Source: an optimization exercise on an open RTL-to-GDS flow (aim: small area). Production flows keep margins and buffers that such runs may drop. At most, simulation tests tie the RTL to the original design; equivalence was not proved. Some runs may be left out. An edit can pass the tests and still lose a function that they never use. Function not checked in runs 9 and 10: the RTL went through the layout flow alone. The clock port is modelled as an ideal driver; clocking choices that lean on that would not hold on a real chip.

<file path="run.sh">
#!/bin/bash
# synth_recipe.tcl (not shown) runs the flow's synth.tcl, then flattens the netlist and writes it again
# the make line also repeats each setting of config.mk as NAME=value (left out here)
make -C /OpenROAD-flow-scripts/flow DESIGN_CONFIG=/design/flow/config.mk WORK_HOME=/design/flow/orfs CLKGATE_MAP_FILE= SYNTH_SCRIPT=/design/flow/synth_recipe.tcl finish
</file>
<file path="config.mk">
export PLATFORM = sky130hd
export DESIGN_NAME = moving_average
export DESIGN_NICKNAME = moving_average
export VERILOG_FILES = /design/flow/design.v
export SDC_FILE = /design/flow/constraint.sdc
export NUM_CORES = 4
export LEC_CHECK = 0
export CAP_MARGIN = 20
export CORE_MARGIN = 2
export CORE_UTILIZATION = 50
export SLEW_MARGIN = 20
</file>
<file path="constraint.sdc">
create_clock -name core_clock -period 8.0 [get_ports {clk}]
set_input_delay 1.6000 -clock core_clock [delete_from_list [all_inputs] [get_ports {clk}]]
set_output_delay 1.6000 -clock core_clock [all_outputs]
set_load 0.01 [all_outputs]
</file>
<file path="design.v">
`timescale 1ns / 1ps
module moving_average # (
    parameter integer in_bits = 16,
    parameter integer out_bits = 16,
    parameter integer log2_samples = 8
    )(
    input wire [in_bits-1:0] in_data,
    input wire clk,
    input wire rst,  
    output wire [out_bits-1:0] out_data
    );
    localparam integer samples = 2**log2_samples;
    localparam integer reg_bits = in_bits+log2_samples;
    reg [reg_bits-1:0] in_data2;
    reg [reg_bits-1:0] buffer [samples-1:0];
    reg [reg_bits-1:0] out_data2;
    genvar i;
    generate
    for(i = 0; i < samples-1; i = i+1) begin : gen_buffer
        always @(posedge clk) begin
            if(rst) begin
                buffer[i][reg_bits-1:0] <= {(reg_bits){1'b0}};
            end
            else begin
                buffer[i][reg_bits-1:0] <= buffer[i+1][reg_bits-1:0];
            end
        end
    end
    endgenerate
    always @(posedge clk) begin
        if(rst) begin
            in_data2 <= {(reg_bits){1'b0}};
            buffer[samples-1][reg_bits-1:0] <= {(reg_bits){1'b0}};
            out_data2 <= {(reg_bits){1'b0}};
        end
        else begin
            in_data2 <= {{(log2_samples+1){in_data[in_bits-1]}}, in_data[in_bits-2:0]};
            buffer[samples-1][reg_bits-1:0] <= in_data2;
            out_data2 <= out_data2 + in_data2 - buffer[0][reg_bits-1:0];
        end
    end
    assign out_data = {out_data2[reg_bits-1],out_data2[reg_bits-3:reg_bits-out_bits-1]};
endmodule
</file>
==> run_1/clock_tree.png <==
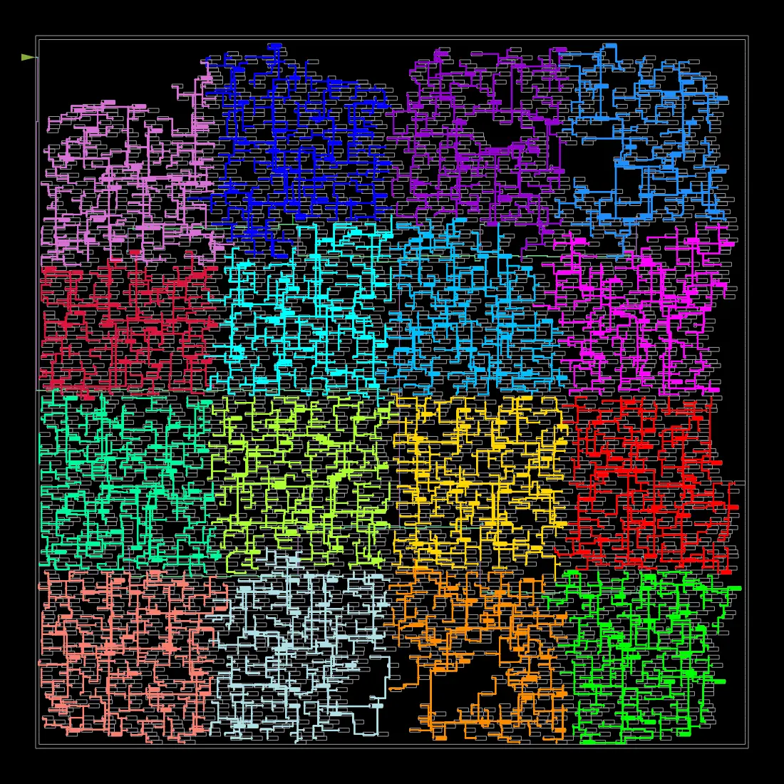
H-tree lvl count: 5
Clock Sinks: 4136

==> run_1/detail.png <==
Scale bar: 10 um. Window x 339 to 379, y 100 to 140 um. Cells in gray, sequential cells in the stronger gray; small squares are vias.
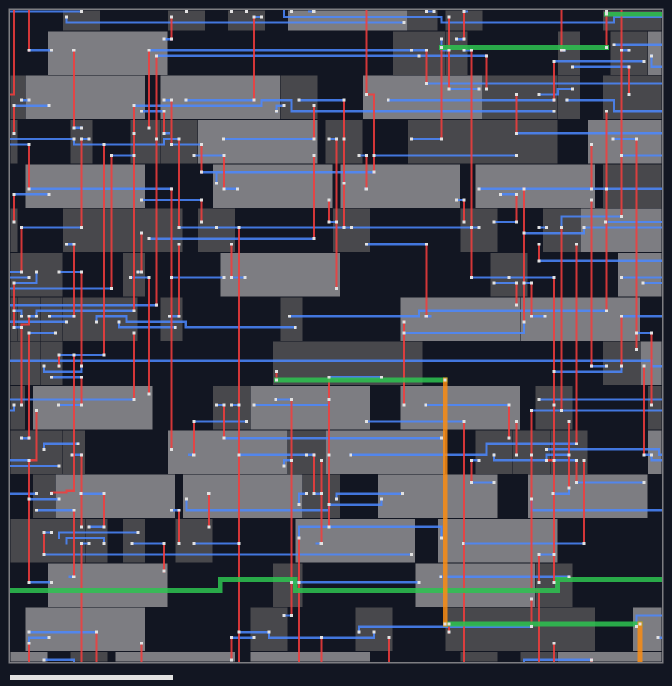
Key: green = metal 3; red = metal 2; blue = metal 1; orange = metal 4
77 logic cells have their middle in the window. Sequential cells in the window: 28. Netlist names of flops here include buffer (26), out_data2 (2). Most frequent: dfxtp_1 (28), nor2b_1 (21), inv_1 (8).

==> reports/results.ini, run 1 <==
[run_status]
status = complete, no violations

[sta]
rsz0062_at_grt = false
fin_crit_sh_pct = 46.3
fmax_ghz = 0.270
setup_viol = 0
skew_ns = 0.0479
tns_ns = 0
whs_ns = 0.406
drv_slew = 0
hold_viol = 0

[critical_path]
path_cells = clkdlybuf4s50_1
max_stage_delay_ns = 0.86
path_buf_inv = 1
cpMaxStageDelayCell = clkdlybuf4s50_1
critical-path-top-delay-family = buffers and inverters
crit_path_end_kind = output pin
worstSetupPathType = reg -> out
startpoint_type = register

[floorplan]
die_x_um = 479
dieArea_um2 = 229000
core_um2 = 224000
rows = 174
die_h_um = 479
num_io_pins = 34
start_util_pct = 50.2

[route]
drtPass1Iterations = 4
drtAntennaViolNets = 0
wl_met3_um = 5080
wl_per_cell_um = 11.3
wl_met1_um = 76000
vias = 51859

[cells_and_area]
final_nets = 9100
final_common_cell = dfxtp_1
final_cells = 12335
final_cell_mix = dfxtp_1, nor2b_1, clkbuf_16
drive_gt1_share_pct = 7.51
post-route-util_pct = 57.4
final_area_um2 = 129000

[place]
io_buffers = 33
place_ws_ns = 4.15
gp_congestion = 0.726
dp_cells = 11624
hpwl_um = 65300
dpl_cell_area_um2 = 115000

[cts]
path_clk_slew_ns = 0.06
cts_resized = 0
clockBufferDepth = 4
tritoncts = yes

[run]
drv_cap = 0

[synth]
synth-xor-area-share_pct = 0.101
synth_warnings = 2
synth_nets = 9107
synth_edf_count = 0
async_flop_share_pct = 0
syn_inst = 9041
synth_top_family_by_area = simple AND/OR/NAND/NOR gates
ys_seq_elements = 4136
yosysSeqAreaShare_pct = 73.5
muxShareOfSynthArea_pct = 0.0678
syn-cell-area_um2 = 113000
synth_cell_types = 56
synth-compound-area-share_pct = 0.481
avgSynthCellArea_um2 = 12.5

[global_routing]
grt-ovfl-total = 0
grt_max_degree = 240
met3_usage_pct = 2.73
met1_usage_pct = 18.6
grt_pass1_vias = 50604
grt_first_pass_wirelength_um = 245000
grt_busiest_layer = met1

[worst_hold_path]
hold_path.class = reg -> reg

==> run_1/layer_met2.png <==
Scale bar: 100 um. Cells faint in the background.
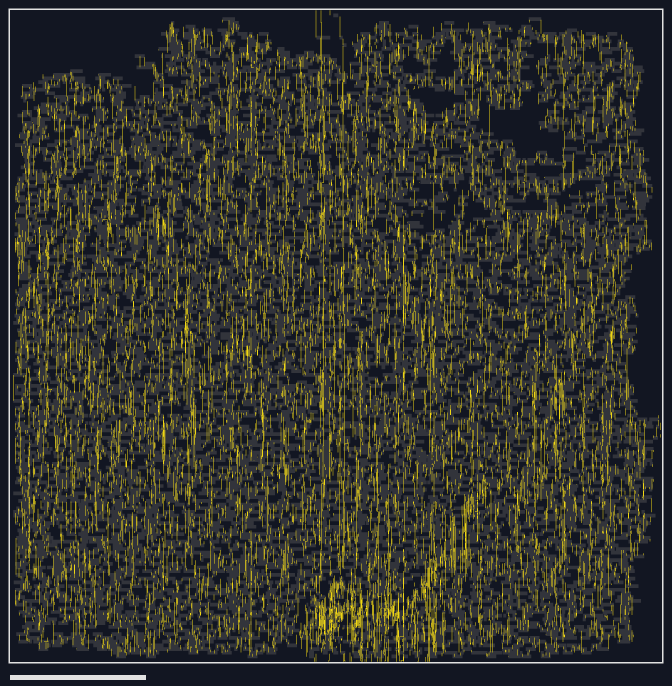
7345 nets have wire on it. The wires run mostly vertical. The longest straight run is 149 um. The layer carries 54.2 mm of wire. The layer holds 39% of the routed length.

[run 1: cell usage after synthesis (2+ instances only)]
| master | n | area [um2] |
|---|---|---|
| nor3_1 | 5 | 25.0 |
| nor2b_1 | 4109 | 25700 |
| a21o_1 | 6 | 45.0 |
| dfxtp_1 | 4136 | 82800 |
| buf_1 | 3 | 11.3 |
| nand4_1 | 5 | 31.3 |
| and2_1 | 2 | 12.5 |
| nor2_1 | 45 | 169 |
| a31oi_1 | 3 | 18.8 |
| mux2i_1 | 2 | 20.0 |
| buf_4 | 17 | 128 |
| o21a_1 | 4 | 30.0 |
| fa_1 | 23 | 460 |
| xnor2_1 | 7 | 61.3 |
| mux2_2 | 2 | 22.5 |
| o21ai_0 | 13 | 65.1 |
| xor2_1 | 6 | 52.6 |
| and4_1 | 2 | 17.5 |
| clkbuf_1 | 458 | 1720 |
| nand3_1 | 4 | 20.0 |
| a21oi_1 | 21 | 105 |
| inv_1 | 87 | 327 |
| or3_1 | 5 | 31.3 |
| nand2b_1 | 4 | 25.0 |
| a211oi_1 | 3 | 22.5 |
| o211ai_1 | 2 | 15.0 |
| nand2_1 | 9 | 33.8 |
| a21oi_2 | 2 | 17.5 |
| ha_1 | 25 | 313 |
| mux2_1 | 3 | 33.8 |
| a21boi_0 | 3 | 22.5 |
[run 1: path summary, 6_finish.rpt]
path / depth (start not counted) / endpoint / from
max reg2reg: 10 / out_data2[20]$_SDFF_PP0_ / in_data2[2]$_SDFF_PP0_
max: 1 / out_data[13] / out_data2[20]$_SDFF_PP0_
min reg2reg: 1 / buffer[2][0]$_SDFF_PP0_ / buffer[3][0]$_SDFF_PP0_
min: 1 / buffer[2][0]$_SDFF_PP0_ / buffer[3][0]$_SDFF_PP0_
[run 1: final cells by class]
| type | count | area, um2 |
|---|---|---|
| tap | 2992 | 3740 |
| timing repair buffer | 71 | 800 |
| multi-input combinational | 4338 | 27600 |
| sequential | 4136 | 82800 |
| antenna | 3 | 7.51 |
| fill | 18255 | 95700 |
| inverter | 87 | 327 |
| clock buffer | 566 | 11700 |
| clock inverter | 142 | 1720 |
[run 1: registers in the layout (all words and copies together) (netlist names)]
register   count
out_data2     24
in_data2      16
buffer      4096
[run 1: logic make-up after synthesis]
group                      after synthesis
and+or+nand+nor                       4198
DFF                                   4136
buffers and inverters                  567
AOI/OAI and AO/OA                       72
adders and majority gates               48
xor gates and xnor gates                13
muxes                                    7
==> run_1/routing.png <==
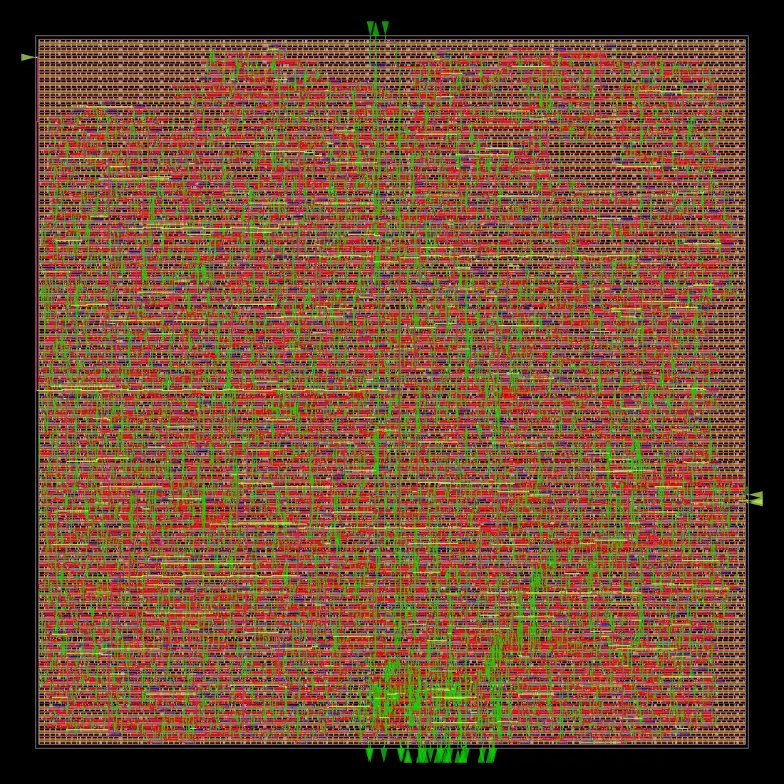

## Run 2: what changed since run 1
==> design.v (replaced) <==
`timescale 1ns / 1ps
module moving_average # (
    parameter integer in_bits = 16,
    parameter integer out_bits = 16,
    parameter integer log2_samples = 8
    )(
    input wire [in_bits-1:0] in_data,
    input wire clk,
    input wire rst,  
    output wire [out_bits-1:0] out_data
    );
    localparam integer samples = 2**log2_samples;
    localparam integer reg_bits = in_bits+log2_samples;
    localparam integer depth = samples+1;    
    reg [depth*in_bits-1:0] line;
    reg [log2_samples:0] fill;               
    reg [reg_bits-1:0] sum;
    wire [in_bits-1:0] newest = line[in_bits-1:0];
    wire [in_bits-1:0] oldest = line[depth*in_bits-1:(depth-1)*in_bits];
    wire add_new = |fill;
    wire sub_old = (fill == depth);
    wire [reg_bits-1:0] add_val = add_new ? {{log2_samples{newest[in_bits-1]}}, newest} : {reg_bits{1'b0}};
    wire [reg_bits-1:0] sub_val = sub_old ? {{log2_samples{oldest[in_bits-1]}}, oldest} : {reg_bits{1'b0}};
    always @(posedge clk) begin
        line <= {line[(depth-1)*in_bits-1:0], in_data};
    end
    always @(posedge clk) begin
        if (rst) begin
            fill <= {(log2_samples+1){1'b0}};
            sum <= {reg_bits{1'b0}};
        end
        else begin
            if (!sub_old)
                fill <= fill + 1'b1;
            sum <= sum + add_val - sub_val;
        end
    end
    assign out_data = {sum[reg_bits-1], sum[reg_bits-3:reg_bits-out_bits-1]};
endmodule
--- a/config.mk
+++ b/config.mk
@@ -9,3 +9,5 @@
 export CORE_MARGIN = 2
 export CORE_UTILIZATION = 50
+export CTS_CLUSTER_DIAMETER = 100
+export CTS_CLUSTER_SIZE = 32
 export SLEW_MARGIN = 20
==> run_2/routing.png <==
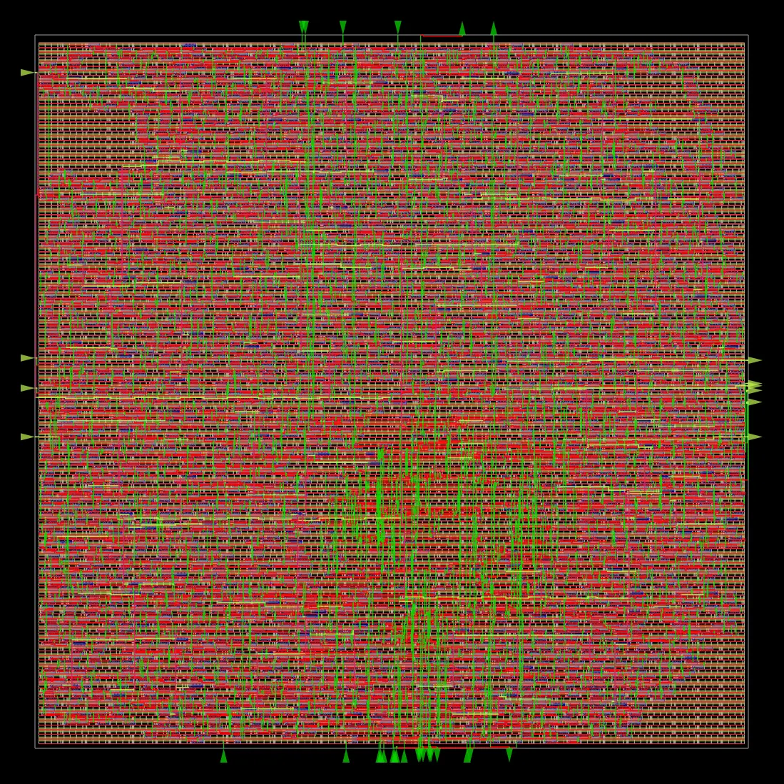
Vias: 27330
routed wl met2: 30800 um
Total Wirelength: 85900 um
DR WL/cell: 12.4 um
met3 wire length: 3560 um

==> run_2/clock_tree.png <==
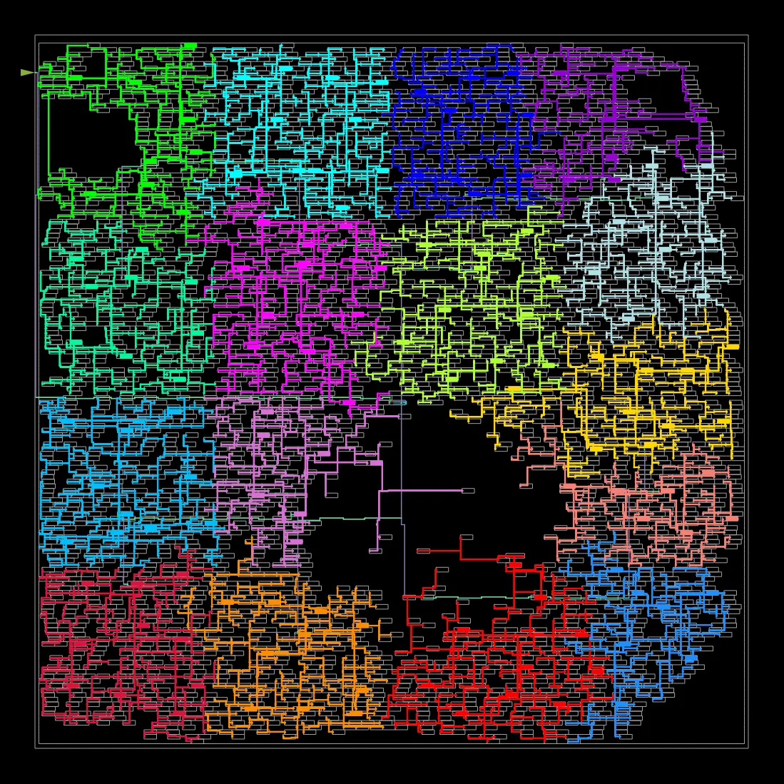
clk root buf: clkbuf_16
FFs & Latches: 4145

==> run_2/placement_by_type.png <==
Scale bar: 100 um.
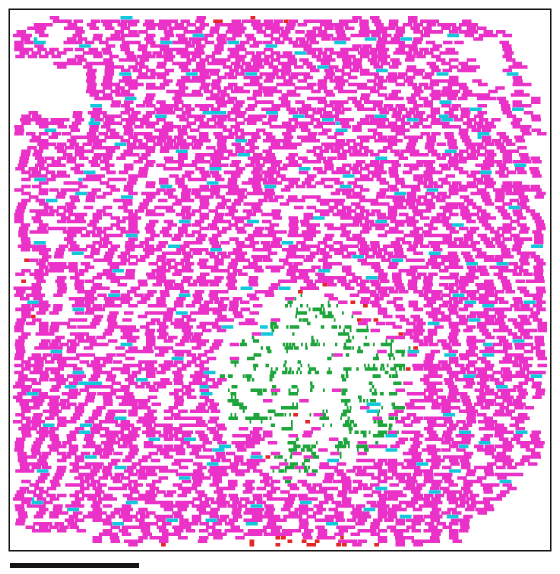
Key: red = other buffers and delay cells [cells 34, share of their area 0.38%]; cyan = clock drivers and dummy loads [cells 165, share of their area 4.5%]; magenta = flops [cells 4145, share of their area 92%]; green = combinational and other logic [cells 372, share of their area 2.9%]

==> run_2/layer_met2.png <==
Scale bar: 100 um. Cells faint in the background.
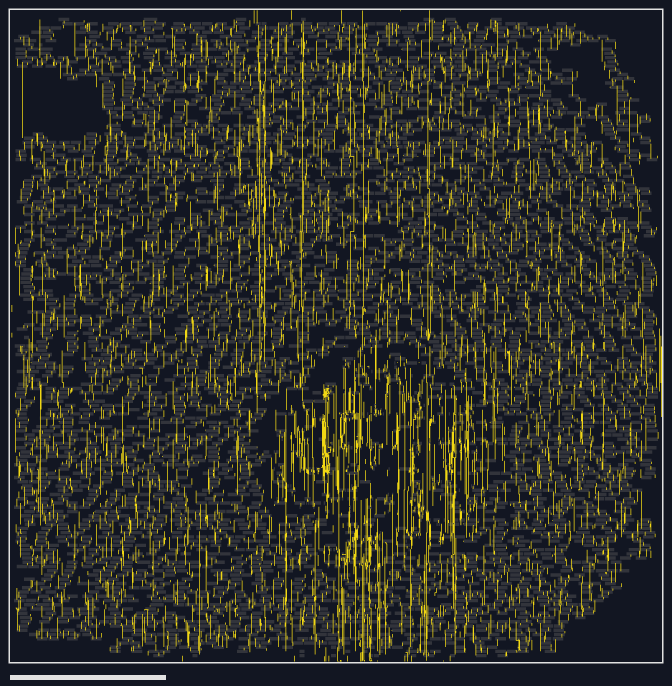
The wires run mostly vertical. The layer holds 36% of the routed length. The layer carries 30.8 mm of wire. 4144 nets have wire on it.

==> run 2 against run 1 <==
Compared with the run above:
- clock skew down 0.015 ns
- maximum frequency decreased by 21%
- die area fell by 24%
- synthesized area down 24%
- count of clock-buffer cells in the layout down 413
- via count shrank 47%
- still clean on timing, DRC and antenna
- sequential share of layout area increased by 25 points
- setup slack lost 0.99 ns
==> reports/results.ini, run 2 <==
[floorplan]
core_um2 = 170000
die_h_um = 418
num_io_pins = 34
start_util_pct = 50.5
rows = 151
dieArea_um2 = 175000
die_x_um = 418

[worst_hold_path]
worstHoldStart = line[3425]$_DFF_P_
hold_path.class = reg -> reg
whs_endpoint = line[3441]$_DFF_P_
hold_depth = 0

[synth]
yosysSeqAreaShare_pct = 96.8
synthTopCellsByCount = dfxtp_1, inv_1, nand2_1, nor2_1, ha_1
syn-cell-area_um2 = 85800
synthFlopType = dfxtp_1
async_flop_share_pct = 0
synth_top_area_share_pct = 96.8
syn_inst = 4547
synth_nets = 4615
synth_warnings = 1
synth_cell_types = 56
netlist_top_cells_area = dfxtp_1, fa_1, ha_1, inv_1, nand2_1
post-synth-top-count-cell = dfxtp_1
avgSynthCellArea_um2 = 18.9
ys_seq_elements = 4145
synth_edf_count = 0
netlist.top_cell.by_area = dfxtp_1

[cells_and_area]
largest_reg_flops = 4112
largest_registers = line x4112, sum x24, fill x9
drive_gt1_share_pct = 3.82
top_register = line
post-route-util_pct = 54.6
syn_to_final_growth_pct = 8.10
final_cell_mix = dfxtp_1, clkbuf_16, inv_1
final_area_um2 = 92700
final_nets = 4769
final_common_cell = dfxtp_1

[cts]
cts_made_buffers = 148
tritoncts = yes
hold_buffers = 0
cts_setup_buffers = 0
path_clk_slew_ns = 0.11
cts.sinks = 4145
htreeDepth = 4
clock_latency_ns = 0.82
clockBufferDepth = 3
cts_resized = 0

[sta]
fin_crit_sh_pct = 58.6
hold_viol = 0
setup_viol = 0
drv_slew = 0
worst_pin_slew_ns = 0.726
tns_ns = 0
setup_ws_ns = 3.31
rsz0062_at_grt = false
skew_ns = 0.0330
min_period_ns = 4.69
max_slew_margin_pct = 51.5
fmax_ghz = 0.213

[critical_path]
crit_end = sum[20]$_SDFF_PP0_
path_cells = inv_1 > ha_1 > nor4b_1 > nand2_1 > nand2_1 > fa_1 > inv_1 > fa_1 > a21o_1 > and4_1 > o21ai_1 > a32oi_1 > a41oi_1 > mux2_1
worstPathMaxFanout = 15
crit_path_end_kind = register
arrival_ns = 5.38
r2r-start = fill[0]$_SDFFE_PP0P_
regToRegSetupSlack_ns = 3.31
cpMaxStageDelayCell = nand2_1
r2r_end = sum[20]$_SDFF_PP0_
max_stage_delay_ns = 0.61
rr_worst_depth = 14
startpoint = fill[0]$_SDFFE_PP0P_
worstSetupPathType = reg -> reg
required_ns = 8.69
startpoint_type = register

[global_routing]
track_usage_pct = 10.2
grt_max_degree = 41
grt_pass1_vias = 26752
antenna_found_initial = 7
grt_first_pass_wirelength_um = 143000
grt-ovfl-total = 0

[route]
drtPass1Iterations = 4
first_iter_violations = 1282
viasPerCell = 3.94
drc = 0
drtAntennaViolNets = 0

[place]
hpwl_um = 43700
gp_congestion = 0.676
io_buffers = 33
place_ws_ns = 3.22
dpl_cell_area_um2 = 88700

[run]
drv_cap = 0

[run_status]
status = complete, no violations

## run 2: cell count changes in the layout (fill, tap and decap cells not counted), moves of 11 or more
cell / previous run / this run
nand2_1: 9 / 33
clkbuf_1: 61 / 0
clkinv_2: 82 / 1
nor2b_1: 4109 / 6
and2_1: 2 / 16
nor3_1: 5 / 16
nor2_1: 45 / 33
clkbuf_8: 103 / 0
bufinv_16: 36 / 0
buf_4: 24 / 1
buf_12: 13 / 0
clkbuf_16: 402 / 153
## run 2: routing by layer
metal  track usage [%]  up-vias  share of wire [%]
li1                  -    14147                  -
met2              12.9      209                 36
met4              3.89        0                2.7
met1              16.2    12816                 57
met5                 0        -                  0
met3              2.71      158                4.1
## run 2: per-stage QoR
step / cells / hold slack (ns)
floorplan: 4547 / 0.310
global placement: 6769 / 0.310
detailed placement: 6769 / 0.312
CTS: 6934 / 0.305
global route: 6934 / 0.315
finish: 6936 / 0.307
## run 2: final cells by class
cell class | count | area (um2)
Antenna cell | 2 | 5.00
Timing Repair Buffer | 34 | 338
Sequential cell | 4145 | 83000
Fill cell | 13155 | 77200
Tap cell | 2218 | 2780
Multi-Input combinational cell | 295 | 2310
Clock buffer | 153 | 3830
Clock inverter | 12 | 174
Inverter | 77 | 289
## run 2: logic make-up (layout without fill, tap and decap cells)
group	after synthesis	in the layout	share of synthesized area (%)
AOI/OAI and AO/OA	77	77	0.649
adders and majority gates	50	50	0.931
muxes	6	6	0.0759
DFF	4145	4145	96.8
xor gates and xnor gates	15	15	0.171
other	0	2	0
and+or+nand+nor	147	147	0.867
buffers and inverters	107	276	0.541
## run 2: critical path, delay by kind of cell (launching register included)
kind                     cells  cell delay, ns
multiplexers                 1            0.34
buffers and inverters        2            0.21
AO/OA/AOI/OAI                4            1.11
flip-flops                   1            0.37
adder cells (fa/ha/maj)      3            0.81
AND/OR/NAND/NOR              4            1.70
==> run_2/detail.png <==
Scale bar: 10 um. Window x 294 to 334, y 85 to 125 um. Cells in gray, sequential cells in the stronger gray; small squares are vias.
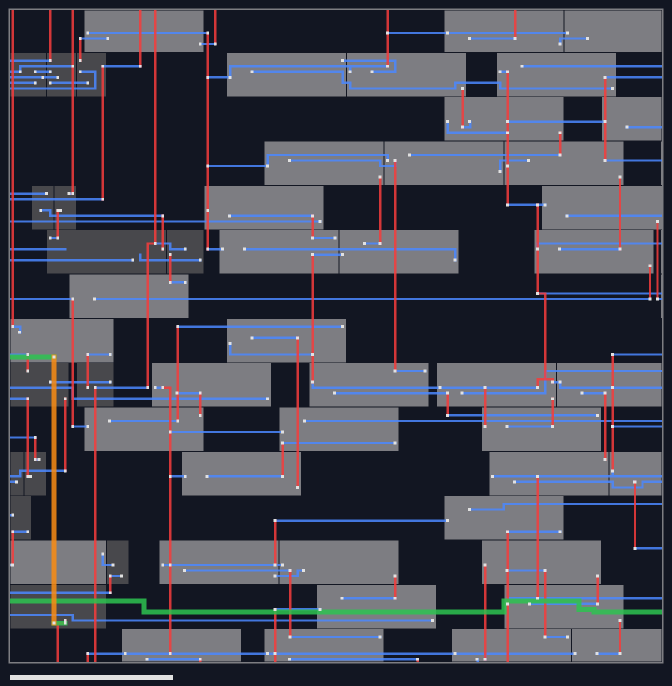

## Run 3: what changed since run 2
--- a/config.mk
+++ b/config.mk
@@ -9,5 +9,3 @@
 export CORE_MARGIN = 2
 export CORE_UTILIZATION = 50
-export CTS_CLUSTER_DIAMETER = 100
-export CTS_CLUSTER_SIZE = 32
 export SLEW_MARGIN = 20
==> run_3/detail.png <==
Scale bar: 10 um. Window x 294 to 334, y 85 to 125 um. Cells in gray, sequential cells in the stronger gray; small squares are vias.
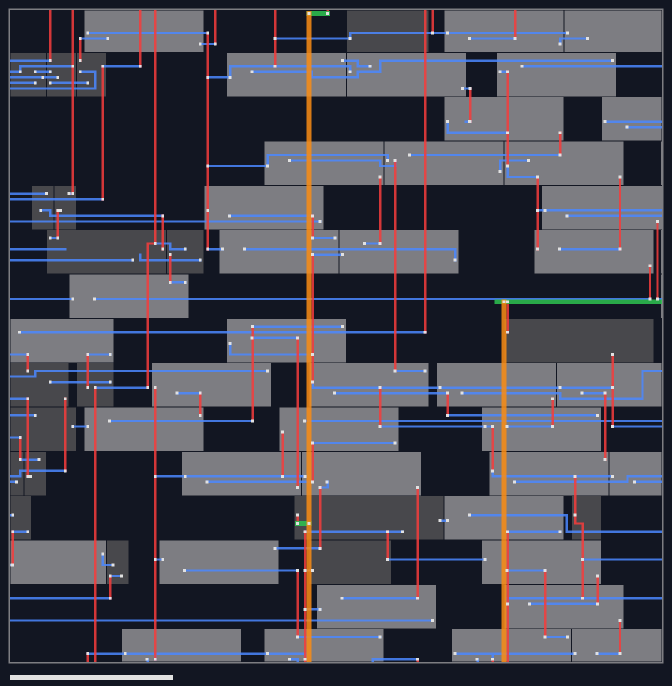
Key: red = metal 2; orange = metal 4; green = metal 3; blue = metal 1
57 logic cells have their middle in the window. Netlist names of flops here include line (37), sum (2). Sequential cells in the window: 39. Most frequent: dfxtp_1 (39), inv_1 (5).

==> run_3/placement_by_type.png <==
Scale bar: 100 um.
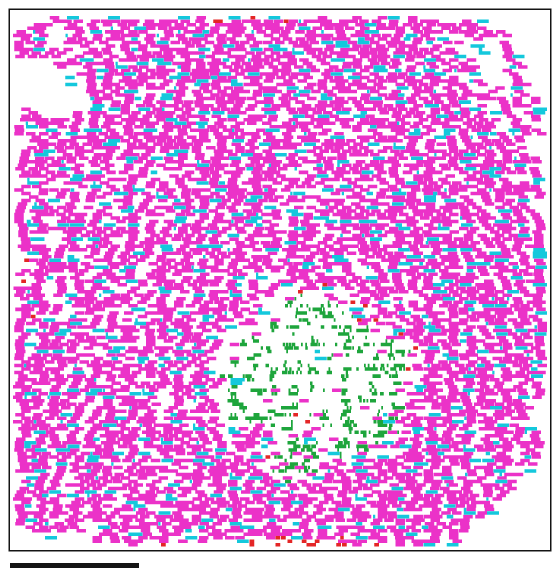
Key: cyan = clock drivers and dummy loads [cells 663, share of their area 13%]; magenta = flops [cells 4145, share of their area 84%]; green = combinational and other logic [cells 372, share of their area 2.6%]; red = other buffers and delay cells [cells 34, share of their area 0.34%]

==> run_3/layer_met2.png <==
Scale bar: 100 um. Cells faint in the background.
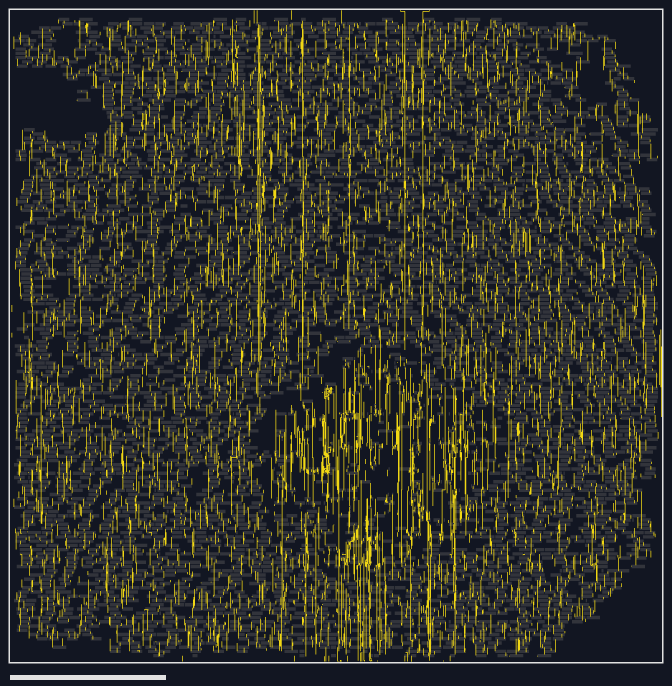
The longest straight run is 217 um. 4391 nets have wire on it. The wires run mostly vertical.

==> run_3/clock_tree.png <==
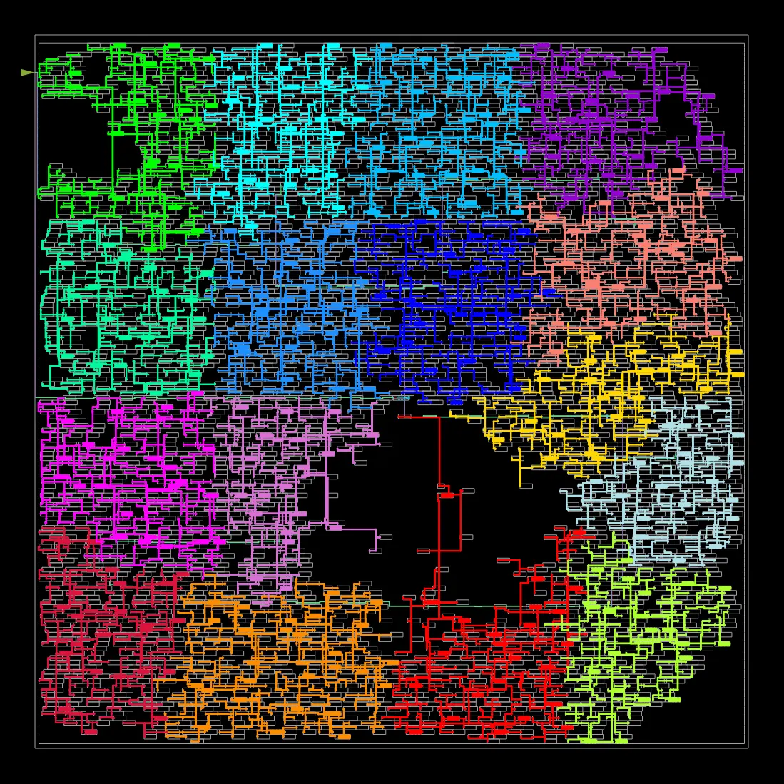
CTS buffer count: 377
Clock Sinks: 4145

==> run 3 against run 2 <==
Compared with the run above:
- still clean on timing, DRC and antenna
- worst hold slack worse by 0.014 ns
- first-iteration DRC count down 20%
- global-route usage up 0.77 points
- register-to-register slack worse by 0.02 ns
- via count up 6.7%
- utilization up 5.1 points
- synthesized cell count unchanged
- die area unchanged
- count of clock-buffer cells in the layout up 383
- clock skew up 0.029 ns
==> reports/results.ini, run 3 <==
[floorplan]
num_io_pins = 34
rows = 151
core_um2 = 170000
dieArea_um2 = 175000
start_util_pct = 50.5
die_x_um = 418
die_h_um = 418

[route]
drtAntennaViolNets = 0
first_iter_violations = 1027
viasPerCell = 3.92
vias = 29171
drtPass1Iterations = 4
drc = 0
totalWireLength_um = 92100
wl_per_cell_um = 12.4

[place]
hpwl_um = 43700
place_ws_ns = 3.22
gp_congestion = 0.676
io_buffers = 33

[sta]
tns_ns = 0
min_period_ns = 4.72
rsz0062_at_grt = false
fmax_ghz = 0.212
max_slew_margin_pct = 50.7
whs_ns = 0.292
skew_ns = 0.0618
fin_crit_sh_pct = 58.9
setup_viol = 0
hold_viol = 0
worst_pin_slew_ns = 0.738
setup_ws_ns = 3.28
drv_slew = 0

[critical_path]
startpoint_type = register
path_cells = inv_1 > ha_1 > nor4b_1 > nand2_1 > nand2_1 > fa_1 > inv_1 > ha_1 > a21o_1 > o21bai_1 > a221oi_2 > o21ai_1 > a211oi_1 > mux2_2
startpoint = fill[0]$_SDFFE_PP0P_
arrival_ns = 5.50
worstSetupPathType = reg -> reg
critical-path-top-delay-family = simple AND/OR/NAND/NOR gates
r2r-start = fill[0]$_SDFFE_PP0P_
path_buf_inv = 2
worstPathMaxFanout = 15
crit_path_end_kind = register
required_ns = 8.78
max_stage_delay_ns = 0.62
cpMaxStageDelayCell = nand2_1

[cts]
hold_buffers = 0
cts_setup_buffers = 0
tritoncts = yes
clock_latency_ns = 0.94
htreeDepth = 5
clockBufferDepth = 4
path_clk_slew_ns = 0.06
cts_resized = 0
clock-root-buffer = clkbuf_16

[synth]
syn-cell-area_um2 = 85800
synthFlopType = dfxtp_1
synth_top_area_share_pct = 96.8
netlist.top_cell.by_area = dfxtp_1
post-synth-top-count-cell = dfxtp_1
synth_cell_types = 56
synth_warnings = 1
synthTopCellsByCount = dfxtp_1, inv_1, nand2_1, nor2_1, ha_1
avgSynthCellArea_um2 = 18.9
ys_seq_elements = 4145
syn_inst = 4547
synth_edf_count = 0
netlist_top_cells_area = dfxtp_1, fa_1, ha_1, inv_1, nand2_1
synth_nets = 4615
yosysSeqAreaShare_pct = 96.8
async_flop_share_pct = 0

[run_status]
status = complete, no violations

[cells_and_area]
final_cell_mix = dfxtp_1, clkbuf_16, clkbuf_8
top_register = line
final_common_cell = dfxtp_1
drive_gt1_share_pct = 11.7
final_nets = 4998
largest_reg_flops = 4112
syn_to_final_growth_pct = 18.2
largest_registers = line x4112, sum x24, fill x9

[global_routing]
antenna_found_initial = 6
grt_pass1_vias = 29688
grt_max_degree = 41
grt_first_pass_wirelength_um = 154000
grt-ovfl-total = 0
track_usage_pct = 10.9

[worst_hold_path]
worstHoldStart = line[2447]$_DFF_P_
hold_path.class = reg -> reg

[run]
drv_cap = 0

## run 3: worst register-to-register path, stage by stage (launching register included)
cell and delay [ns]:
dfxtp_1 0.35, inv_1 0.10, ha_1 0.15, nor4b_1 0.53
nand2_1 0.62, nand2_1 0.28, fa_1 0.43, inv_1 0.06
ha_1 0.30, a21o_1 0.25, o21bai_1 0.22, a221oi_2 0.41
o21ai_1 0.12, a211oi_1 0.35, mux2_2 0.37
## run 3: stage by stage
step           instances  util, %  area [um2]
6_report            7434     59.7      101000
5_1_grt             7432     59.7      101000
4_1_cts             7432     59.7      101000
3_5_place_dp        6769     52.2       88700
3_3_place_gp        6769     52.2       88700
2_1_floorplan       4547        -       85800
## run 3: cells by family (layout without fill, tap and decap cells)
| group | Yosys count | in the layout | synth area share [%] |
|---|---|---|---|
| xor+xnor | 15 | 15 | 0.171 |
| compound gates | 77 | 77 | 0.649 |
| simple gates | 147 | 147 | 0.867 |
| flops | 4145 | 4145 | 96.8 |
| mux | 6 | 6 | 0.0759 |
| fa+ha+maj | 50 | 50 | 0.931 |
| other cells | 0 | 2 | 0 |
| buf+inv | 107 | 774 | 0.541 |
## run 3: worst paths after layout
path | cells past startpoint | slack [ns] | endpoint
worst max-delay path | 14 | 3.28 | sum[22]$_SDFF_PP0_
worst min-delay path | 0 | 0.29 | line[2463]$_DFF_P_
worst max register to register | 14 | 3.28 | sum[22]$_SDFF_PP0_
worst min register to register | 0 | 0.29 | line[2463]$_DFF_P_
## run 3: layout make-up
type | instances | area, um2
antenna | 2 | 5.00
clock inverter | 127 | 1630
multi-input combinational | 295 | 2310
fill | 12456 | 68500
timing repair buffer | 34 | 338
sequential | 4145 | 83000
inverter | 77 | 289
tap | 2218 | 2780
clock buffer | 536 | 11000
## run 3: per-layer routing
layer  track usage (%)  routed length (um)  vias up
met1              16.6               50300    13539
met5                 0                   0        -
li1                  -                   -    14900
met4              5.70                3510        0
met3              3.51                4610      300
met2              13.7               33700      432
==> run_3/routing.png <==
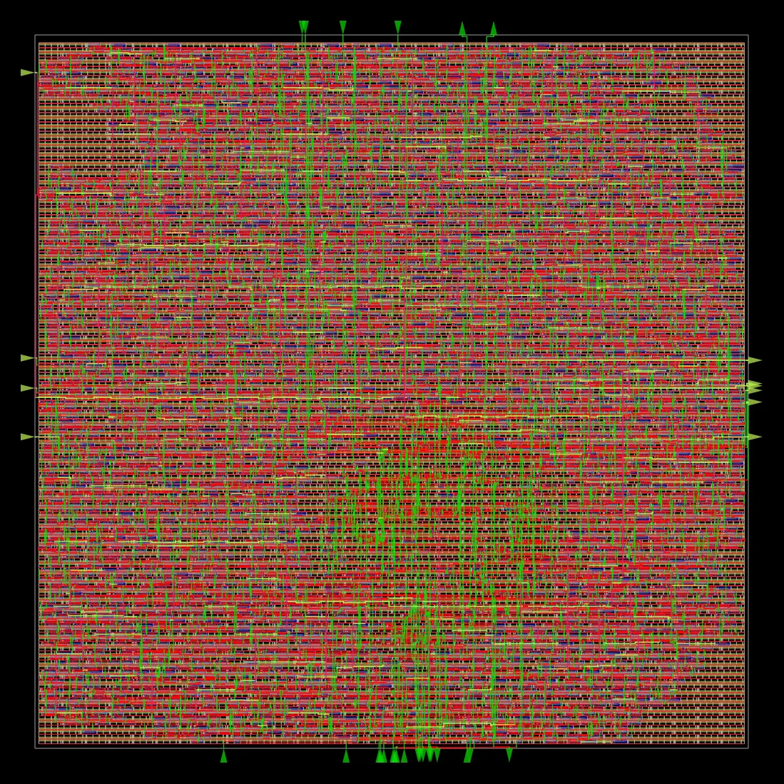

## Run 4: what changed since run 3
--- a/config.mk
+++ b/config.mk
@@ -8,4 +8,6 @@
 export CAP_MARGIN = 20
 export CORE_MARGIN = 2
-export CORE_UTILIZATION = 50
+export CORE_UTILIZATION = 70
+export CTS_CLUSTER_DIAMETER = 80
+export CTS_CLUSTER_SIZE = 26
 export SLEW_MARGIN = 20
==> run_4/routing.png <==
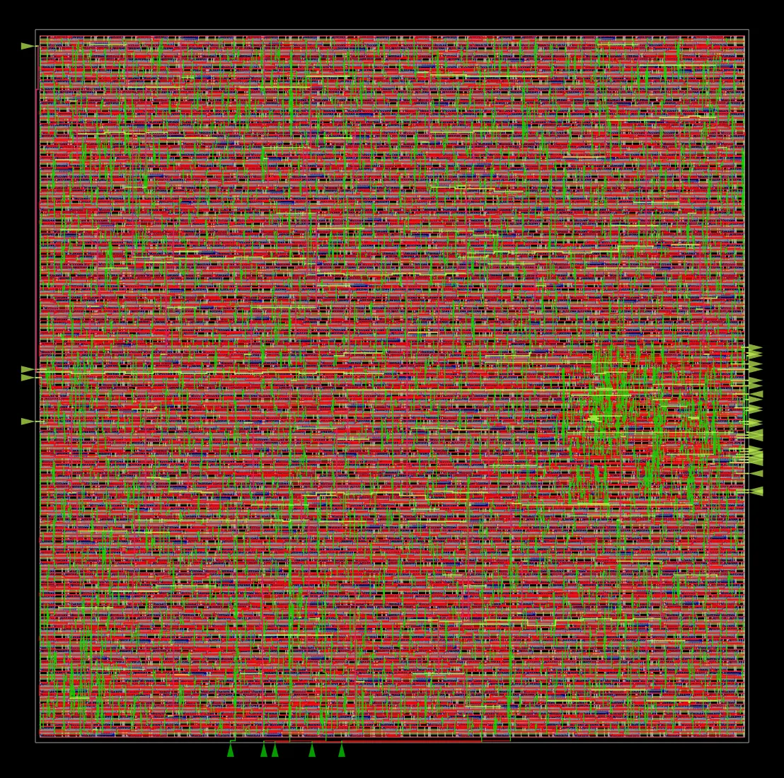
Total GRT Usage: 13.9%
M1 wire length: 48800 um
Vias: 27368

==> run_4/clock_tree.png <==
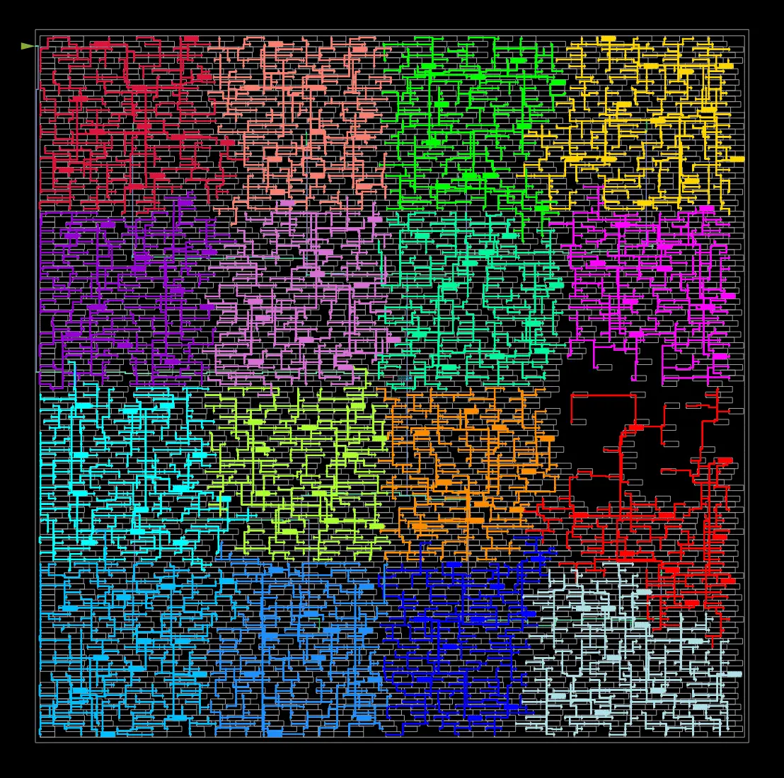
CTS buffer count: 177
H-tree lvl count: 4

==> run 4 against run 3 <==
Compared with the run above:
- still clean
- synthesized cell count is the same
- sequential share of layout area grew 7.7 points
- global-route usage grew 2.9 points
- synthesized area is the same
- via count shrank 6.2%
- first-iteration DRC count grew 56%
- critical path depth is the same
- register-to-register slack gained 0.21 ns
- largest cell class unchanged
- highest routed layer unchanged
==> reports/results.ini, run 4 <==
[cells_and_area]
largest_reg_flops = 4112
syn_to_final_growth_pct = 8.00
final_common_cell = dfxtp_1
final_nets = 4798
final_cell_mix = dfxtp_1, clkbuf_16, inv_1
antenna_cells = 0
top_register = line
drive_gt1_share_pct = 4.32
largest_registers = line x4112, sum x24, fill x9
final_cells = 6366

[critical_path]
critical-path-top-delay-family = simple AND/OR/NAND/NOR gates
worstPathMaxFanout = 15
path_cells = inv_1 > ha_1 > nor4b_1 > nand2_1 > nand2_1 > fa_1 > inv_1 > fa_1 > a21o_1 > and4_1 > o21ai_1 > a32oi_1 > a41oi_1 > mux2_1
worstSetupPathType = reg -> reg
required_ns = 8.67
max_stage_delay_ns = 0.57
cpMaxStageDelayCell = nand2_1
path_buf_inv = 2
crit_path_end_kind = register
arrival_ns = 5.18
startpoint_type = register

[synth]
synth_warnings = 1
yosysSeqAreaShare_pct = 96.8
synth_adder_area_share_pct = 0.931
synth_edf_count = 0
async_flop_share_pct = 0
synthSimpleGateAreaFrac_pct = 0.867
netlist_top_cells_area = dfxtp_1, fa_1, ha_1, inv_1, nand2_1
ys_seq_elements = 4145
synth_nets = 4615
muxShareOfSynthArea_pct = 0.0759
synthFlopType = dfxtp_1
synth_top_area_share_pct = 96.8
synth_top_family_by_area = adder cells
syn_inst = 4547
synthTopCellsByCount = dfxtp_1, inv_1, nand2_1, nor2_1, ha_1
synth-xor-area-share_pct = 0.171
synth_cell_types = 56
synth-compound-area-share_pct = 0.649
post-synth-top-count-cell = dfxtp_1
avgSynthCellArea_um2 = 18.9
syn-cell-area_um2 = 85800
netlist.top_cell.by_area = dfxtp_1

[floorplan]
die_x_um = 354
start_util_pct = 70.5
num_io_pins = 34
core_um2 = 122000
die_h_um = 354
dieArea_um2 = 125000
rows = 128

[cts]
hold_buffers = 0
cts_setup_buffers = 0
path_clk_slew_ns = 0.09
tritoncts = yes
clock-root-buffer = clkbuf_16
cts_resized = 0
clockBufferDepth = 3
clock_latency_ns = 0.79
cts.sinks = 4145

[route]
totalWireLength_um = 84100
wl_per_cell_um = 13.2
drtPass1Iterations = 4
first_iter_violations = 1598
drtAntennaViolNets = 0
viasPerCell = 4.30
drc = 0

[sta]
max_slew_margin_pct = 55.1
skew_ns = 0.0186
min_period_ns = 4.51
setup_viol = 0
rsz0062_at_grt = false
tns_ns = 0
whs_ns = 0.318
worst_pin_slew_ns = 0.664
drv_slew = 0
hold_viol = 0
fmax_ghz = 0.222
fin_crit_sh_pct = 56.4
setup_ws_ns = 3.49

[place]
io_buffers = 33
place_ws_ns = 3.52
gp_congestion = 0.746
dp_cells = 6176
hpwl_um = 39800

[run_status]
status = complete, no violations

[global_routing]
grt_max_degree = 41
grt_first_pass_wirelength_um = 141000
grt_busiest_layer = met1
grt-ovfl-total = 0
antenna_found_initial = 5
met3_usage_pct = 3.05
grt_pass1_vias = 27246
met2_usage_pct = 17.3
met1_usage_pct = 23.4

[run]
drv_cap = 0

[worst_hold_path]
hold_path.class = reg -> reg

==> run_4/placement_by_type.png <==
Scale bar: 100 um.
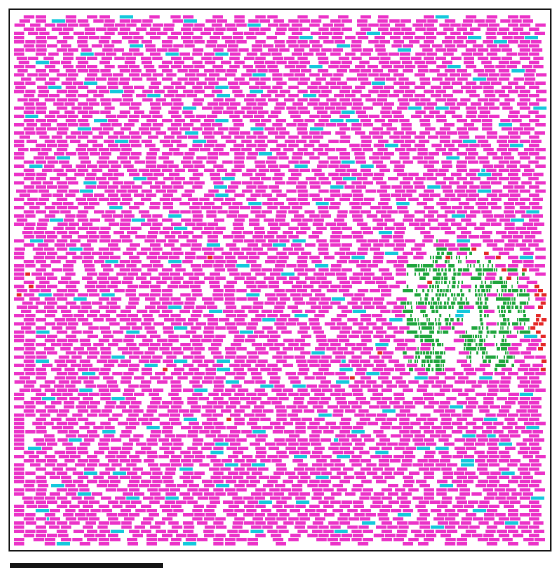
Key: red = other buffers and delay cells [cells 34, share of their area 0.37%]; green = combinational and other logic [cells 372, share of their area 2.9%]; magenta = flops [cells 4145, share of their area 92%]; cyan = clock drivers and dummy loads [cells 190, share of their area 5.2%]

==> run_4/layer_met2.png <==
Scale bar: 100 um. Cells faint in the background.
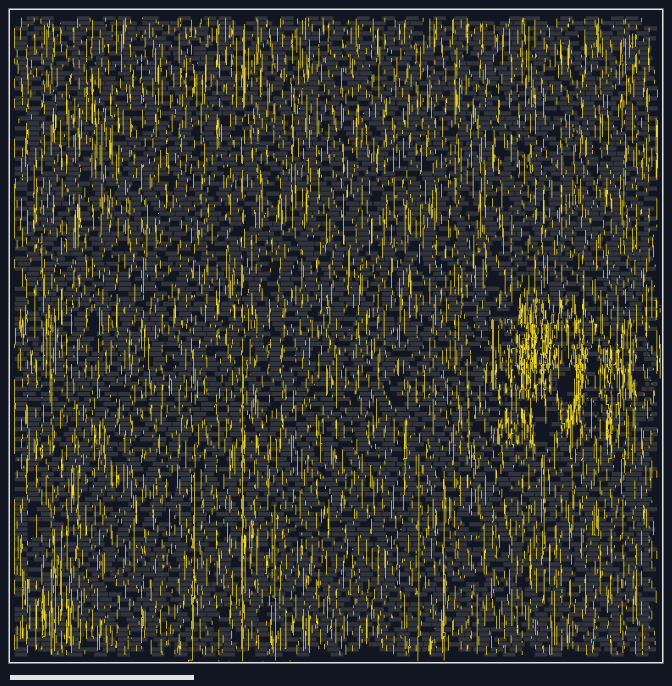
The layer carries 29.7 mm of wire. 4189 nets have wire on it. The layer holds 35% of the routed length. The longest straight run is 166 um. The wires run mostly vertical.

==> run 4: changes by cell type in the layout (fill, tap and decap cells not counted), moves of 2 or more <==
cell	previous run	this run
clkinvlp_4	9	0
diode_2	2	0
inv_6	6	3
clkinv_4	2	0
clkinv_2	70	1
clkbuf_16	381	184
clkbuf_1	67	0
bufinv_16	35	0
clkbuf_8	88	0
==> run 4: worst reg2reg max path, stage by stage, from the launching register on <==
cell,delay (ns)
dfxtp_1,0.36
inv_1,0.10
ha_1,0.14
nor4b_1,0.55
nand2_1,0.57
nand2_1,0.23
fa_1,0.42
inv_1,0.11
fa_1,0.23
a21o_1,0.14
and4_1,0.27
o21ai_1,0.13
a32oi_1,0.55
a41oi_1,0.24
mux2_1,0.34
==> run 4: area by class of cell <==
class | count | area (um2)
clock buffer | 184 | 4600
clock inverter | 6 | 63.8
fill | 6895 | 29100
inverter | 77 | 289
multi-input combinational | 295 | 2310
sequential | 4145 | 83000
tap | 1625 | 2030
timing repair buffer | 34 | 338
==> run 4: metrics by stage <==
stage	utilization, %	cell area (um2)
global route	76.1	92600
detailed placement	72.3	87900
floorplan	-	85800
CTS	76.1	92600
global placement	72.3	87900
finish	76.1	92600
==> run 4: logic make-up after synthesis <==
group | count (synthesis)
compound gates | 77
xor+xnor | 15
fa+ha+maj | 50
buf+inv | 107
flops | 4145
mux | 6
simple gates | 147
==> run 4: worst paths after layout <==
path	start	endpoint	slack (ns)	cells after the start
worst min-delay path	line[55]$_DFF_P_	line[71]$_DFF_P_	0.32	0
worst max-delay path	fill[0]$_SDFFE_PP0P_	sum[20]$_SDFF_PP0_	3.49	14
worst max register to register	fill[0]$_SDFFE_PP0P_	sum[20]$_SDFF_PP0_	3.49	14
worst min register to register	line[55]$_DFF_P_	line[71]$_DFF_P_	0.32	0
==> run 4: routing by layer <==
metal | vias to the layer above | part of all wire [%]
met5 | - | 0
met3 | 176 | 4.0
li1 | 14225 | -
met2 | 297 | 35
met4 | 0 | 2.6
met1 | 12670 | 58
==> run_4/detail.png <==
Scale bar: 10 um. Window x 246 to 286, y 69 to 109 um. Cells in gray, sequential cells in the stronger gray; small squares are vias.
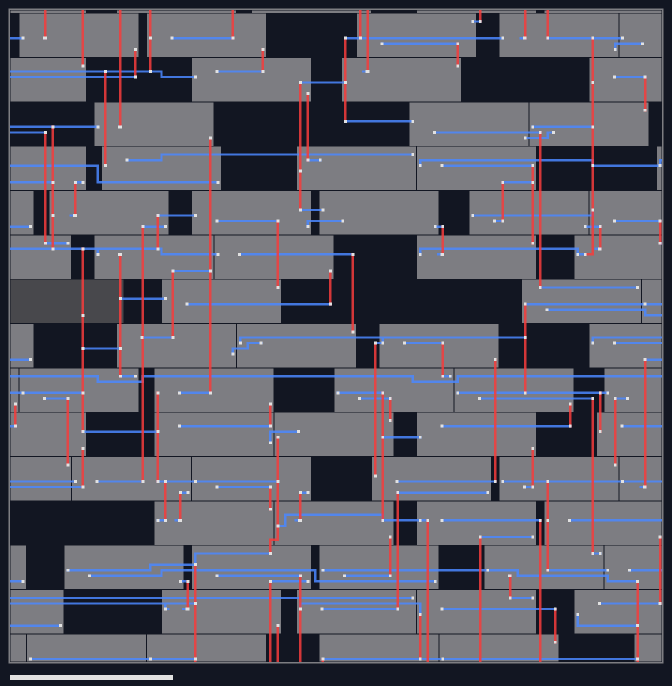

## Run 5: what changed since run 4
--- a/config.mk
+++ b/config.mk
@@ -9,5 +9,5 @@
 export CORE_MARGIN = 2
 export CORE_UTILIZATION = 70
-export CTS_CLUSTER_DIAMETER = 80
-export CTS_CLUSTER_SIZE = 26
+export CTS_CLUSTER_DIAMETER = 60
+export CTS_CLUSTER_SIZE = 34
 export SLEW_MARGIN = 20
==> run_5/detail.png <==
Scale bar: 10 um. Window x 246 to 286, y 69 to 109 um. Cells in gray, sequential cells in the stronger gray; small squares are vias.
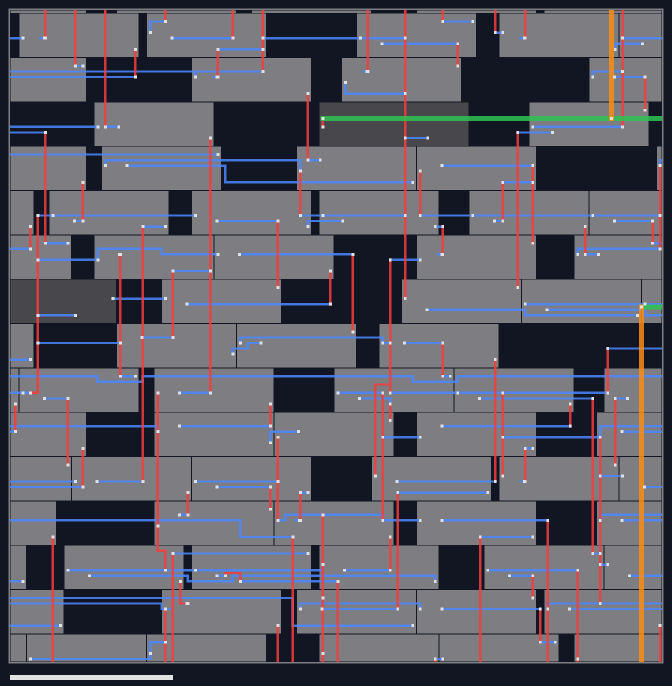
Key: orange = metal 4; red = metal 2; blue = metal 1; green = metal 3
Netlist names of flops here include line (61). Most frequent: dfxtp_1 (61), clkbuf_16 (2). Sequential cells in the window: 61. 63 logic cells have their middle in the window.

==> run_5/layer_met2.png <==
Scale bar: 100 um. Cells faint in the background.
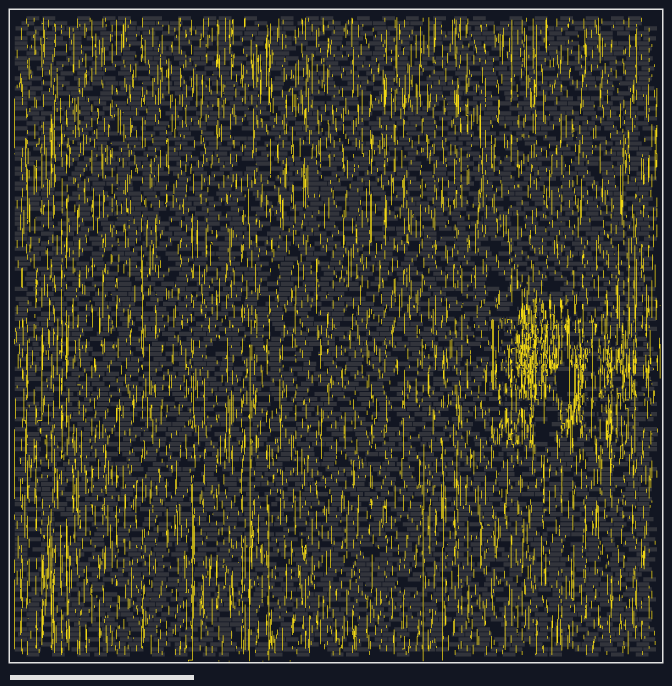
The wires run mostly vertical. 4164 nets have wire on it. The layer holds 35% of the routed length.

==> run 5 against run 4 <==
Compared with the run above:
- via count is 0.67% lower
- maximum frequency grew 0.82%
- largest cell class unchanged
- sequential cell count unchanged
- synthesized cell count unchanged
- register-to-register slack improved by 0.04 ns
- count of clock-buffer cells in the layout shrank 7
- global-route usage fell by 0.15 points
- cell area is essentially flat
- highest routed layer unchanged
==> reports/results.ini, run 5 <==
[route]
drc = 0
first_iter_violations = 1475
viasPerCell = 4.26
drtAntennaViolNets = 0
drtPass1Iterations = 4
wl_per_cell_um = 13.2

[critical_path]
crit_path_end_kind = register
arrival_ns = 5.14
worstPathMaxFanout = 15
required_ns = 8.67
worstSetupPathType = reg -> reg
startpoint_type = register

[sta]
skew_ns = 0.0380
setup_ws_ns = 3.53
setup_viol = 0
fin_crit_sh_pct = 55.9
tns_ns = 0
drv_slew = 0
whs_ns = 0.321
rsz0062_at_grt = false
max_slew_margin_pct = 55.5
worst_pin_slew_ns = 0.658
fmax_ghz = 0.224
min_period_ns = 4.47
hold_viol = 0

[cells_and_area]
final_common_cell = dfxtp_1
top_register = line
largest_registers = line x4112, sum x24, fill x9
drive_gt1_share_pct = 4.49
final_cell_mix = dfxtp_1, clkbuf_16, inv_1
syn_to_final_growth_pct = 7.93
final_nets = 4769
largest_reg_flops = 4112

[synth]
synth_edf_count = 0
netlist_top_cells_area = dfxtp_1, fa_1, ha_1, inv_1, nand2_1
yosysSeqAreaShare_pct = 96.8
synthTopCellsByCount = dfxtp_1, inv_1, nand2_1, nor2_1, ha_1
synth_top_area_share_pct = 96.8
avgSynthCellArea_um2 = 18.9
syn_inst = 4547
syn-cell-area_um2 = 85800
synth_warnings = 1
ys_seq_elements = 4145
post-synth-top-count-cell = dfxtp_1
netlist.top_cell.by_area = dfxtp_1
async_flop_share_pct = 0
synthFlopType = dfxtp_1
synth_nets = 4615
synth_cell_types = 56

[worst_hold_path]
hold_path.class = reg -> reg

[global_routing]
grt_pass1_vias = 26652
antenna_found_initial = 4
grt_max_degree = 41
grt-ovfl-total = 0
grt_first_pass_wirelength_um = 139000

[floorplan]
start_util_pct = 70.5
die_h_um = 354
die_x_um = 354
dieArea_um2 = 125000
num_io_pins = 34

[cts]
tritoncts = yes
htreeDepth = 4
cts_made_buffers = 148
cts_setup_buffers = 0
path_clk_slew_ns = 0.11
clock_latency_ns = 0.78
cts_resized = 0
hold_buffers = 0
clock-root-buffer = clkbuf_16
cts.sinks = 4145
clockBufferDepth = 3

[place]
io_buffers = 33
hpwl_um = 39800
gp_congestion = 0.746
place_ws_ns = 3.52

[run_status]
status = complete, no violations

[run]
drv_cap = 0

==> run_5/routing.png <==
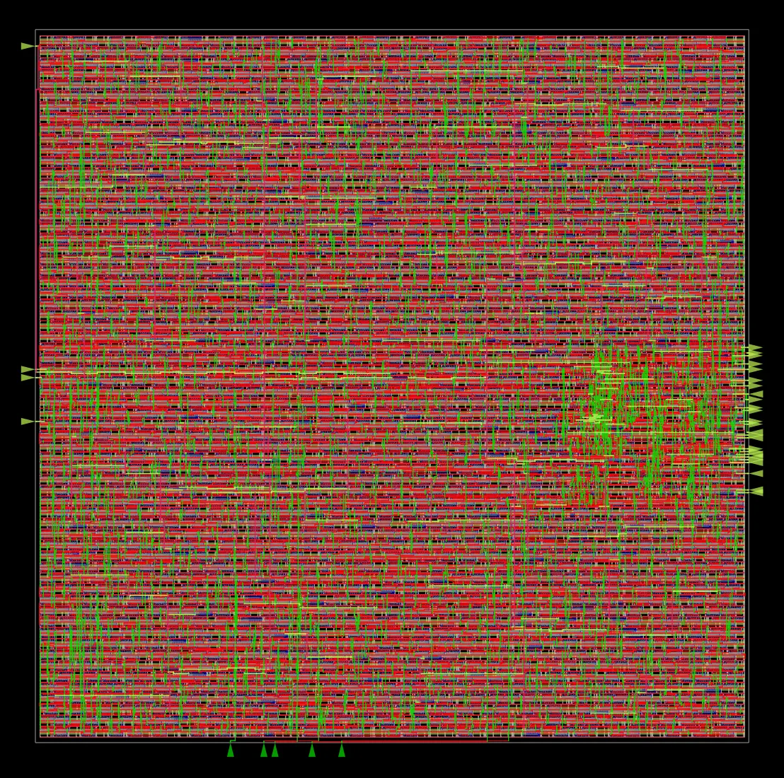
Total Wirelength: 84200 um
Vias: 27186
met3 wire length: 3160 um
Total GRT Usage: 13.7%

==> run_5/placement_by_type.png <==
Scale bar: 100 um.
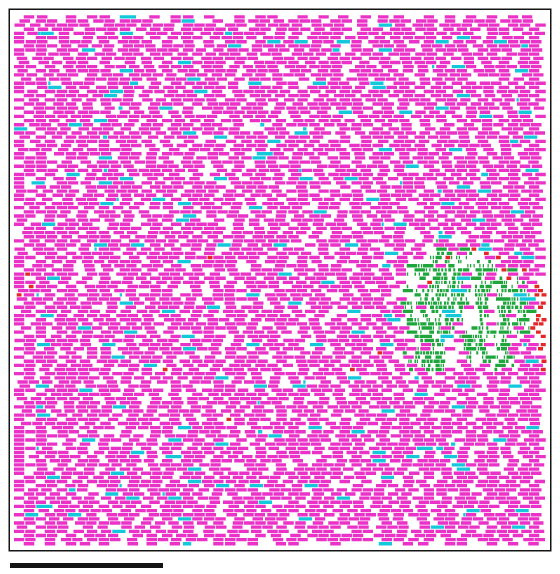
core region area: 122000 um2
Seq area share: 89.7%
final non-filler cell area: 92600 um2
row count: 128
Final Util: 76.0%

==> run 5: kinds of logic after synthesis <==
kind of cell | count (synthesis) | share of synthesized area [%]
buf+inv | 107 | 0.541
mux | 6 | 0.0759
xor+xnor | 15 | 0.171
simple gates | 147 | 0.867
flops | 4145 | 96.8
fa+ha+maj | 50 | 0.931
compound gates | 77 | 0.649
==> run 5: final timing paths <==
kind                                      startpoint  slack [ns]                  to  cells after the start
worst min register to register    line[4015]$_DFF_P_        0.32  line[4031]$_DFF_P_                      0
worst max-delay path            fill[0]$_SDFFE_PP0P_        3.53  sum[20]$_SDFF_PP0_                     14
worst max register to register  fill[0]$_SDFFE_PP0P_        3.53  sum[20]$_SDFF_PP0_                     14
worst min-delay path              line[4015]$_DFF_P_        0.32  line[4031]$_DFF_P_                      0
==> run 5: metal layers <==
layer  part of all wire (%)  GRT usage, %
met1                     59          23.3
met2                     35          17.0
met3                    3.8          3.03
met4                    2.4          4.67
met5                      0             0
==> run 5: layout make-up <==
type                       count  area, um2
clock inverter                33        485
clock buffer                 177       4120
antenna                        1       2.50
tap                         1625       2030
multi-input combinational    295       2310
fill                        6911      29200
timing repair buffer          34        338
inverter                      77        289
sequential                  4145      83000
==> run 5: stage by stage <==
step | std cells | instance area (um2)
3_5_place_dp | 6176 | 87900
6_report | 6387 | 92600
4_1_cts | 6386 | 92600
5_1_grt | 6386 | 92600
3_3_place_gp | 6176 | 87900
2_1_floorplan | 4547 | 85800
==> run 5: critical path, cell delays in order (launching register included) <==
cell,delay (ns)
dfxtp_1,0.37
inv_1,0.10
ha_1,0.14
nor4b_1,0.55
nand2_1,0.58
nand2_1,0.24
fa_1,0.42
inv_1,0.07
ha_1,0.27
a21o_1,0.21
and4_1,0.24
o21ai_1,0.23
a32oi_1,0.27
a41oi_1,0.35
mux2_1,0.34
## Run 6: what changed since run 5
--- a/config.mk
+++ b/config.mk
@@ -8,6 +8,6 @@
 export CAP_MARGIN = 20
 export CORE_MARGIN = 2
-export CORE_UTILIZATION = 70
-export CTS_CLUSTER_DIAMETER = 60
-export CTS_CLUSTER_SIZE = 34
+export CORE_UTILIZATION = 75
+export CTS_CLUSTER_DIAMETER = 50
+export CTS_CLUSTER_SIZE = 38
 export SLEW_MARGIN = 20
==> run 6 against run 5 <==
Compared with the run above:
- the run now fails in clock tree synthesis
- synthesized area did not move
- synthesized cell count did not move
==> reports/results.ini, run 6 <==
[run_status]
status = did not finish
stop_stage = clock tree synthesis
tool.error = [ERROR DPL-0033] detailed placement checks failed during check placement.

[place]
gp_congestion = 0.748
place_ws_ns = 3.55
io_buffers = 33
hpwl_um = 45300

[synth]
netlist.top_cell.by_area = dfxtp_1
synth_cell_types = 56
syn_inst = 4547
avgSynthCellArea_um2 = 18.9
ys_seq_elements = 4145
post-synth-top-count-cell = dfxtp_1
syn-cell-area_um2 = 85800
synth_edf_count = 0
synth_warnings = 1
yosysSeqAreaShare_pct = 96.8
synth_nets = 4615
netlist_top_cells_area = dfxtp_1, fa_1, ha_1, inv_1, nand2_1
synthFlopType = dfxtp_1
synth_top_area_share_pct = 96.8
synthTopCellsByCount = dfxtp_1, inv_1, nand2_1, nor2_1, ha_1
async_flop_share_pct = 0

[cts]
hold_buffers = 0
cts_setup_buffers = 0
clockBufferDepth = 3
cts.sinks = 4145
clock-root-buffer = clkbuf_16
cts_made_buffers = 163
cts_resized = 0
htreeDepth = 4

[floorplan]
die_h_um = 342
die_x_um = 342
start_util_pct = 75.3
rows = 124
num_io_pins = 34

## run 6: logic make-up after synthesis
group | synth area share [%]
compound gates | 0.649
xor+xnor | 0.171
fa+ha+maj | 0.931
buf+inv | 0.541
flops | 96.8
mux | 0.0759
simple gates | 0.867
## run 6: worst max path at each step
stage	start	to	slack [ns]	cells after the start
detailed placement	fill[0]$_SDFFE_PP0P_	sum[20]$_SDFF_PP0_	3.55	14
global placement	fill[0]$_SDFFE_PP0P_	sum[20]$_SDFF_PP0_	3.62	14
floorplan	fill[2]$_SDFFE_PP0P_	sum[22]$_SDFF_PP0_	4.11	14
## run 6: through the flow
| step | util, % | instance area, um2 | instances | hold WS, ns |
|---|---|---|---|---|
| floorplan | - | 85800 | 4547 | 0.310 |
| global placement | 77.1 | 87800 | 6063 | 0.310 |
| detailed placement | 77.1 | 87800 | 6063 | 0.312 |
## Run 7: what changed since run 6
==> design.v (replaced) <==
`timescale 1ns / 1ps
module moving_average # (
    parameter integer in_bits = 16,
    parameter integer out_bits = 16,
    parameter integer log2_samples = 8
    )(
    input wire [in_bits-1:0] in_data,
    input wire clk,
    input wire rst,  
    output wire [out_bits-1:0] out_data
    );
    localparam integer samples = 2**log2_samples;
    localparam integer reg_bits = in_bits+log2_samples;
    localparam integer depth = samples+1;    
    reg [depth*in_bits-1:0] line;
    reg [log2_samples:0] fill;
    reg [reg_bits-1:0] sum;
    wire [in_bits-1:0] newest = line[in_bits-1:0];
    wire [in_bits-1:0] oldest = line[depth*in_bits-1:(depth-1)*in_bits];
    wire sub_old = fill[log2_samples];
    wire [in_bits:0] da = {newest[in_bits-1], newest};
    wire [in_bits:0] db = ~({(in_bits+1){sub_old}} & {oldest[in_bits-1], oldest});
    wire [in_bits+1:0] dc;
    wire [in_bits:0] diff;
    assign dc[0] = 1'b1;
    genvar i;
    generate
    for (i = 0; i <= in_bits; i = i+1) begin : gen_diff
        assign diff[i] = da[i] ^ db[i] ^ dc[i];
        assign dc[i+1] = (da[i] & db[i]) | (dc[i] & (da[i] ^ db[i]));
    end
    endgenerate
    wire [reg_bits-1:0] sb = {{(reg_bits-in_bits-1){diff[in_bits]}}, diff};
    wire [reg_bits:0] sc;
    wire [reg_bits-1:0] next;
    assign sc[0] = 1'b0;
    generate
    for (i = 0; i < reg_bits; i = i+1) begin : gen_sum
        assign next[i] = sum[i] ^ sb[i] ^ sc[i];
        assign sc[i+1] = (sum[i] & sb[i]) | (sc[i] & (sum[i] ^ sb[i]));
    end
    endgenerate
    always @(posedge clk) begin
        line[depth*in_bits-1:in_bits] <= line[(depth-1)*in_bits-1:0];
        line[in_bits-1:0] <= rst ? {in_bits{1'b0}} : in_data;
    end
    always @(posedge clk) begin
        if (rst) begin
            fill <= {(log2_samples+1){1'b0}};
            sum <= {reg_bits{1'b0}};
        end
        else begin
            fill[log2_samples-1:0] <= fill[log2_samples-1:0] + 1'b1;
            if (&fill[log2_samples-1:0])
                fill[log2_samples] <= 1'b1;
            sum <= next;
        end
    end
    assign out_data = {sum[reg_bits-1], sum[reg_bits-3:reg_bits-out_bits-1]};
endmodule
--- a/config.mk
+++ b/config.mk
@@ -8,6 +8,6 @@
 export CAP_MARGIN = 20
 export CORE_MARGIN = 2
-export CORE_UTILIZATION = 75
+export CORE_UTILIZATION = 65
 export CTS_CLUSTER_DIAMETER = 50
-export CTS_CLUSTER_SIZE = 38
+export CTS_CLUSTER_SIZE = 30
 export SLEW_MARGIN = 20
==> run_7/layer_met4.png <==
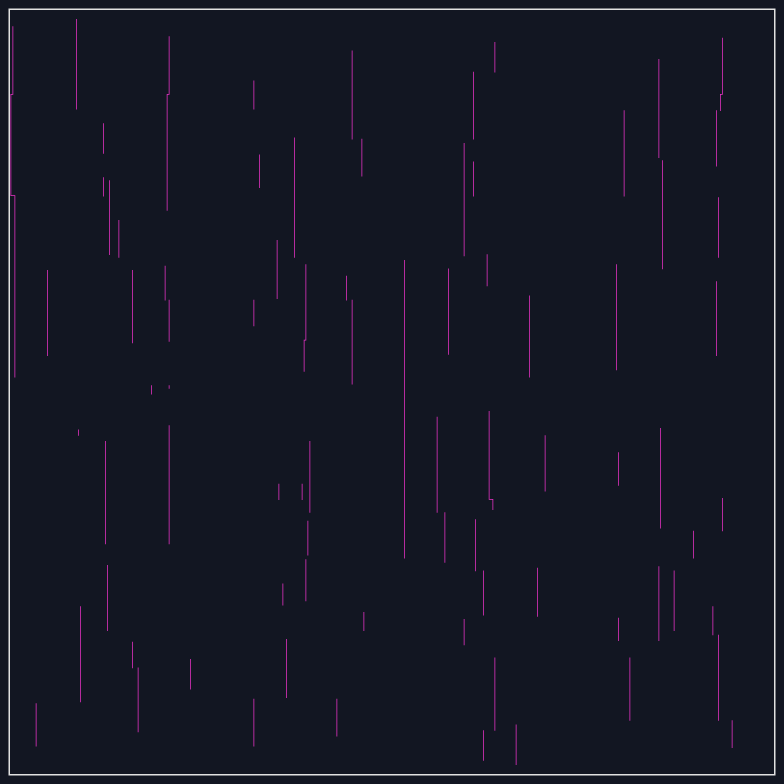
The layer holds 3.1% of the routed length. The longest straight run is 142 um. 22 nets have wire on it. The wires run mostly vertical. The layer carries 2440 um of wire.

==> run_7/routing.png <==
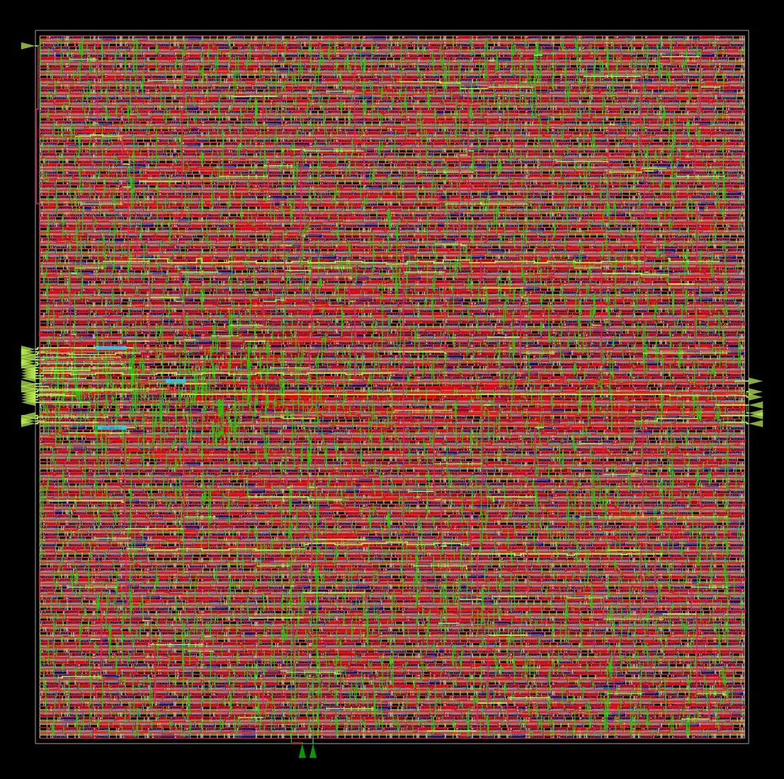
DR WL/cell: 12.1 um
Total GRT Usage: 12.1%

==> run_7/clock_tree.png <==
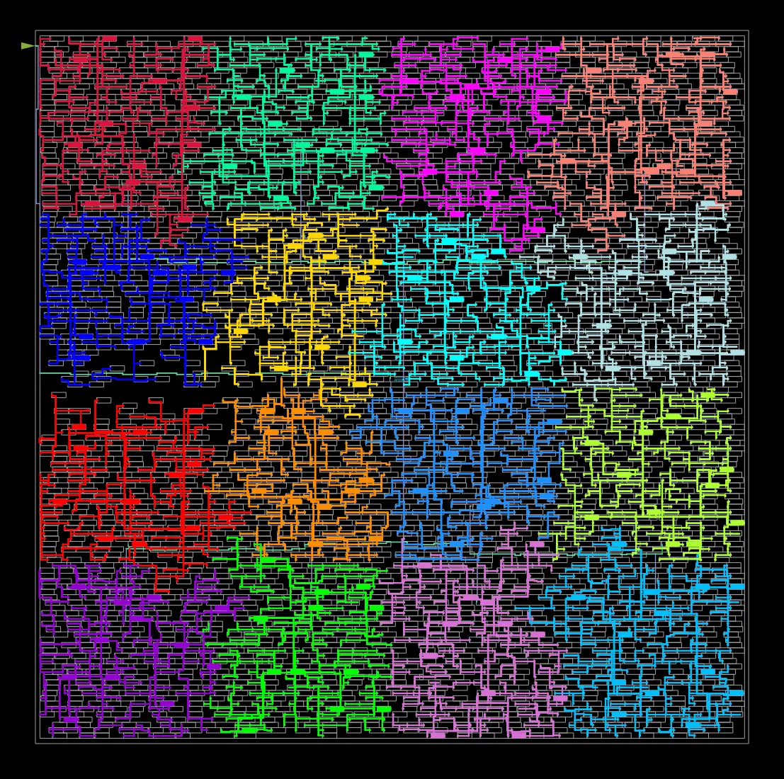
CTS buffer count: 191

==> run_7/detail.png <==
Scale bar: 10 um. Window x 253 to 293, y 71 to 111 um. Cells in gray, sequential cells in the stronger gray; small squares are vias.
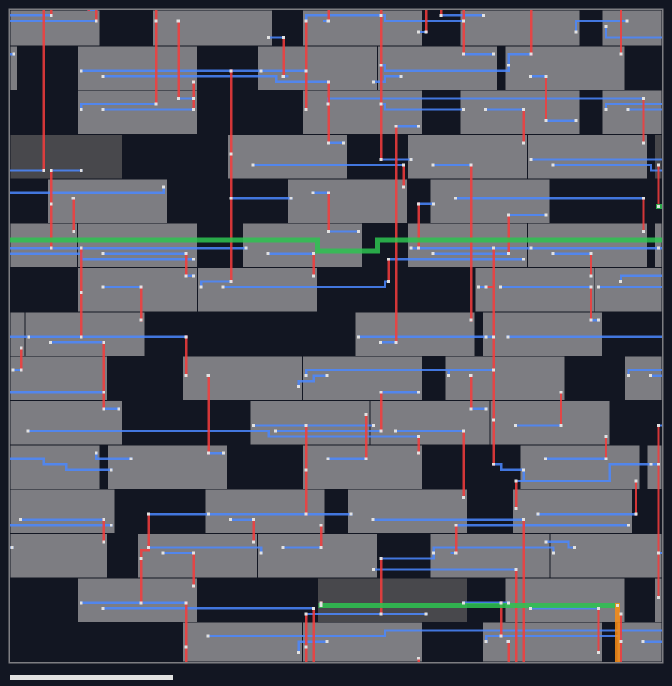

==> run 7 against run 6 <==
Compared with the run above:
- now fails the layout checks on setup timing
- synthesized area is 1.5% lower
- synthesized cell count is 4.6% lower
==> reports/results.ini, run 7 <==
[run_status]
status = complete, but fails checks
so_faults = setup timing

[place]
gp_congestion = 0.674
hpwl_um = 34600
place_ws_ns = -1.36
io_buffers = 33
dp_cells = 6092

[critical_path]
worstPathMaxFanout = 2
cp_common_cell = fa_2
r2r_end = sum[23]$_SDFF_PP0_
cpMaxStageDelayCell = fa_2
required_ns = 8.66
startpoint = fill[8]$_SDFFE_PP0P_
startpoint_type = register
max_stage_delay_ns = 0.54
regToRegSetupSlack_ns = -1.32
r2r-start = fill[8]$_SDFFE_PP0P_
arrival_ns = 9.97

[floorplan]
start_util_pct = 65.3
num_io_pins = 34
die_h_um = 365
dieArea_um2 = 133000
die_x_um = 365
rows = 132

[sta]
setup_ws_ns = -1.32
fmax_ghz = 0.107
setup_viol = 5
hold_viol = 0
min_period_ns = 9.32
skew_ns = 0.0244
fin_crit_sh_pct = 116
max_slew_margin_pct = 53.9

[cts]
cts.sinks = 4145
cts_resized = 0
clock_latency_ns = 0.80
hold_buffers = 0
cts_setup_buffers = 0
clockBufferDepth = 3
path_clk_slew_ns = 0.10

[synth]
syn-cell-area_um2 = 84500
synth_warnings = 1
synth_nets = 4394
netlist_top_cells_area = dfxtp_1, fa_1, inv_1, buf_4, nor2_1
synthFlopType = dfxtp_1
yosysSeqAreaShare_pct = 98.2
async_flop_share_pct = 0
synth_cell_types = 22
synth_edf_count = 0
syn_inst = 4336
netlist.top_cell.by_area = dfxtp_1
ys_seq_elements = 4145

[global_routing]
grt_first_pass_wirelength_um = 130000
grt-ovfl-total = 0
grt_max_degree = 52
antenna_found_initial = 8
grt_pass1_vias = 25463

[route]
first_iter_violations = 1245
totalWireLength_um = 77800
vias = 26083
drtAntennaViolNets = 0

[worst_hold_path]
hold_path.class = reg -> reg
whs_endpoint = line[289]$_DFF_P_
worstHoldStart = line[273]$_DFF_P_
hold_depth = 0

[cells_and_area]
final_common_cell = dfxtp_1
syn_to_final_growth_pct = 10.9
drive_gt1_share_pct = 8.45
final_nets = 4601
final_cell_mix = dfxtp_1, clkbuf_16, inv_8
largest_registers = line x4112, sum x24, fill x9
top_register = line
largest_reg_flops = 4112

[run]
drv_cap = 0

run 7: worst max path at each step:
stage	endpoint	slack [ns]	cells past startpoint
after CTS	sum[23]$_SDFF_PP0_	-1.38	30
after global placement	sum[23]$_SDFF_PP0_	-1.30	30
final	sum[23]$_SDFF_PP0_	-1.32	30
after global routing	sum[23]$_SDFF_PP0_	-1.58	30
after floorplan	sum[23]$_SDFF_PP0_	-1.17	31
after detailed placement	sum[23]$_SDFF_PP0_	-1.36	30
run 7: per-stage QoR:
stage	util, %	instance area [um2]	hold WS (ns)	TNS [ns]
6_report	72.5	93700	0.314	-3.88
4_1_cts	72.5	93700	0.315	-4.16
3_3_place_gp	67.3	87000	0.310	-3.83
3_5_place_dp	67.3	87000	0.312	-4.11
5_1_grt	72.5	93700	0.320	-5.11
2_1_floorplan	-	84600	0.310	-3.25
run 7: cell families (layout without fill, tap and decap cells):
kind of cell    Yosys count  in the layout  share of synthesized area [%]
buf+inv                  66            417                          0.372
fa+ha+maj                40             40                          0.921
other cells               0              2                              0
xor+xnor                  5              5                         0.0518
simple gates             73             73                          0.404
flops                  4145           4145                           98.2
compound gates            7              7                         0.0548
run 7: what timing repair did:
action,CTS,global route
setup endpoints to repair,5,6
cloned,0,0
endpoints found under the hold margin,0,0
pin swaps,0,2
run 7: layer usage:
layer | wire (um) | vias up | GRT usage [%]
met2 | 24500 | 266 | 13.6
met4 | 2440 | 6 | 5.00
li1 | - | 13641 | -
met5 | 34 | - | 0
met3 | 3720 | 201 | 3.63
met1 | 47200 | 11969 | 20.7
run 7: worst max-delay path, delay by kind of cell, from the launching register on:
kind	cells	cell delay, ns
XOR/XNOR	2	0.29
adder cells (fa/ha/maj)	24	8.31
buffers and inverters	2	0.07
flip-flops	1	0.33
AND/OR/NAND/NOR	2	0.20
run 7: final cells by class:
cell class	count	area, um2
multi-input combinational	125	1320
fill	8023	35600
tap	1742	2180
antenna	2	5.00
clock buffer	208	5110
clock inverter	129	1610
sequential	4145	83000
timing repair buffer	38	363
inverter	42	158
==> run_7/placement_by_type.png <==
Scale bar: 100 um.
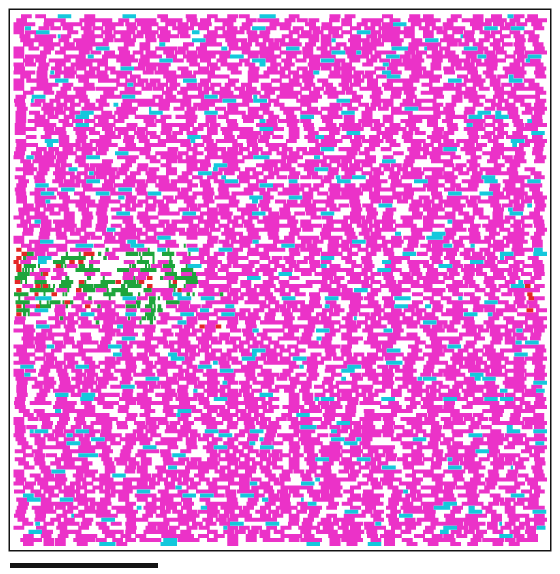

## Run 8: what changed since run 7
--- a/config.mk
+++ b/config.mk
@@ -8,6 +8,6 @@
 export CAP_MARGIN = 20
 export CORE_MARGIN = 2
-export CORE_UTILIZATION = 65
-export CTS_CLUSTER_DIAMETER = 50
-export CTS_CLUSTER_SIZE = 30
+export CORE_UTILIZATION = 50
+export CTS_CLUSTER_DIAMETER = 100
+export CTS_CLUSTER_SIZE = 32
 export SLEW_MARGIN = 20
==> run_8/placement_by_type.png <==
Scale bar: 100 um.
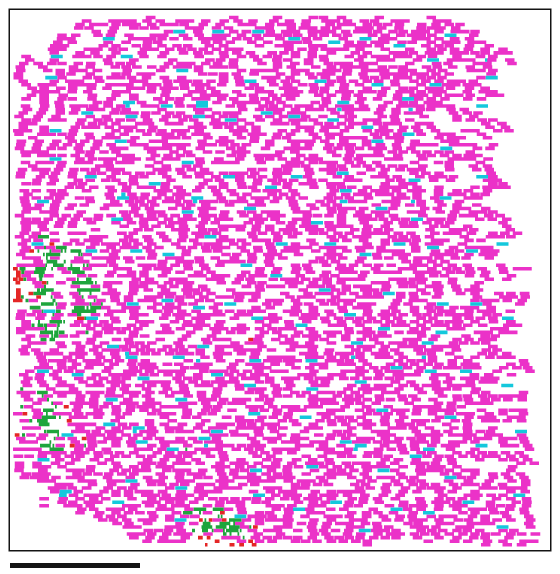
Key: red = other buffers and delay cells [cells 38, share of their area 0.41%]; green = combinational and other logic [cells 167, share of their area 1.7%]; cyan = clock drivers and dummy loads [cells 164, share of their area 4.3%]; magenta = flops [cells 4145, share of their area 94%]

==> run_8/routing.png <==
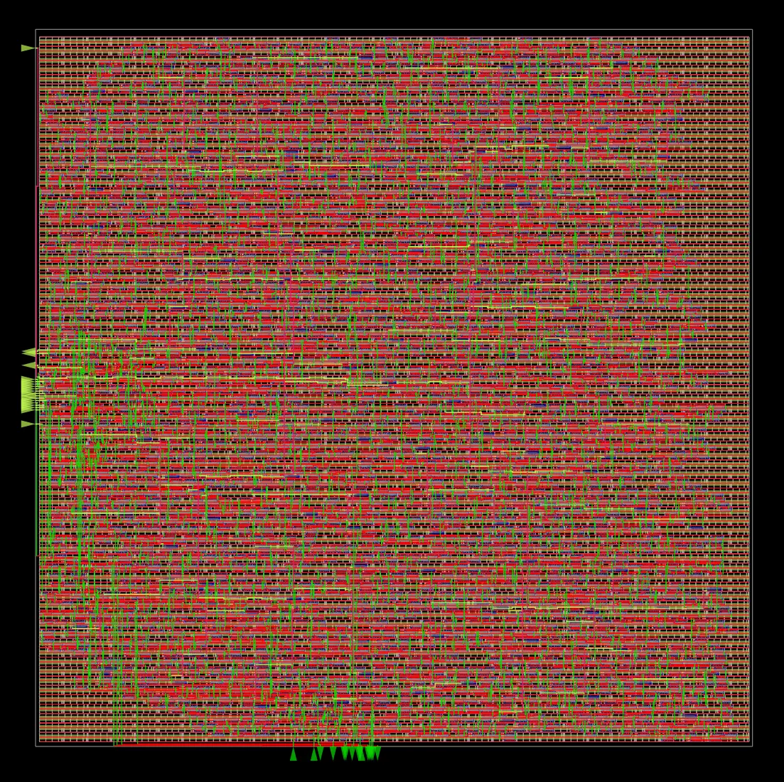
M1 wire length: 45800 um
routed wl met2: 24500 um
Vias: 25833

==> run_8/layer_met2.png <==
Scale bar: 100 um. Cells faint in the background.
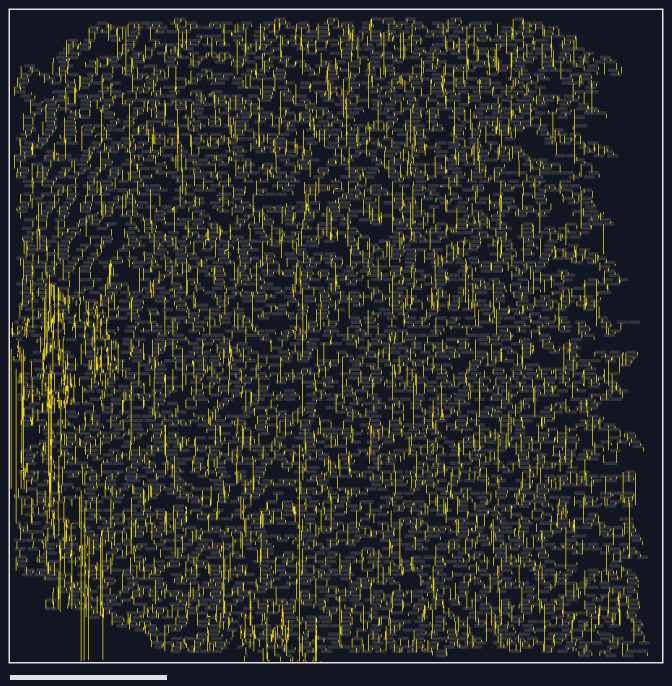
The layer carries 24.5 mm of wire. The layer holds 33% of the routed length.

==> run_8/detail.png <==
Scale bar: 10 um. Window x 291 to 331, y 84 to 124 um. Cells in gray, sequential cells in the stronger gray; small squares are vias.
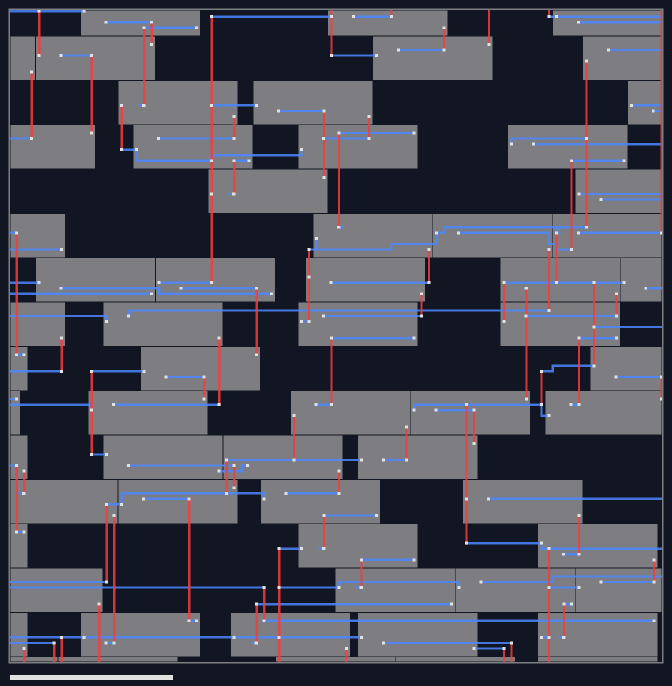
Key: blue = metal 1; red = metal 2
47 logic cells have their middle in the window. Sequential cells in the window: 47. Most frequent: dfxtp_1 (47). Netlist names of flops here include line (47).

==> run 8 against run 7 <==
Compared with the run above:
- the layout still fails its checks (setup timing)
- global-route usage is 3.1 points lower
- maximum frequency down 2.5%
- via count fell by 0.96%
- critical path depth is the same
- worst hold slack better by 0.0078 ns
- synthesized area is the same
- synthesized cell count is the same
- routed wire length is 3.0% lower
- sequential share of layout area up 2.2 points
==> reports/results.ini, run 8 <==
[sta]
hold_viol = 0
setup_viol = 6
drv_slew = 0
max_slew_margin_pct = 58.1
skew_ns = 0.0129
fin_crit_sh_pct = 119
rsz0062_at_grt = true
setup_ws_ns = -1.56

[floorplan]
die_x_um = 415
dieArea_um2 = 172000
rows = 150
num_io_pins = 34

[cells_and_area]
final_area_um2 = 91400
final_common_cell = dfxtp_1
drive_gt1_share_pct = 4.98
final_cell_mix = dfxtp_1, clkbuf_16, fa_2
syn_to_final_growth_pct = 8.20
multi_input_area_um2 = 1320
largest_registers = line x4112, sum x24, fill x9
final_nets = 4557
ff_latch_area_um2 = 83000
antenna_cells = 0

[critical_path]
required_ns = 8.67
max_stage_delay_ns = 0.54
crit_path_end_kind = register
cp_common_cell = fa_2
worstPathMaxFanout = 2
cpMaxStageDelayCell = fa_2
arrival_ns = 10.23
startpoint_type = register
regToRegSetupSlack_ns = -1.56

[synth]
netlist_top_cells_area = dfxtp_1, fa_1, inv_1, buf_4, nor2_1
syn_inst = 4336
ys_seq_elements = 4145
avgSynthCellArea_um2 = 19.5
synth_cell_types = 22
post-synth-top-count-cell = dfxtp_1
async_flop_share_pct = 0
synth_nets = 4394
synth_edf_count = 0
netlist.top_cell.by_area = dfxtp_1
yosysSeqAreaShare_pct = 98.2
synth_top_area_share_pct = 98.2
synthFlopType = dfxtp_1

[route]
totalWireLength_um = 75500
viasPerCell = 3.85
drtPass1Iterations = 4
drc = 0

[run]
drv_cap = 0

[run_status]
so_faults = setup timing
status = complete, but fails checks

[place]
gp_congestion = 0.659
io_buffers = 33
place_ws_ns = -1.64

[cts]
cts_made_buffers = 147
path_clk_slew_ns = 0.11
clock_latency_ns = 0.78
clock-root-buffer = clkbuf_16
cts.sinks = 4145
tritoncts = yes
hold_buffers = 0

[global_routing]
track_usage_pct = 9.00
grt-ovfl-total = 0
antenna_found_initial = 2
grt_pass1_vias = 25030
grt_first_pass_wirelength_um = 129000

[worst_hold_path]
hold_path.class = reg -> reg

run 8: cell counts after synthesis:
Identical to the previous run, type by type.
run 8: worst paths after layout:
| path | start | endpoint | cells after the start |
|---|---|---|---|
| worst max-delay path | fill[8]$_SDFFE_PP0P_ | sum[23]$_SDFF_PP0_ | 30 |
| worst min-delay path | line[285]$_DFF_P_ | line[301]$_DFF_P_ | 0 |
| worst max register to register | fill[8]$_SDFFE_PP0P_ | sum[23]$_SDFF_PP0_ | 30 |
| worst min register to register | line[285]$_DFF_P_ | line[301]$_DFF_P_ | 0 |
run 8: cell families (layout without fill, tap and decap cells):
logic type	count (synthesis)	in the layout	share of synthesized area, %
buffers and inverters	66	244	0.372
adder cells (fa/ha/maj)	40	40	0.921
XOR/XNOR	5	5	0.0518
AO/OA/AOI/OAI	7	7	0.0548
flip-flops	4145	4145	98.2
AND/OR/NAND/NOR	73	73	0.404
run 8: per-stage QoR:
step / instances / TNS (ns) / hold slack [ns] / utilization (%)
2_1_floorplan: 4336 / -3.25 / 0.310 / -
3_5_place_dp: 6554 / -5.64 / 0.312 / 52.3
6_report: 6718 / -5.14 / 0.322 / 54.6
4_1_cts: 6718 / -5.45 / 0.323 / 54.6
3_3_place_gp: 6554 / -5.47 / 0.310 / 52.3
5_1_grt: 6718 / -6.48 / 0.323 / 54.6
run 8: final cells by class:
cell class,count,share of cell area [%]
Multi-Input combinational cell,125,1.45
Tap cell,2204,3.02
Timing Repair Buffer,38,0.397
Sequential cell,4145,90.8
Inverter,42,0.172
Clock inverter,15,0.160
Clock buffer,149,4.05
run 8: metal layers:
layer	wire, um	up-vias	track usage (%)
li1	-	13380	-
met1	45800	12088	15.2
met2	24500	212	10.4
met3	3010	153	2.40
met4	2100	0	3.56
met5	0	-	0
run 8: what timing repair did:
| item | CTS | global route |
|---|---|---|
| gates resized for setup | 1 | 0 |
| buffers inserted | 0 | 0 |
| pin swaps | 0 | 0 |
| setup endpoints to repair | 6 | 6 |
==> run_8/clock_tree.png <==
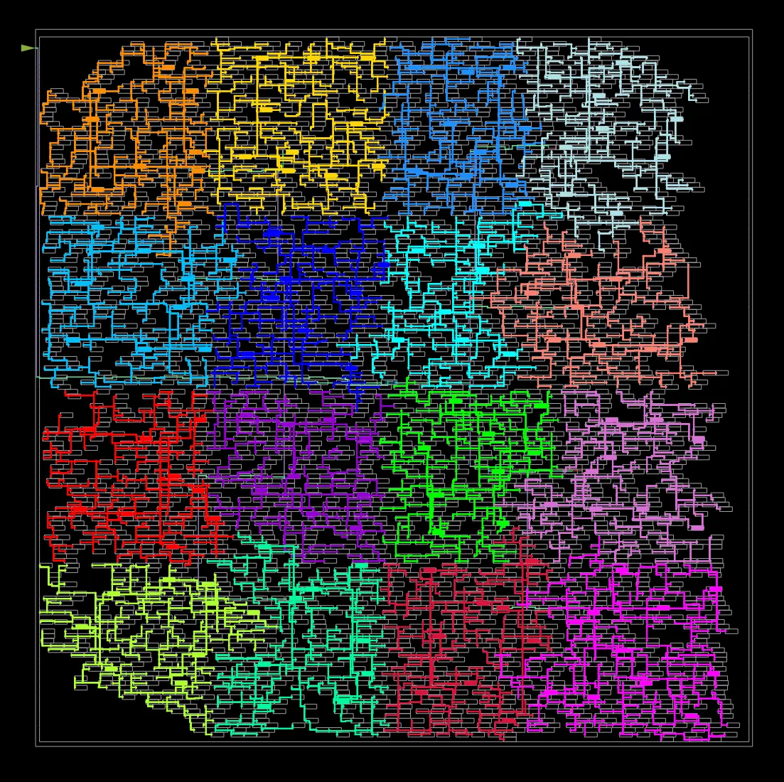

## Run 9: what changed since run 8
--- a/design.v
+++ b/design.v
@@ -31,14 +31,20 @@
     end
     endgenerate
-    wire [reg_bits-1:0] sb = {{(reg_bits-in_bits-1){diff[in_bits]}}, diff};
-    wire [reg_bits:0] sc;
+    wire [in_bits+1:0] sc;
     wire [reg_bits-1:0] next;
     assign sc[0] = 1'b0;
     generate
-    for (i = 0; i < reg_bits; i = i+1) begin : gen_sum
-        assign next[i] = sum[i] ^ sb[i] ^ sc[i];
-        assign sc[i+1] = (sum[i] & sb[i]) | (sc[i] & (sum[i] ^ sb[i]));
+    for (i = 0; i <= in_bits; i = i+1) begin : gen_sum
+        assign next[i] = sum[i] ^ diff[i] ^ sc[i];
+        assign sc[i+1] = (sum[i] & diff[i]) | (sc[i] & (sum[i] ^ diff[i]));
     end
     endgenerate
+    localparam integer hi_bits = reg_bits-in_bits-1;
+    wire [hi_bits-1:0] sum_hi = sum[reg_bits-1:in_bits+1];
+    wire [hi_bits-1:0] hi_inc = sum_hi + 1'b1;
+    wire [hi_bits-1:0] hi_dec = sum_hi - 1'b1;
+    wire up = sc[in_bits+1] & ~diff[in_bits];
+    wire down = ~sc[in_bits+1] & diff[in_bits];
+    assign next[reg_bits-1:in_bits+1] = up ? hi_inc : down ? hi_dec : sum_hi;
     always @(posedge clk) begin
         line[depth*in_bits-1:in_bits] <= line[(depth-1)*in_bits-1:0];
==> run_9/clock_tree.png <==
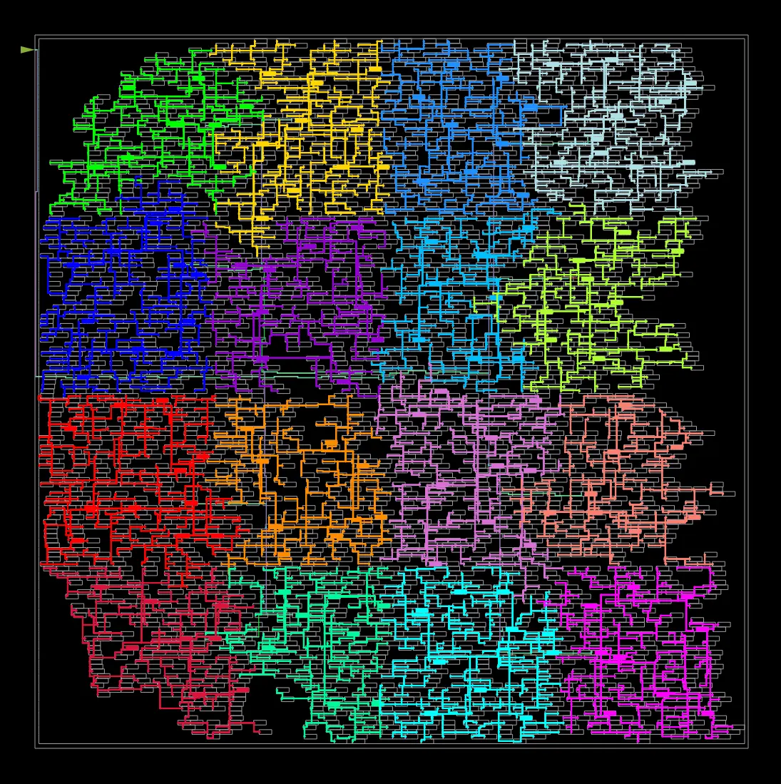
CTS buffer count: 147

==> run_9/detail.png <==
Scale bar: 10 um. Window x 292 to 332, y 84 to 124 um. Cells in gray, sequential cells in the stronger gray; small squares are vias.
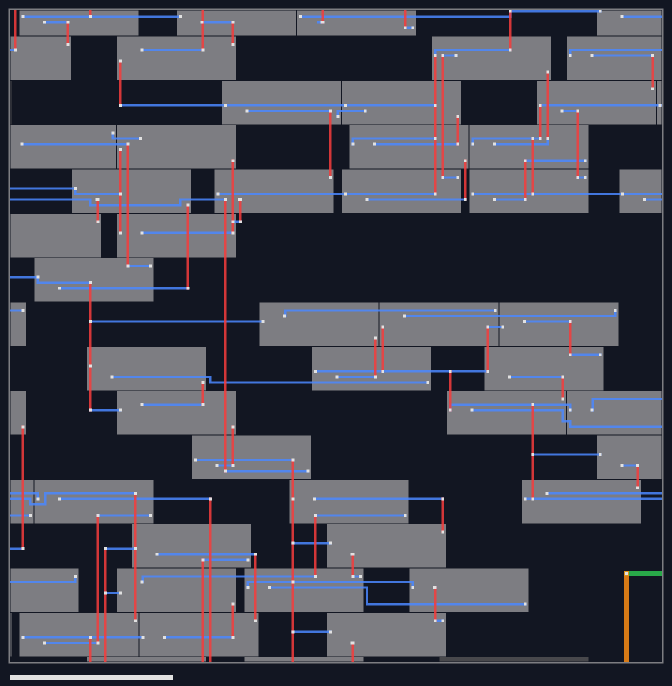

==> run 9 against run 8 <==
Compared with the run above:
- still fails the layout checks on setup timing
- via count grew 1.3%
- non-clock buffer count rose by 6
- clock skew increased by 0.011 ns
- first-iteration DRC count rose by 3.5%
- critical path depth fell by 1
- utilization down 0.19 points
- routed wire length grew 5.2%
- global-route usage increased by 0.41 points
- critical path type unchanged
==> reports/results.ini, run 9 <==
[run_status]
status = complete, but fails checks
so_faults = setup timing

[sta]
drv_slew = 0
setup_ws_ns = -0.260
fmax_ghz = 0.121
min_period_ns = 8.26
setup_viol = 5
fin_crit_sh_pct = 103
rsz0062_at_grt = true

[floorplan]
rows = 151
dieArea_um2 = 173000
die_h_um = 416
core_um2 = 169000
num_io_pins = 34
die_x_um = 416
start_util_pct = 50.2

[global_routing]
grt-ovfl-total = 0
grt_max_degree = 54
antenna_found_initial = 12
grt_first_pass_wirelength_um = 133000
grt_pass1_vias = 25570
track_usage_pct = 9.41
grt_busiest_layer = met1
met1_usage_pct = 15.2
met2_usage_pct = 11.6

[route]
totalWireLength_um = 79400
vias = 26161
drtAntennaViolNets = 0
first_iter_violations = 1321
drc = 0

[cells_and_area]
final_common_cell = dfxtp_1
largest_registers = line x4112, sum x24, fill x9
fillers = 13113
final_area_um2 = 91800
drive_gt1_share_pct = 4.95
final_cell_mix = dfxtp_1, clkbuf_16, nor2_1
multi_input_area_um2 = 1550
largest_reg_flops = 4112
ff_latch_area_um2 = 83000
syn_to_final_growth_pct = 8.41
top_register = line

[critical_path]
max_stage_delay_ns = 0.53
startpoint_type = register
cpMaxStageDelayCell = fa_2
worstPathMaxFanout = 7
arrival_ns = 8.95
crit_path_end_kind = register

[place]
hpwl_um = 38100
gp_congestion = 0.674
dpl_cell_area_um2 = 87800
place_ws_ns = -0.435

[cts]
hold_buffers = 0
clock-root-buffer = clkbuf_16
cts.sinks = 4145
tritoncts = yes
clock_latency_ns = 0.80

[synth]
synth_edf_count = 0
synth_warnings = 1
avgSynthCellArea_um2 = 19.4
syn_inst = 4368
synth_cell_types = 33
netlist.top_cell.by_area = dfxtp_1
synth_top_area_share_pct = 98.0
synthTopCellsByCount = dfxtp_1, inv_1, nor2_1, fa_1, nand2_1
post-synth-top-count-cell = dfxtp_1
yosysSeqAreaShare_pct = 98.0
async_flop_share_pct = 0
synth_nets = 4428

[worst_hold_path]
hold_path.class = reg -> reg

[run]
drv_cap = 0

==> run_9/placement_by_type.png <==
Scale bar: 100 um.
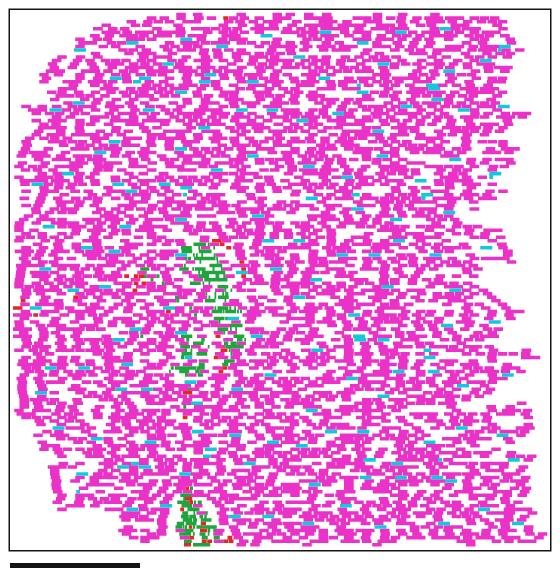
Key: magenta = flops [cells 4145, share of their area 93%]; cyan = clock drivers and dummy loads [cells 164, share of their area 4.4%]; red = other buffers and delay cells [cells 44, share of their area 0.48%]; green = combinational and other logic [cells 197, share of their area 1.9%]

==> run_9/layer_met2.png <==
Scale bar: 100 um. Cells faint in the background.
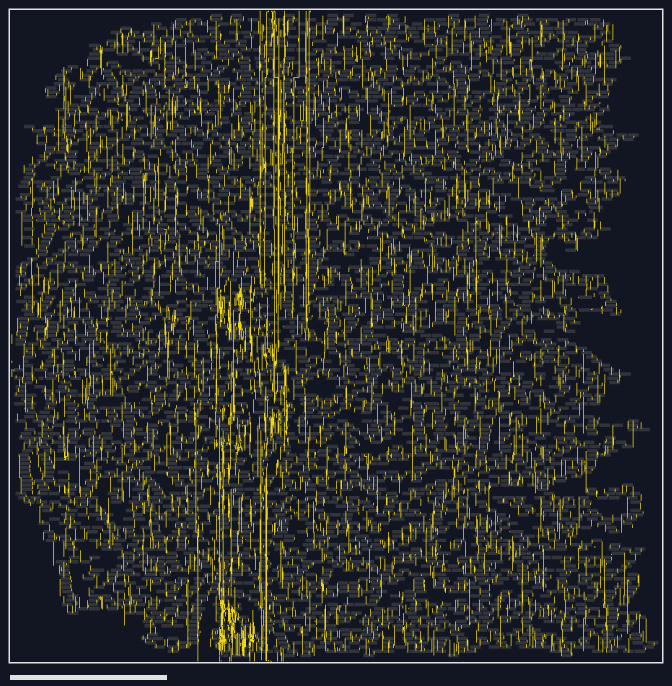
The wires run mostly vertical. The longest straight run is 183 um. The layer holds 35% of the routed length.

## run 9: path summary, 6_finish.rpt
kind,start,endpoint,slack [ns],cells after the start
min,line[240]$_DFF_P_,line[256]$_DFF_P_,0.31,0
max,fill[8]$_SDFFE_PP0P_,sum[23]$_SDFFE_PP0P_,-0.26,29
min reg2reg,line[240]$_DFF_P_,line[256]$_DFF_P_,0.31,0
max reg2reg,fill[8]$_SDFFE_PP0P_,sum[23]$_SDFFE_PP0P_,-0.26,29
## run 9: through the flow
stage	TNS, ns	cells
6_report	-1.08	6770
5_1_grt	-2.49	6769
4_1_cts	-1.44	6765
3_5_place_dp	-2.01	6600
3_3_place_gp	-1.51	6600
2_1_floorplan	-0.0188	4368
## run 9: critical path, delay by kind of cell (launching register included)
kind | cells | cell delay (ns)
adders and majority gates | 20 | 6.76
AOI/OAI and AO/OA | 3 | 0.57
DFF | 1 | 0.36
and+or+nand+nor | 2 | 0.24
buffers and inverters | 4 | 0.21
## run 9: kinds of logic after synthesis
| kind of cell | share of synthesized area [%] |
|---|---|
| adders and majority gates | 0.904 |
| DFF | 98.0 |
| xor gates and xnor gates | 0.0930 |
| buffers and inverters | 0.378 |
| and+or+nand+nor | 0.484 |
| muxes | 0.0118 |
| AOI/OAI and AO/OA | 0.174 |
## run 9: what timing repair did
item / in CTS / in global routing
resized for setup: 19 / 3
buffers inserted: 1 / 2
pin swaps: 13 / 4
setup endpoints to repair: 6 / 6
## run 9: final cells by class
type | instances | area share (%)
flip-flops and latches | 4145 | 90.4
well taps | 2218 | 3.02
diodes | 2 | 0.00545
repair buffers | 44 | 0.470
multi-input cells | 158 | 1.69
inverters | 39 | 0.168
clock buffers | 151 | 4.11
clock inverters | 13 | 0.169
## run 9: layer usage
layer / part of all wire, % / vias to the layer above
met5: 0.089 / -
met4: 3.0 / 12
met3: 4.3 / 184
met2: 35 / 226
met1: 58 / 12224
li1: - / 13515
==> run_9/routing.png <==
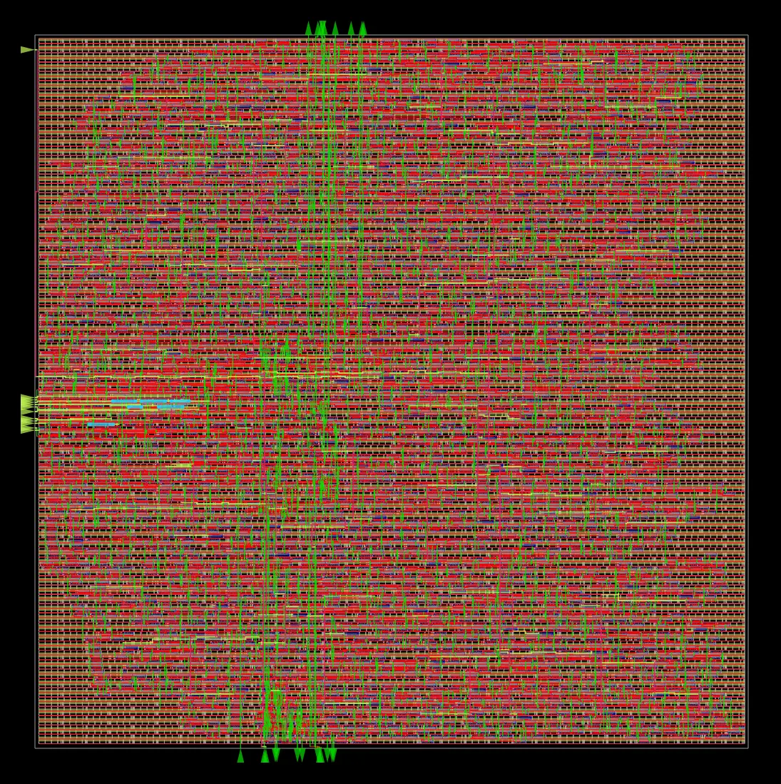

## Run 10: what changed since run 9
--- a/config.mk
+++ b/config.mk
@@ -9,5 +9,6 @@
 export CORE_MARGIN = 2
 export CORE_UTILIZATION = 50
-export CTS_CLUSTER_DIAMETER = 100
-export CTS_CLUSTER_SIZE = 32
+export CTS_BUF_LIST = sky130_fd_sc_hd__clkbuf_4
+export CTS_CLUSTER_DIAMETER = 40
+export CTS_CLUSTER_SIZE = 12
 export SLEW_MARGIN = 20
==> run_10/routing.png <==
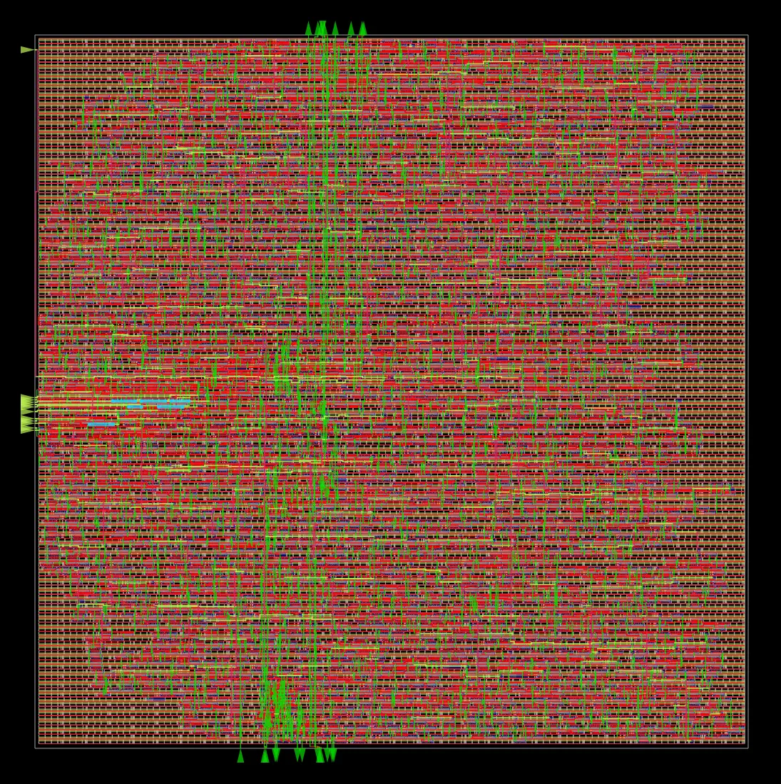
Vias: 27964
max layer used: met5

==> run_10/layer_met2.png <==
Scale bar: 100 um. Cells faint in the background.
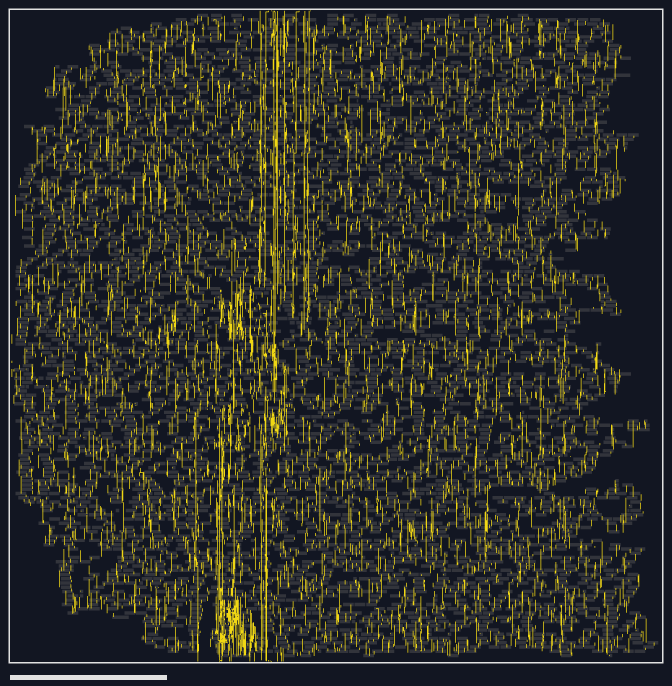
The longest straight run is 202 um. The layer carries 29.4 mm of wire.

==> run 10 against run 9 <==
Compared with the run above:
- the layout still fails its checks (setup timing)
- die area unchanged
- utilization increased by 0.32 points
- clock skew increased by 0.036 ns
- synthesized cell count unchanged
- first-iteration DRC count decreased by 17%
- critical path type unchanged
==> reports/results.ini, run 10 <==
[run_status]
status = complete, but fails checks
so_faults = setup timing

[place]
hpwl_um = 38100
io_buffers = 33
gp_congestion = 0.674

[cells_and_area]
final_nets = 4878
top_register = line
final_cell_mix = dfxtp_1, clkbuf_4, inv_1
largest_registers = line x4112, sum x24, fill x9
syn_to_final_growth_pct = 9.05
largest_reg_flops = 4112
drive_gt1_share_pct = 12.2
post-route-util_pct = 54.7
final_common_cell = dfxtp_1

[route]
drtAntennaViolNets = 0
totalWireLength_um = 83900
first_iter_violations = 1097
drc = 0
drtPass1Iterations = 4
viasPerCell = 3.89

[synth]
avgSynthCellArea_um2 = 19.4
synthTopCellsByCount = dfxtp_1, inv_1, nor2_1, fa_1, nand2_1
syn-cell-area_um2 = 84700
post-synth-top-count-cell = dfxtp_1
synth_top_area_share_pct = 98.0
synth_cell_types = 33
ys_seq_elements = 4145
synth_edf_count = 0
syn_inst = 4368
netlist.top_cell.by_area = dfxtp_1
async_flop_share_pct = 0
netlist_top_cells_area = dfxtp_1, fa_1, inv_1, nor2_1, buf_4
synth_nets = 4428
yosysSeqAreaShare_pct = 98.0
synthFlopType = dfxtp_1

[sta]
skew_ns = 0.0604
fin_crit_sh_pct = 103
drv_slew = 0
rsz0062_at_grt = true
min_period_ns = 8.28
worst_pin_slew_ns = 0.590
setup_ws_ns = -0.279
hold_viol = 0
max_slew_margin_pct = 60.6
tns_ns = -0.937
setup_viol = 5

[floorplan]
core_um2 = 169000
dieArea_um2 = 173000
start_util_pct = 50.2
die_x_um = 416
die_h_um = 416
rows = 151
num_io_pins = 34

[worst_hold_path]
hold_path.class = reg -> reg

[critical_path]
cpMaxStageDelayCell = fa_2
arrival_ns = 9.46
startpoint_type = register
path_buf_inv = 4
cp_common_cell = fa_2
crit_path_end_kind = register
worstPathMaxFanout = 6
required_ns = 9.18
critical-path-top-delay-family = adder cells
max_stage_delay_ns = 0.53
worstSetupPathType = reg -> reg

[cts]
path_clk_slew_ns = 0.11
clockBufferDepth = 4
tritoncts = yes
clock_latency_ns = 1.32
cts.sinks = 4145
hold_buffers = 0

[global_routing]
grt-ovfl-total = 0
track_usage_pct = 10.1
grt_pass1_vias = 28525
grt_first_pass_wirelength_um = 142000
antenna_found_initial = 14
grt_max_degree = 54

[run]
drv_cap = 0

==> run_10/detail.png <==
Scale bar: 10 um. Window x 292 to 332, y 84 to 124 um. Cells in gray, sequential cells in the stronger gray; small squares are vias.
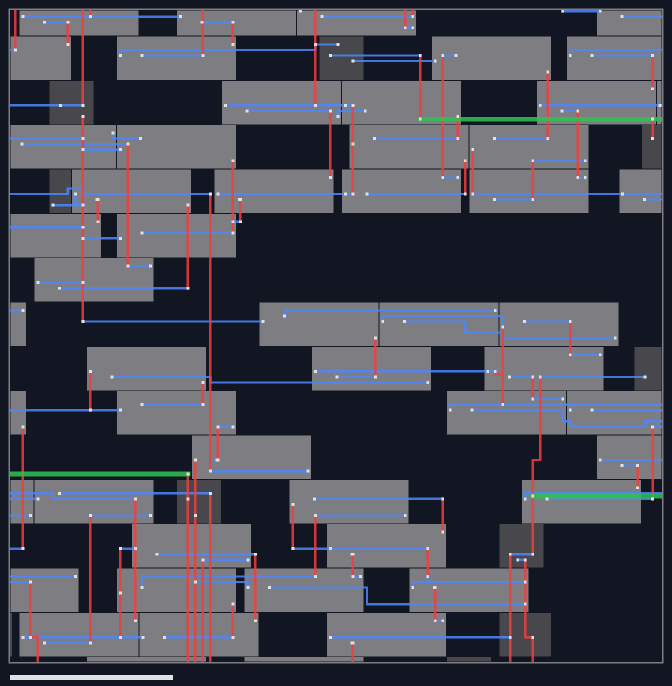

==> run_10/clock_tree.png <==
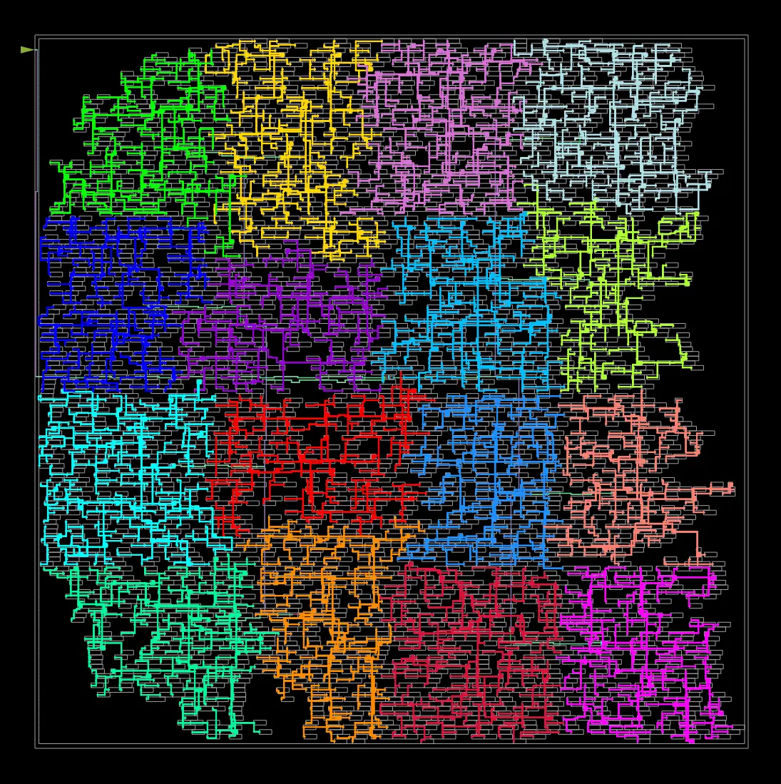
CTS buffer count: 428
clk root buf: clkbuf_4
H-tree lvl count: 5

-- run 10: cell counts after synthesis --
No cell type changed its count.
-- run 10: through the flow --
step	setup slack, ns	cell area, um2	hold slack (ns)	instances
3_5_place_dp	-0.435	87800	0.312	6600
2_1_floorplan	-0.0178	84800	0.310	4368
3_3_place_gp	-0.337	87800	0.310	6600
6_report	-0.279	92400	0.276	7186
5_1_grt	-0.529	92400	0.283	7184
4_1_cts	-0.288	92300	0.267	7177
-- run 10: kinds of logic (layout without fill, tap and decap cells) --
| kind of cell | after synthesis | after routing | synth area share (%) |
|---|---|---|---|
| flops | 4145 | 4145 | 98.0 |
| fa+ha+maj | 42 | 42 | 0.904 |
| simple gates | 87 | 87 | 0.484 |
| buf+inv | 65 | 659 | 0.378 |
| other cells | 0 | 6 | 0 |
| compound gates | 19 | 19 | 0.174 |
| xor+xnor | 9 | 9 | 0.0930 |
| mux | 1 | 1 | 0.0118 |
-- run 10: timing repair --
| action | in CTS | in global routing |
|---|---|---|
| setup buffers | 3 | 2 |
| setup endpoints to repair | 6 | 6 |
| pin swaps | 7 | 7 |
| gates resized for setup | 15 | 9 |
| gates cloned | 0 | 0 |
-- run 10: final timing paths --
path	from	slack, ns	to	cells past startpoint
worst max-delay path	fill[8]$_SDFFE_PP0P_	-0.28	sum[23]$_SDFFE_PP0P_	29
worst min-delay path	line[1065]$_DFF_P_	0.28	line[1081]$_DFF_P_	0
worst max register to register	fill[8]$_SDFFE_PP0P_	-0.28	sum[23]$_SDFFE_PP0P_	29
worst min register to register	line[1065]$_DFF_P_	0.28	line[1081]$_DFF_P_	0
-- run 10: layer usage --
layer  routed length (um)  GRT usage [%]  vias to the layer above
met2                29400           12.1                      488
met1                46300           15.2                    12840
met5                   71              0                        -
met4                 2930           5.39                       12
met3                 5190           3.90                      270
li1                     -              -                    14354
-- run 10: layout make-up --
cell class | count | area (um2)
antenna | 6 | 15.0
clock buffer | 473 | 3550
clock inverter | 101 | 860
fill | 13274 | 76500
inverter | 39 | 156
multi-input combinational | 158 | 1580
sequential | 4145 | 83000
tap | 2218 | 2780
timing repair buffer | 46 | 459

## Gallery

Metal 4.
(a)
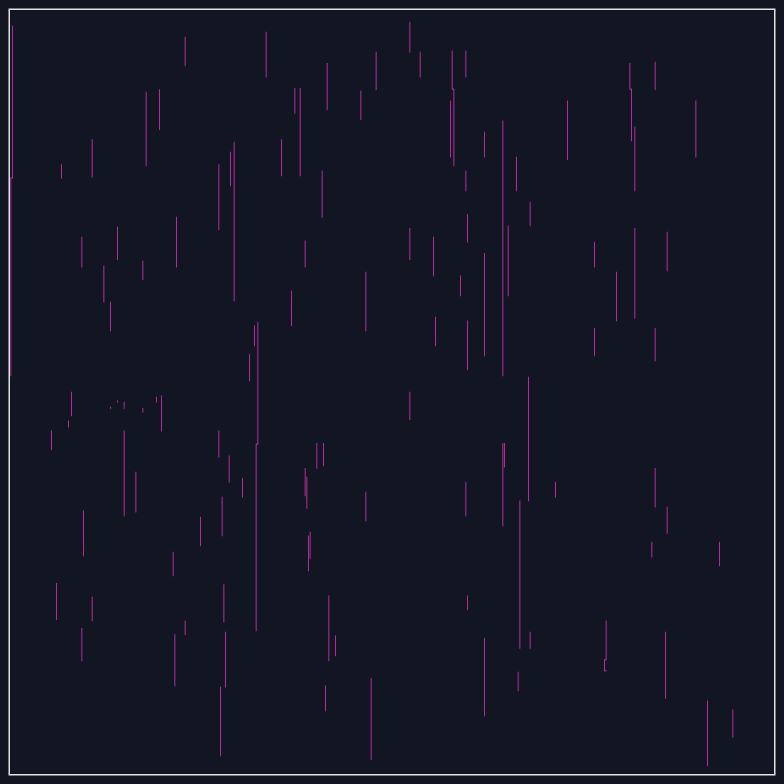
(b)
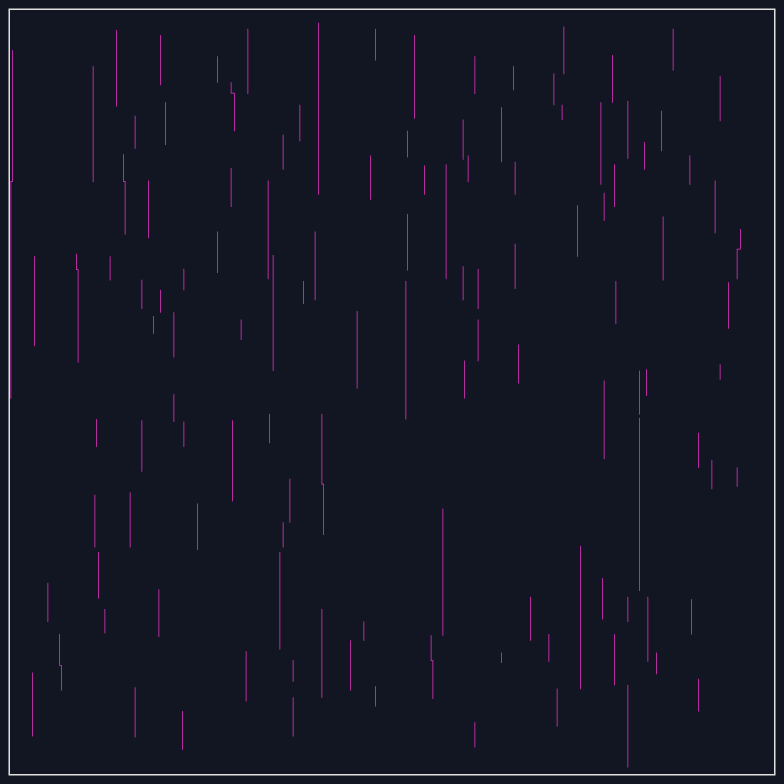
| from | picture |
|---|---|
| run 10 | (a) |
| run 3 | (b) |

Key to (a):
The layer carries 2930 um of wire. The layer holds 3.5% of the routed length. The wires run mostly vertical.

-- port drivers added, routing unchanged --
In the flow no input, the clock included, has a driving cell. The finished layouts below were timed again as built, in two steps. Step 1 assumes that a clkbuf_16 drives the clock port and a buf_2 every other input. Step 2 also shifts input and output timing later by t, the mid clock arrival at the registers, as if the neighbouring blocks saw the same clock. a / b / c = ideal ports / drivers / drivers and shift; a / b = the first two.
run	t (ns)	setup slack, ns	hold slack, ns
run 1	0.984	4.298 / 4.217 / 4.082	0.406 / 0.406 / 0.406
run 2	0.878	3.308 / 3.308 / 3.308	0.307 / 0.307 / 0.307
run 3	0.987	3.284 / 3.284 / 3.284	0.292 / 0.292 / 0.292
run 4	0.855	3.490 / 3.490 / 3.490	0.318 / 0.318 / 0.318
run 5	0.837	3.526 / 3.526 / 3.526	0.321 / 0.321 / 0.321
run 7	0.864	-1.316 / -1.316 / -1.316	0.314 / 0.314 / 0.314
run 8	0.851	-1.559 / -1.559 / -1.559	0.322 / 0.322 / 0.322
run 9	0.857	-0.260 / -0.260 / -0.260	0.313 / 0.313 / 0.313
run 10	1.340	-0.279 / -0.279 / -0.279	0.276 / 0.276 / 0.276
The setup slack of run 1, which loses most, moves by -0.081 ns with the drivers and by -0.216 ns with both steps.
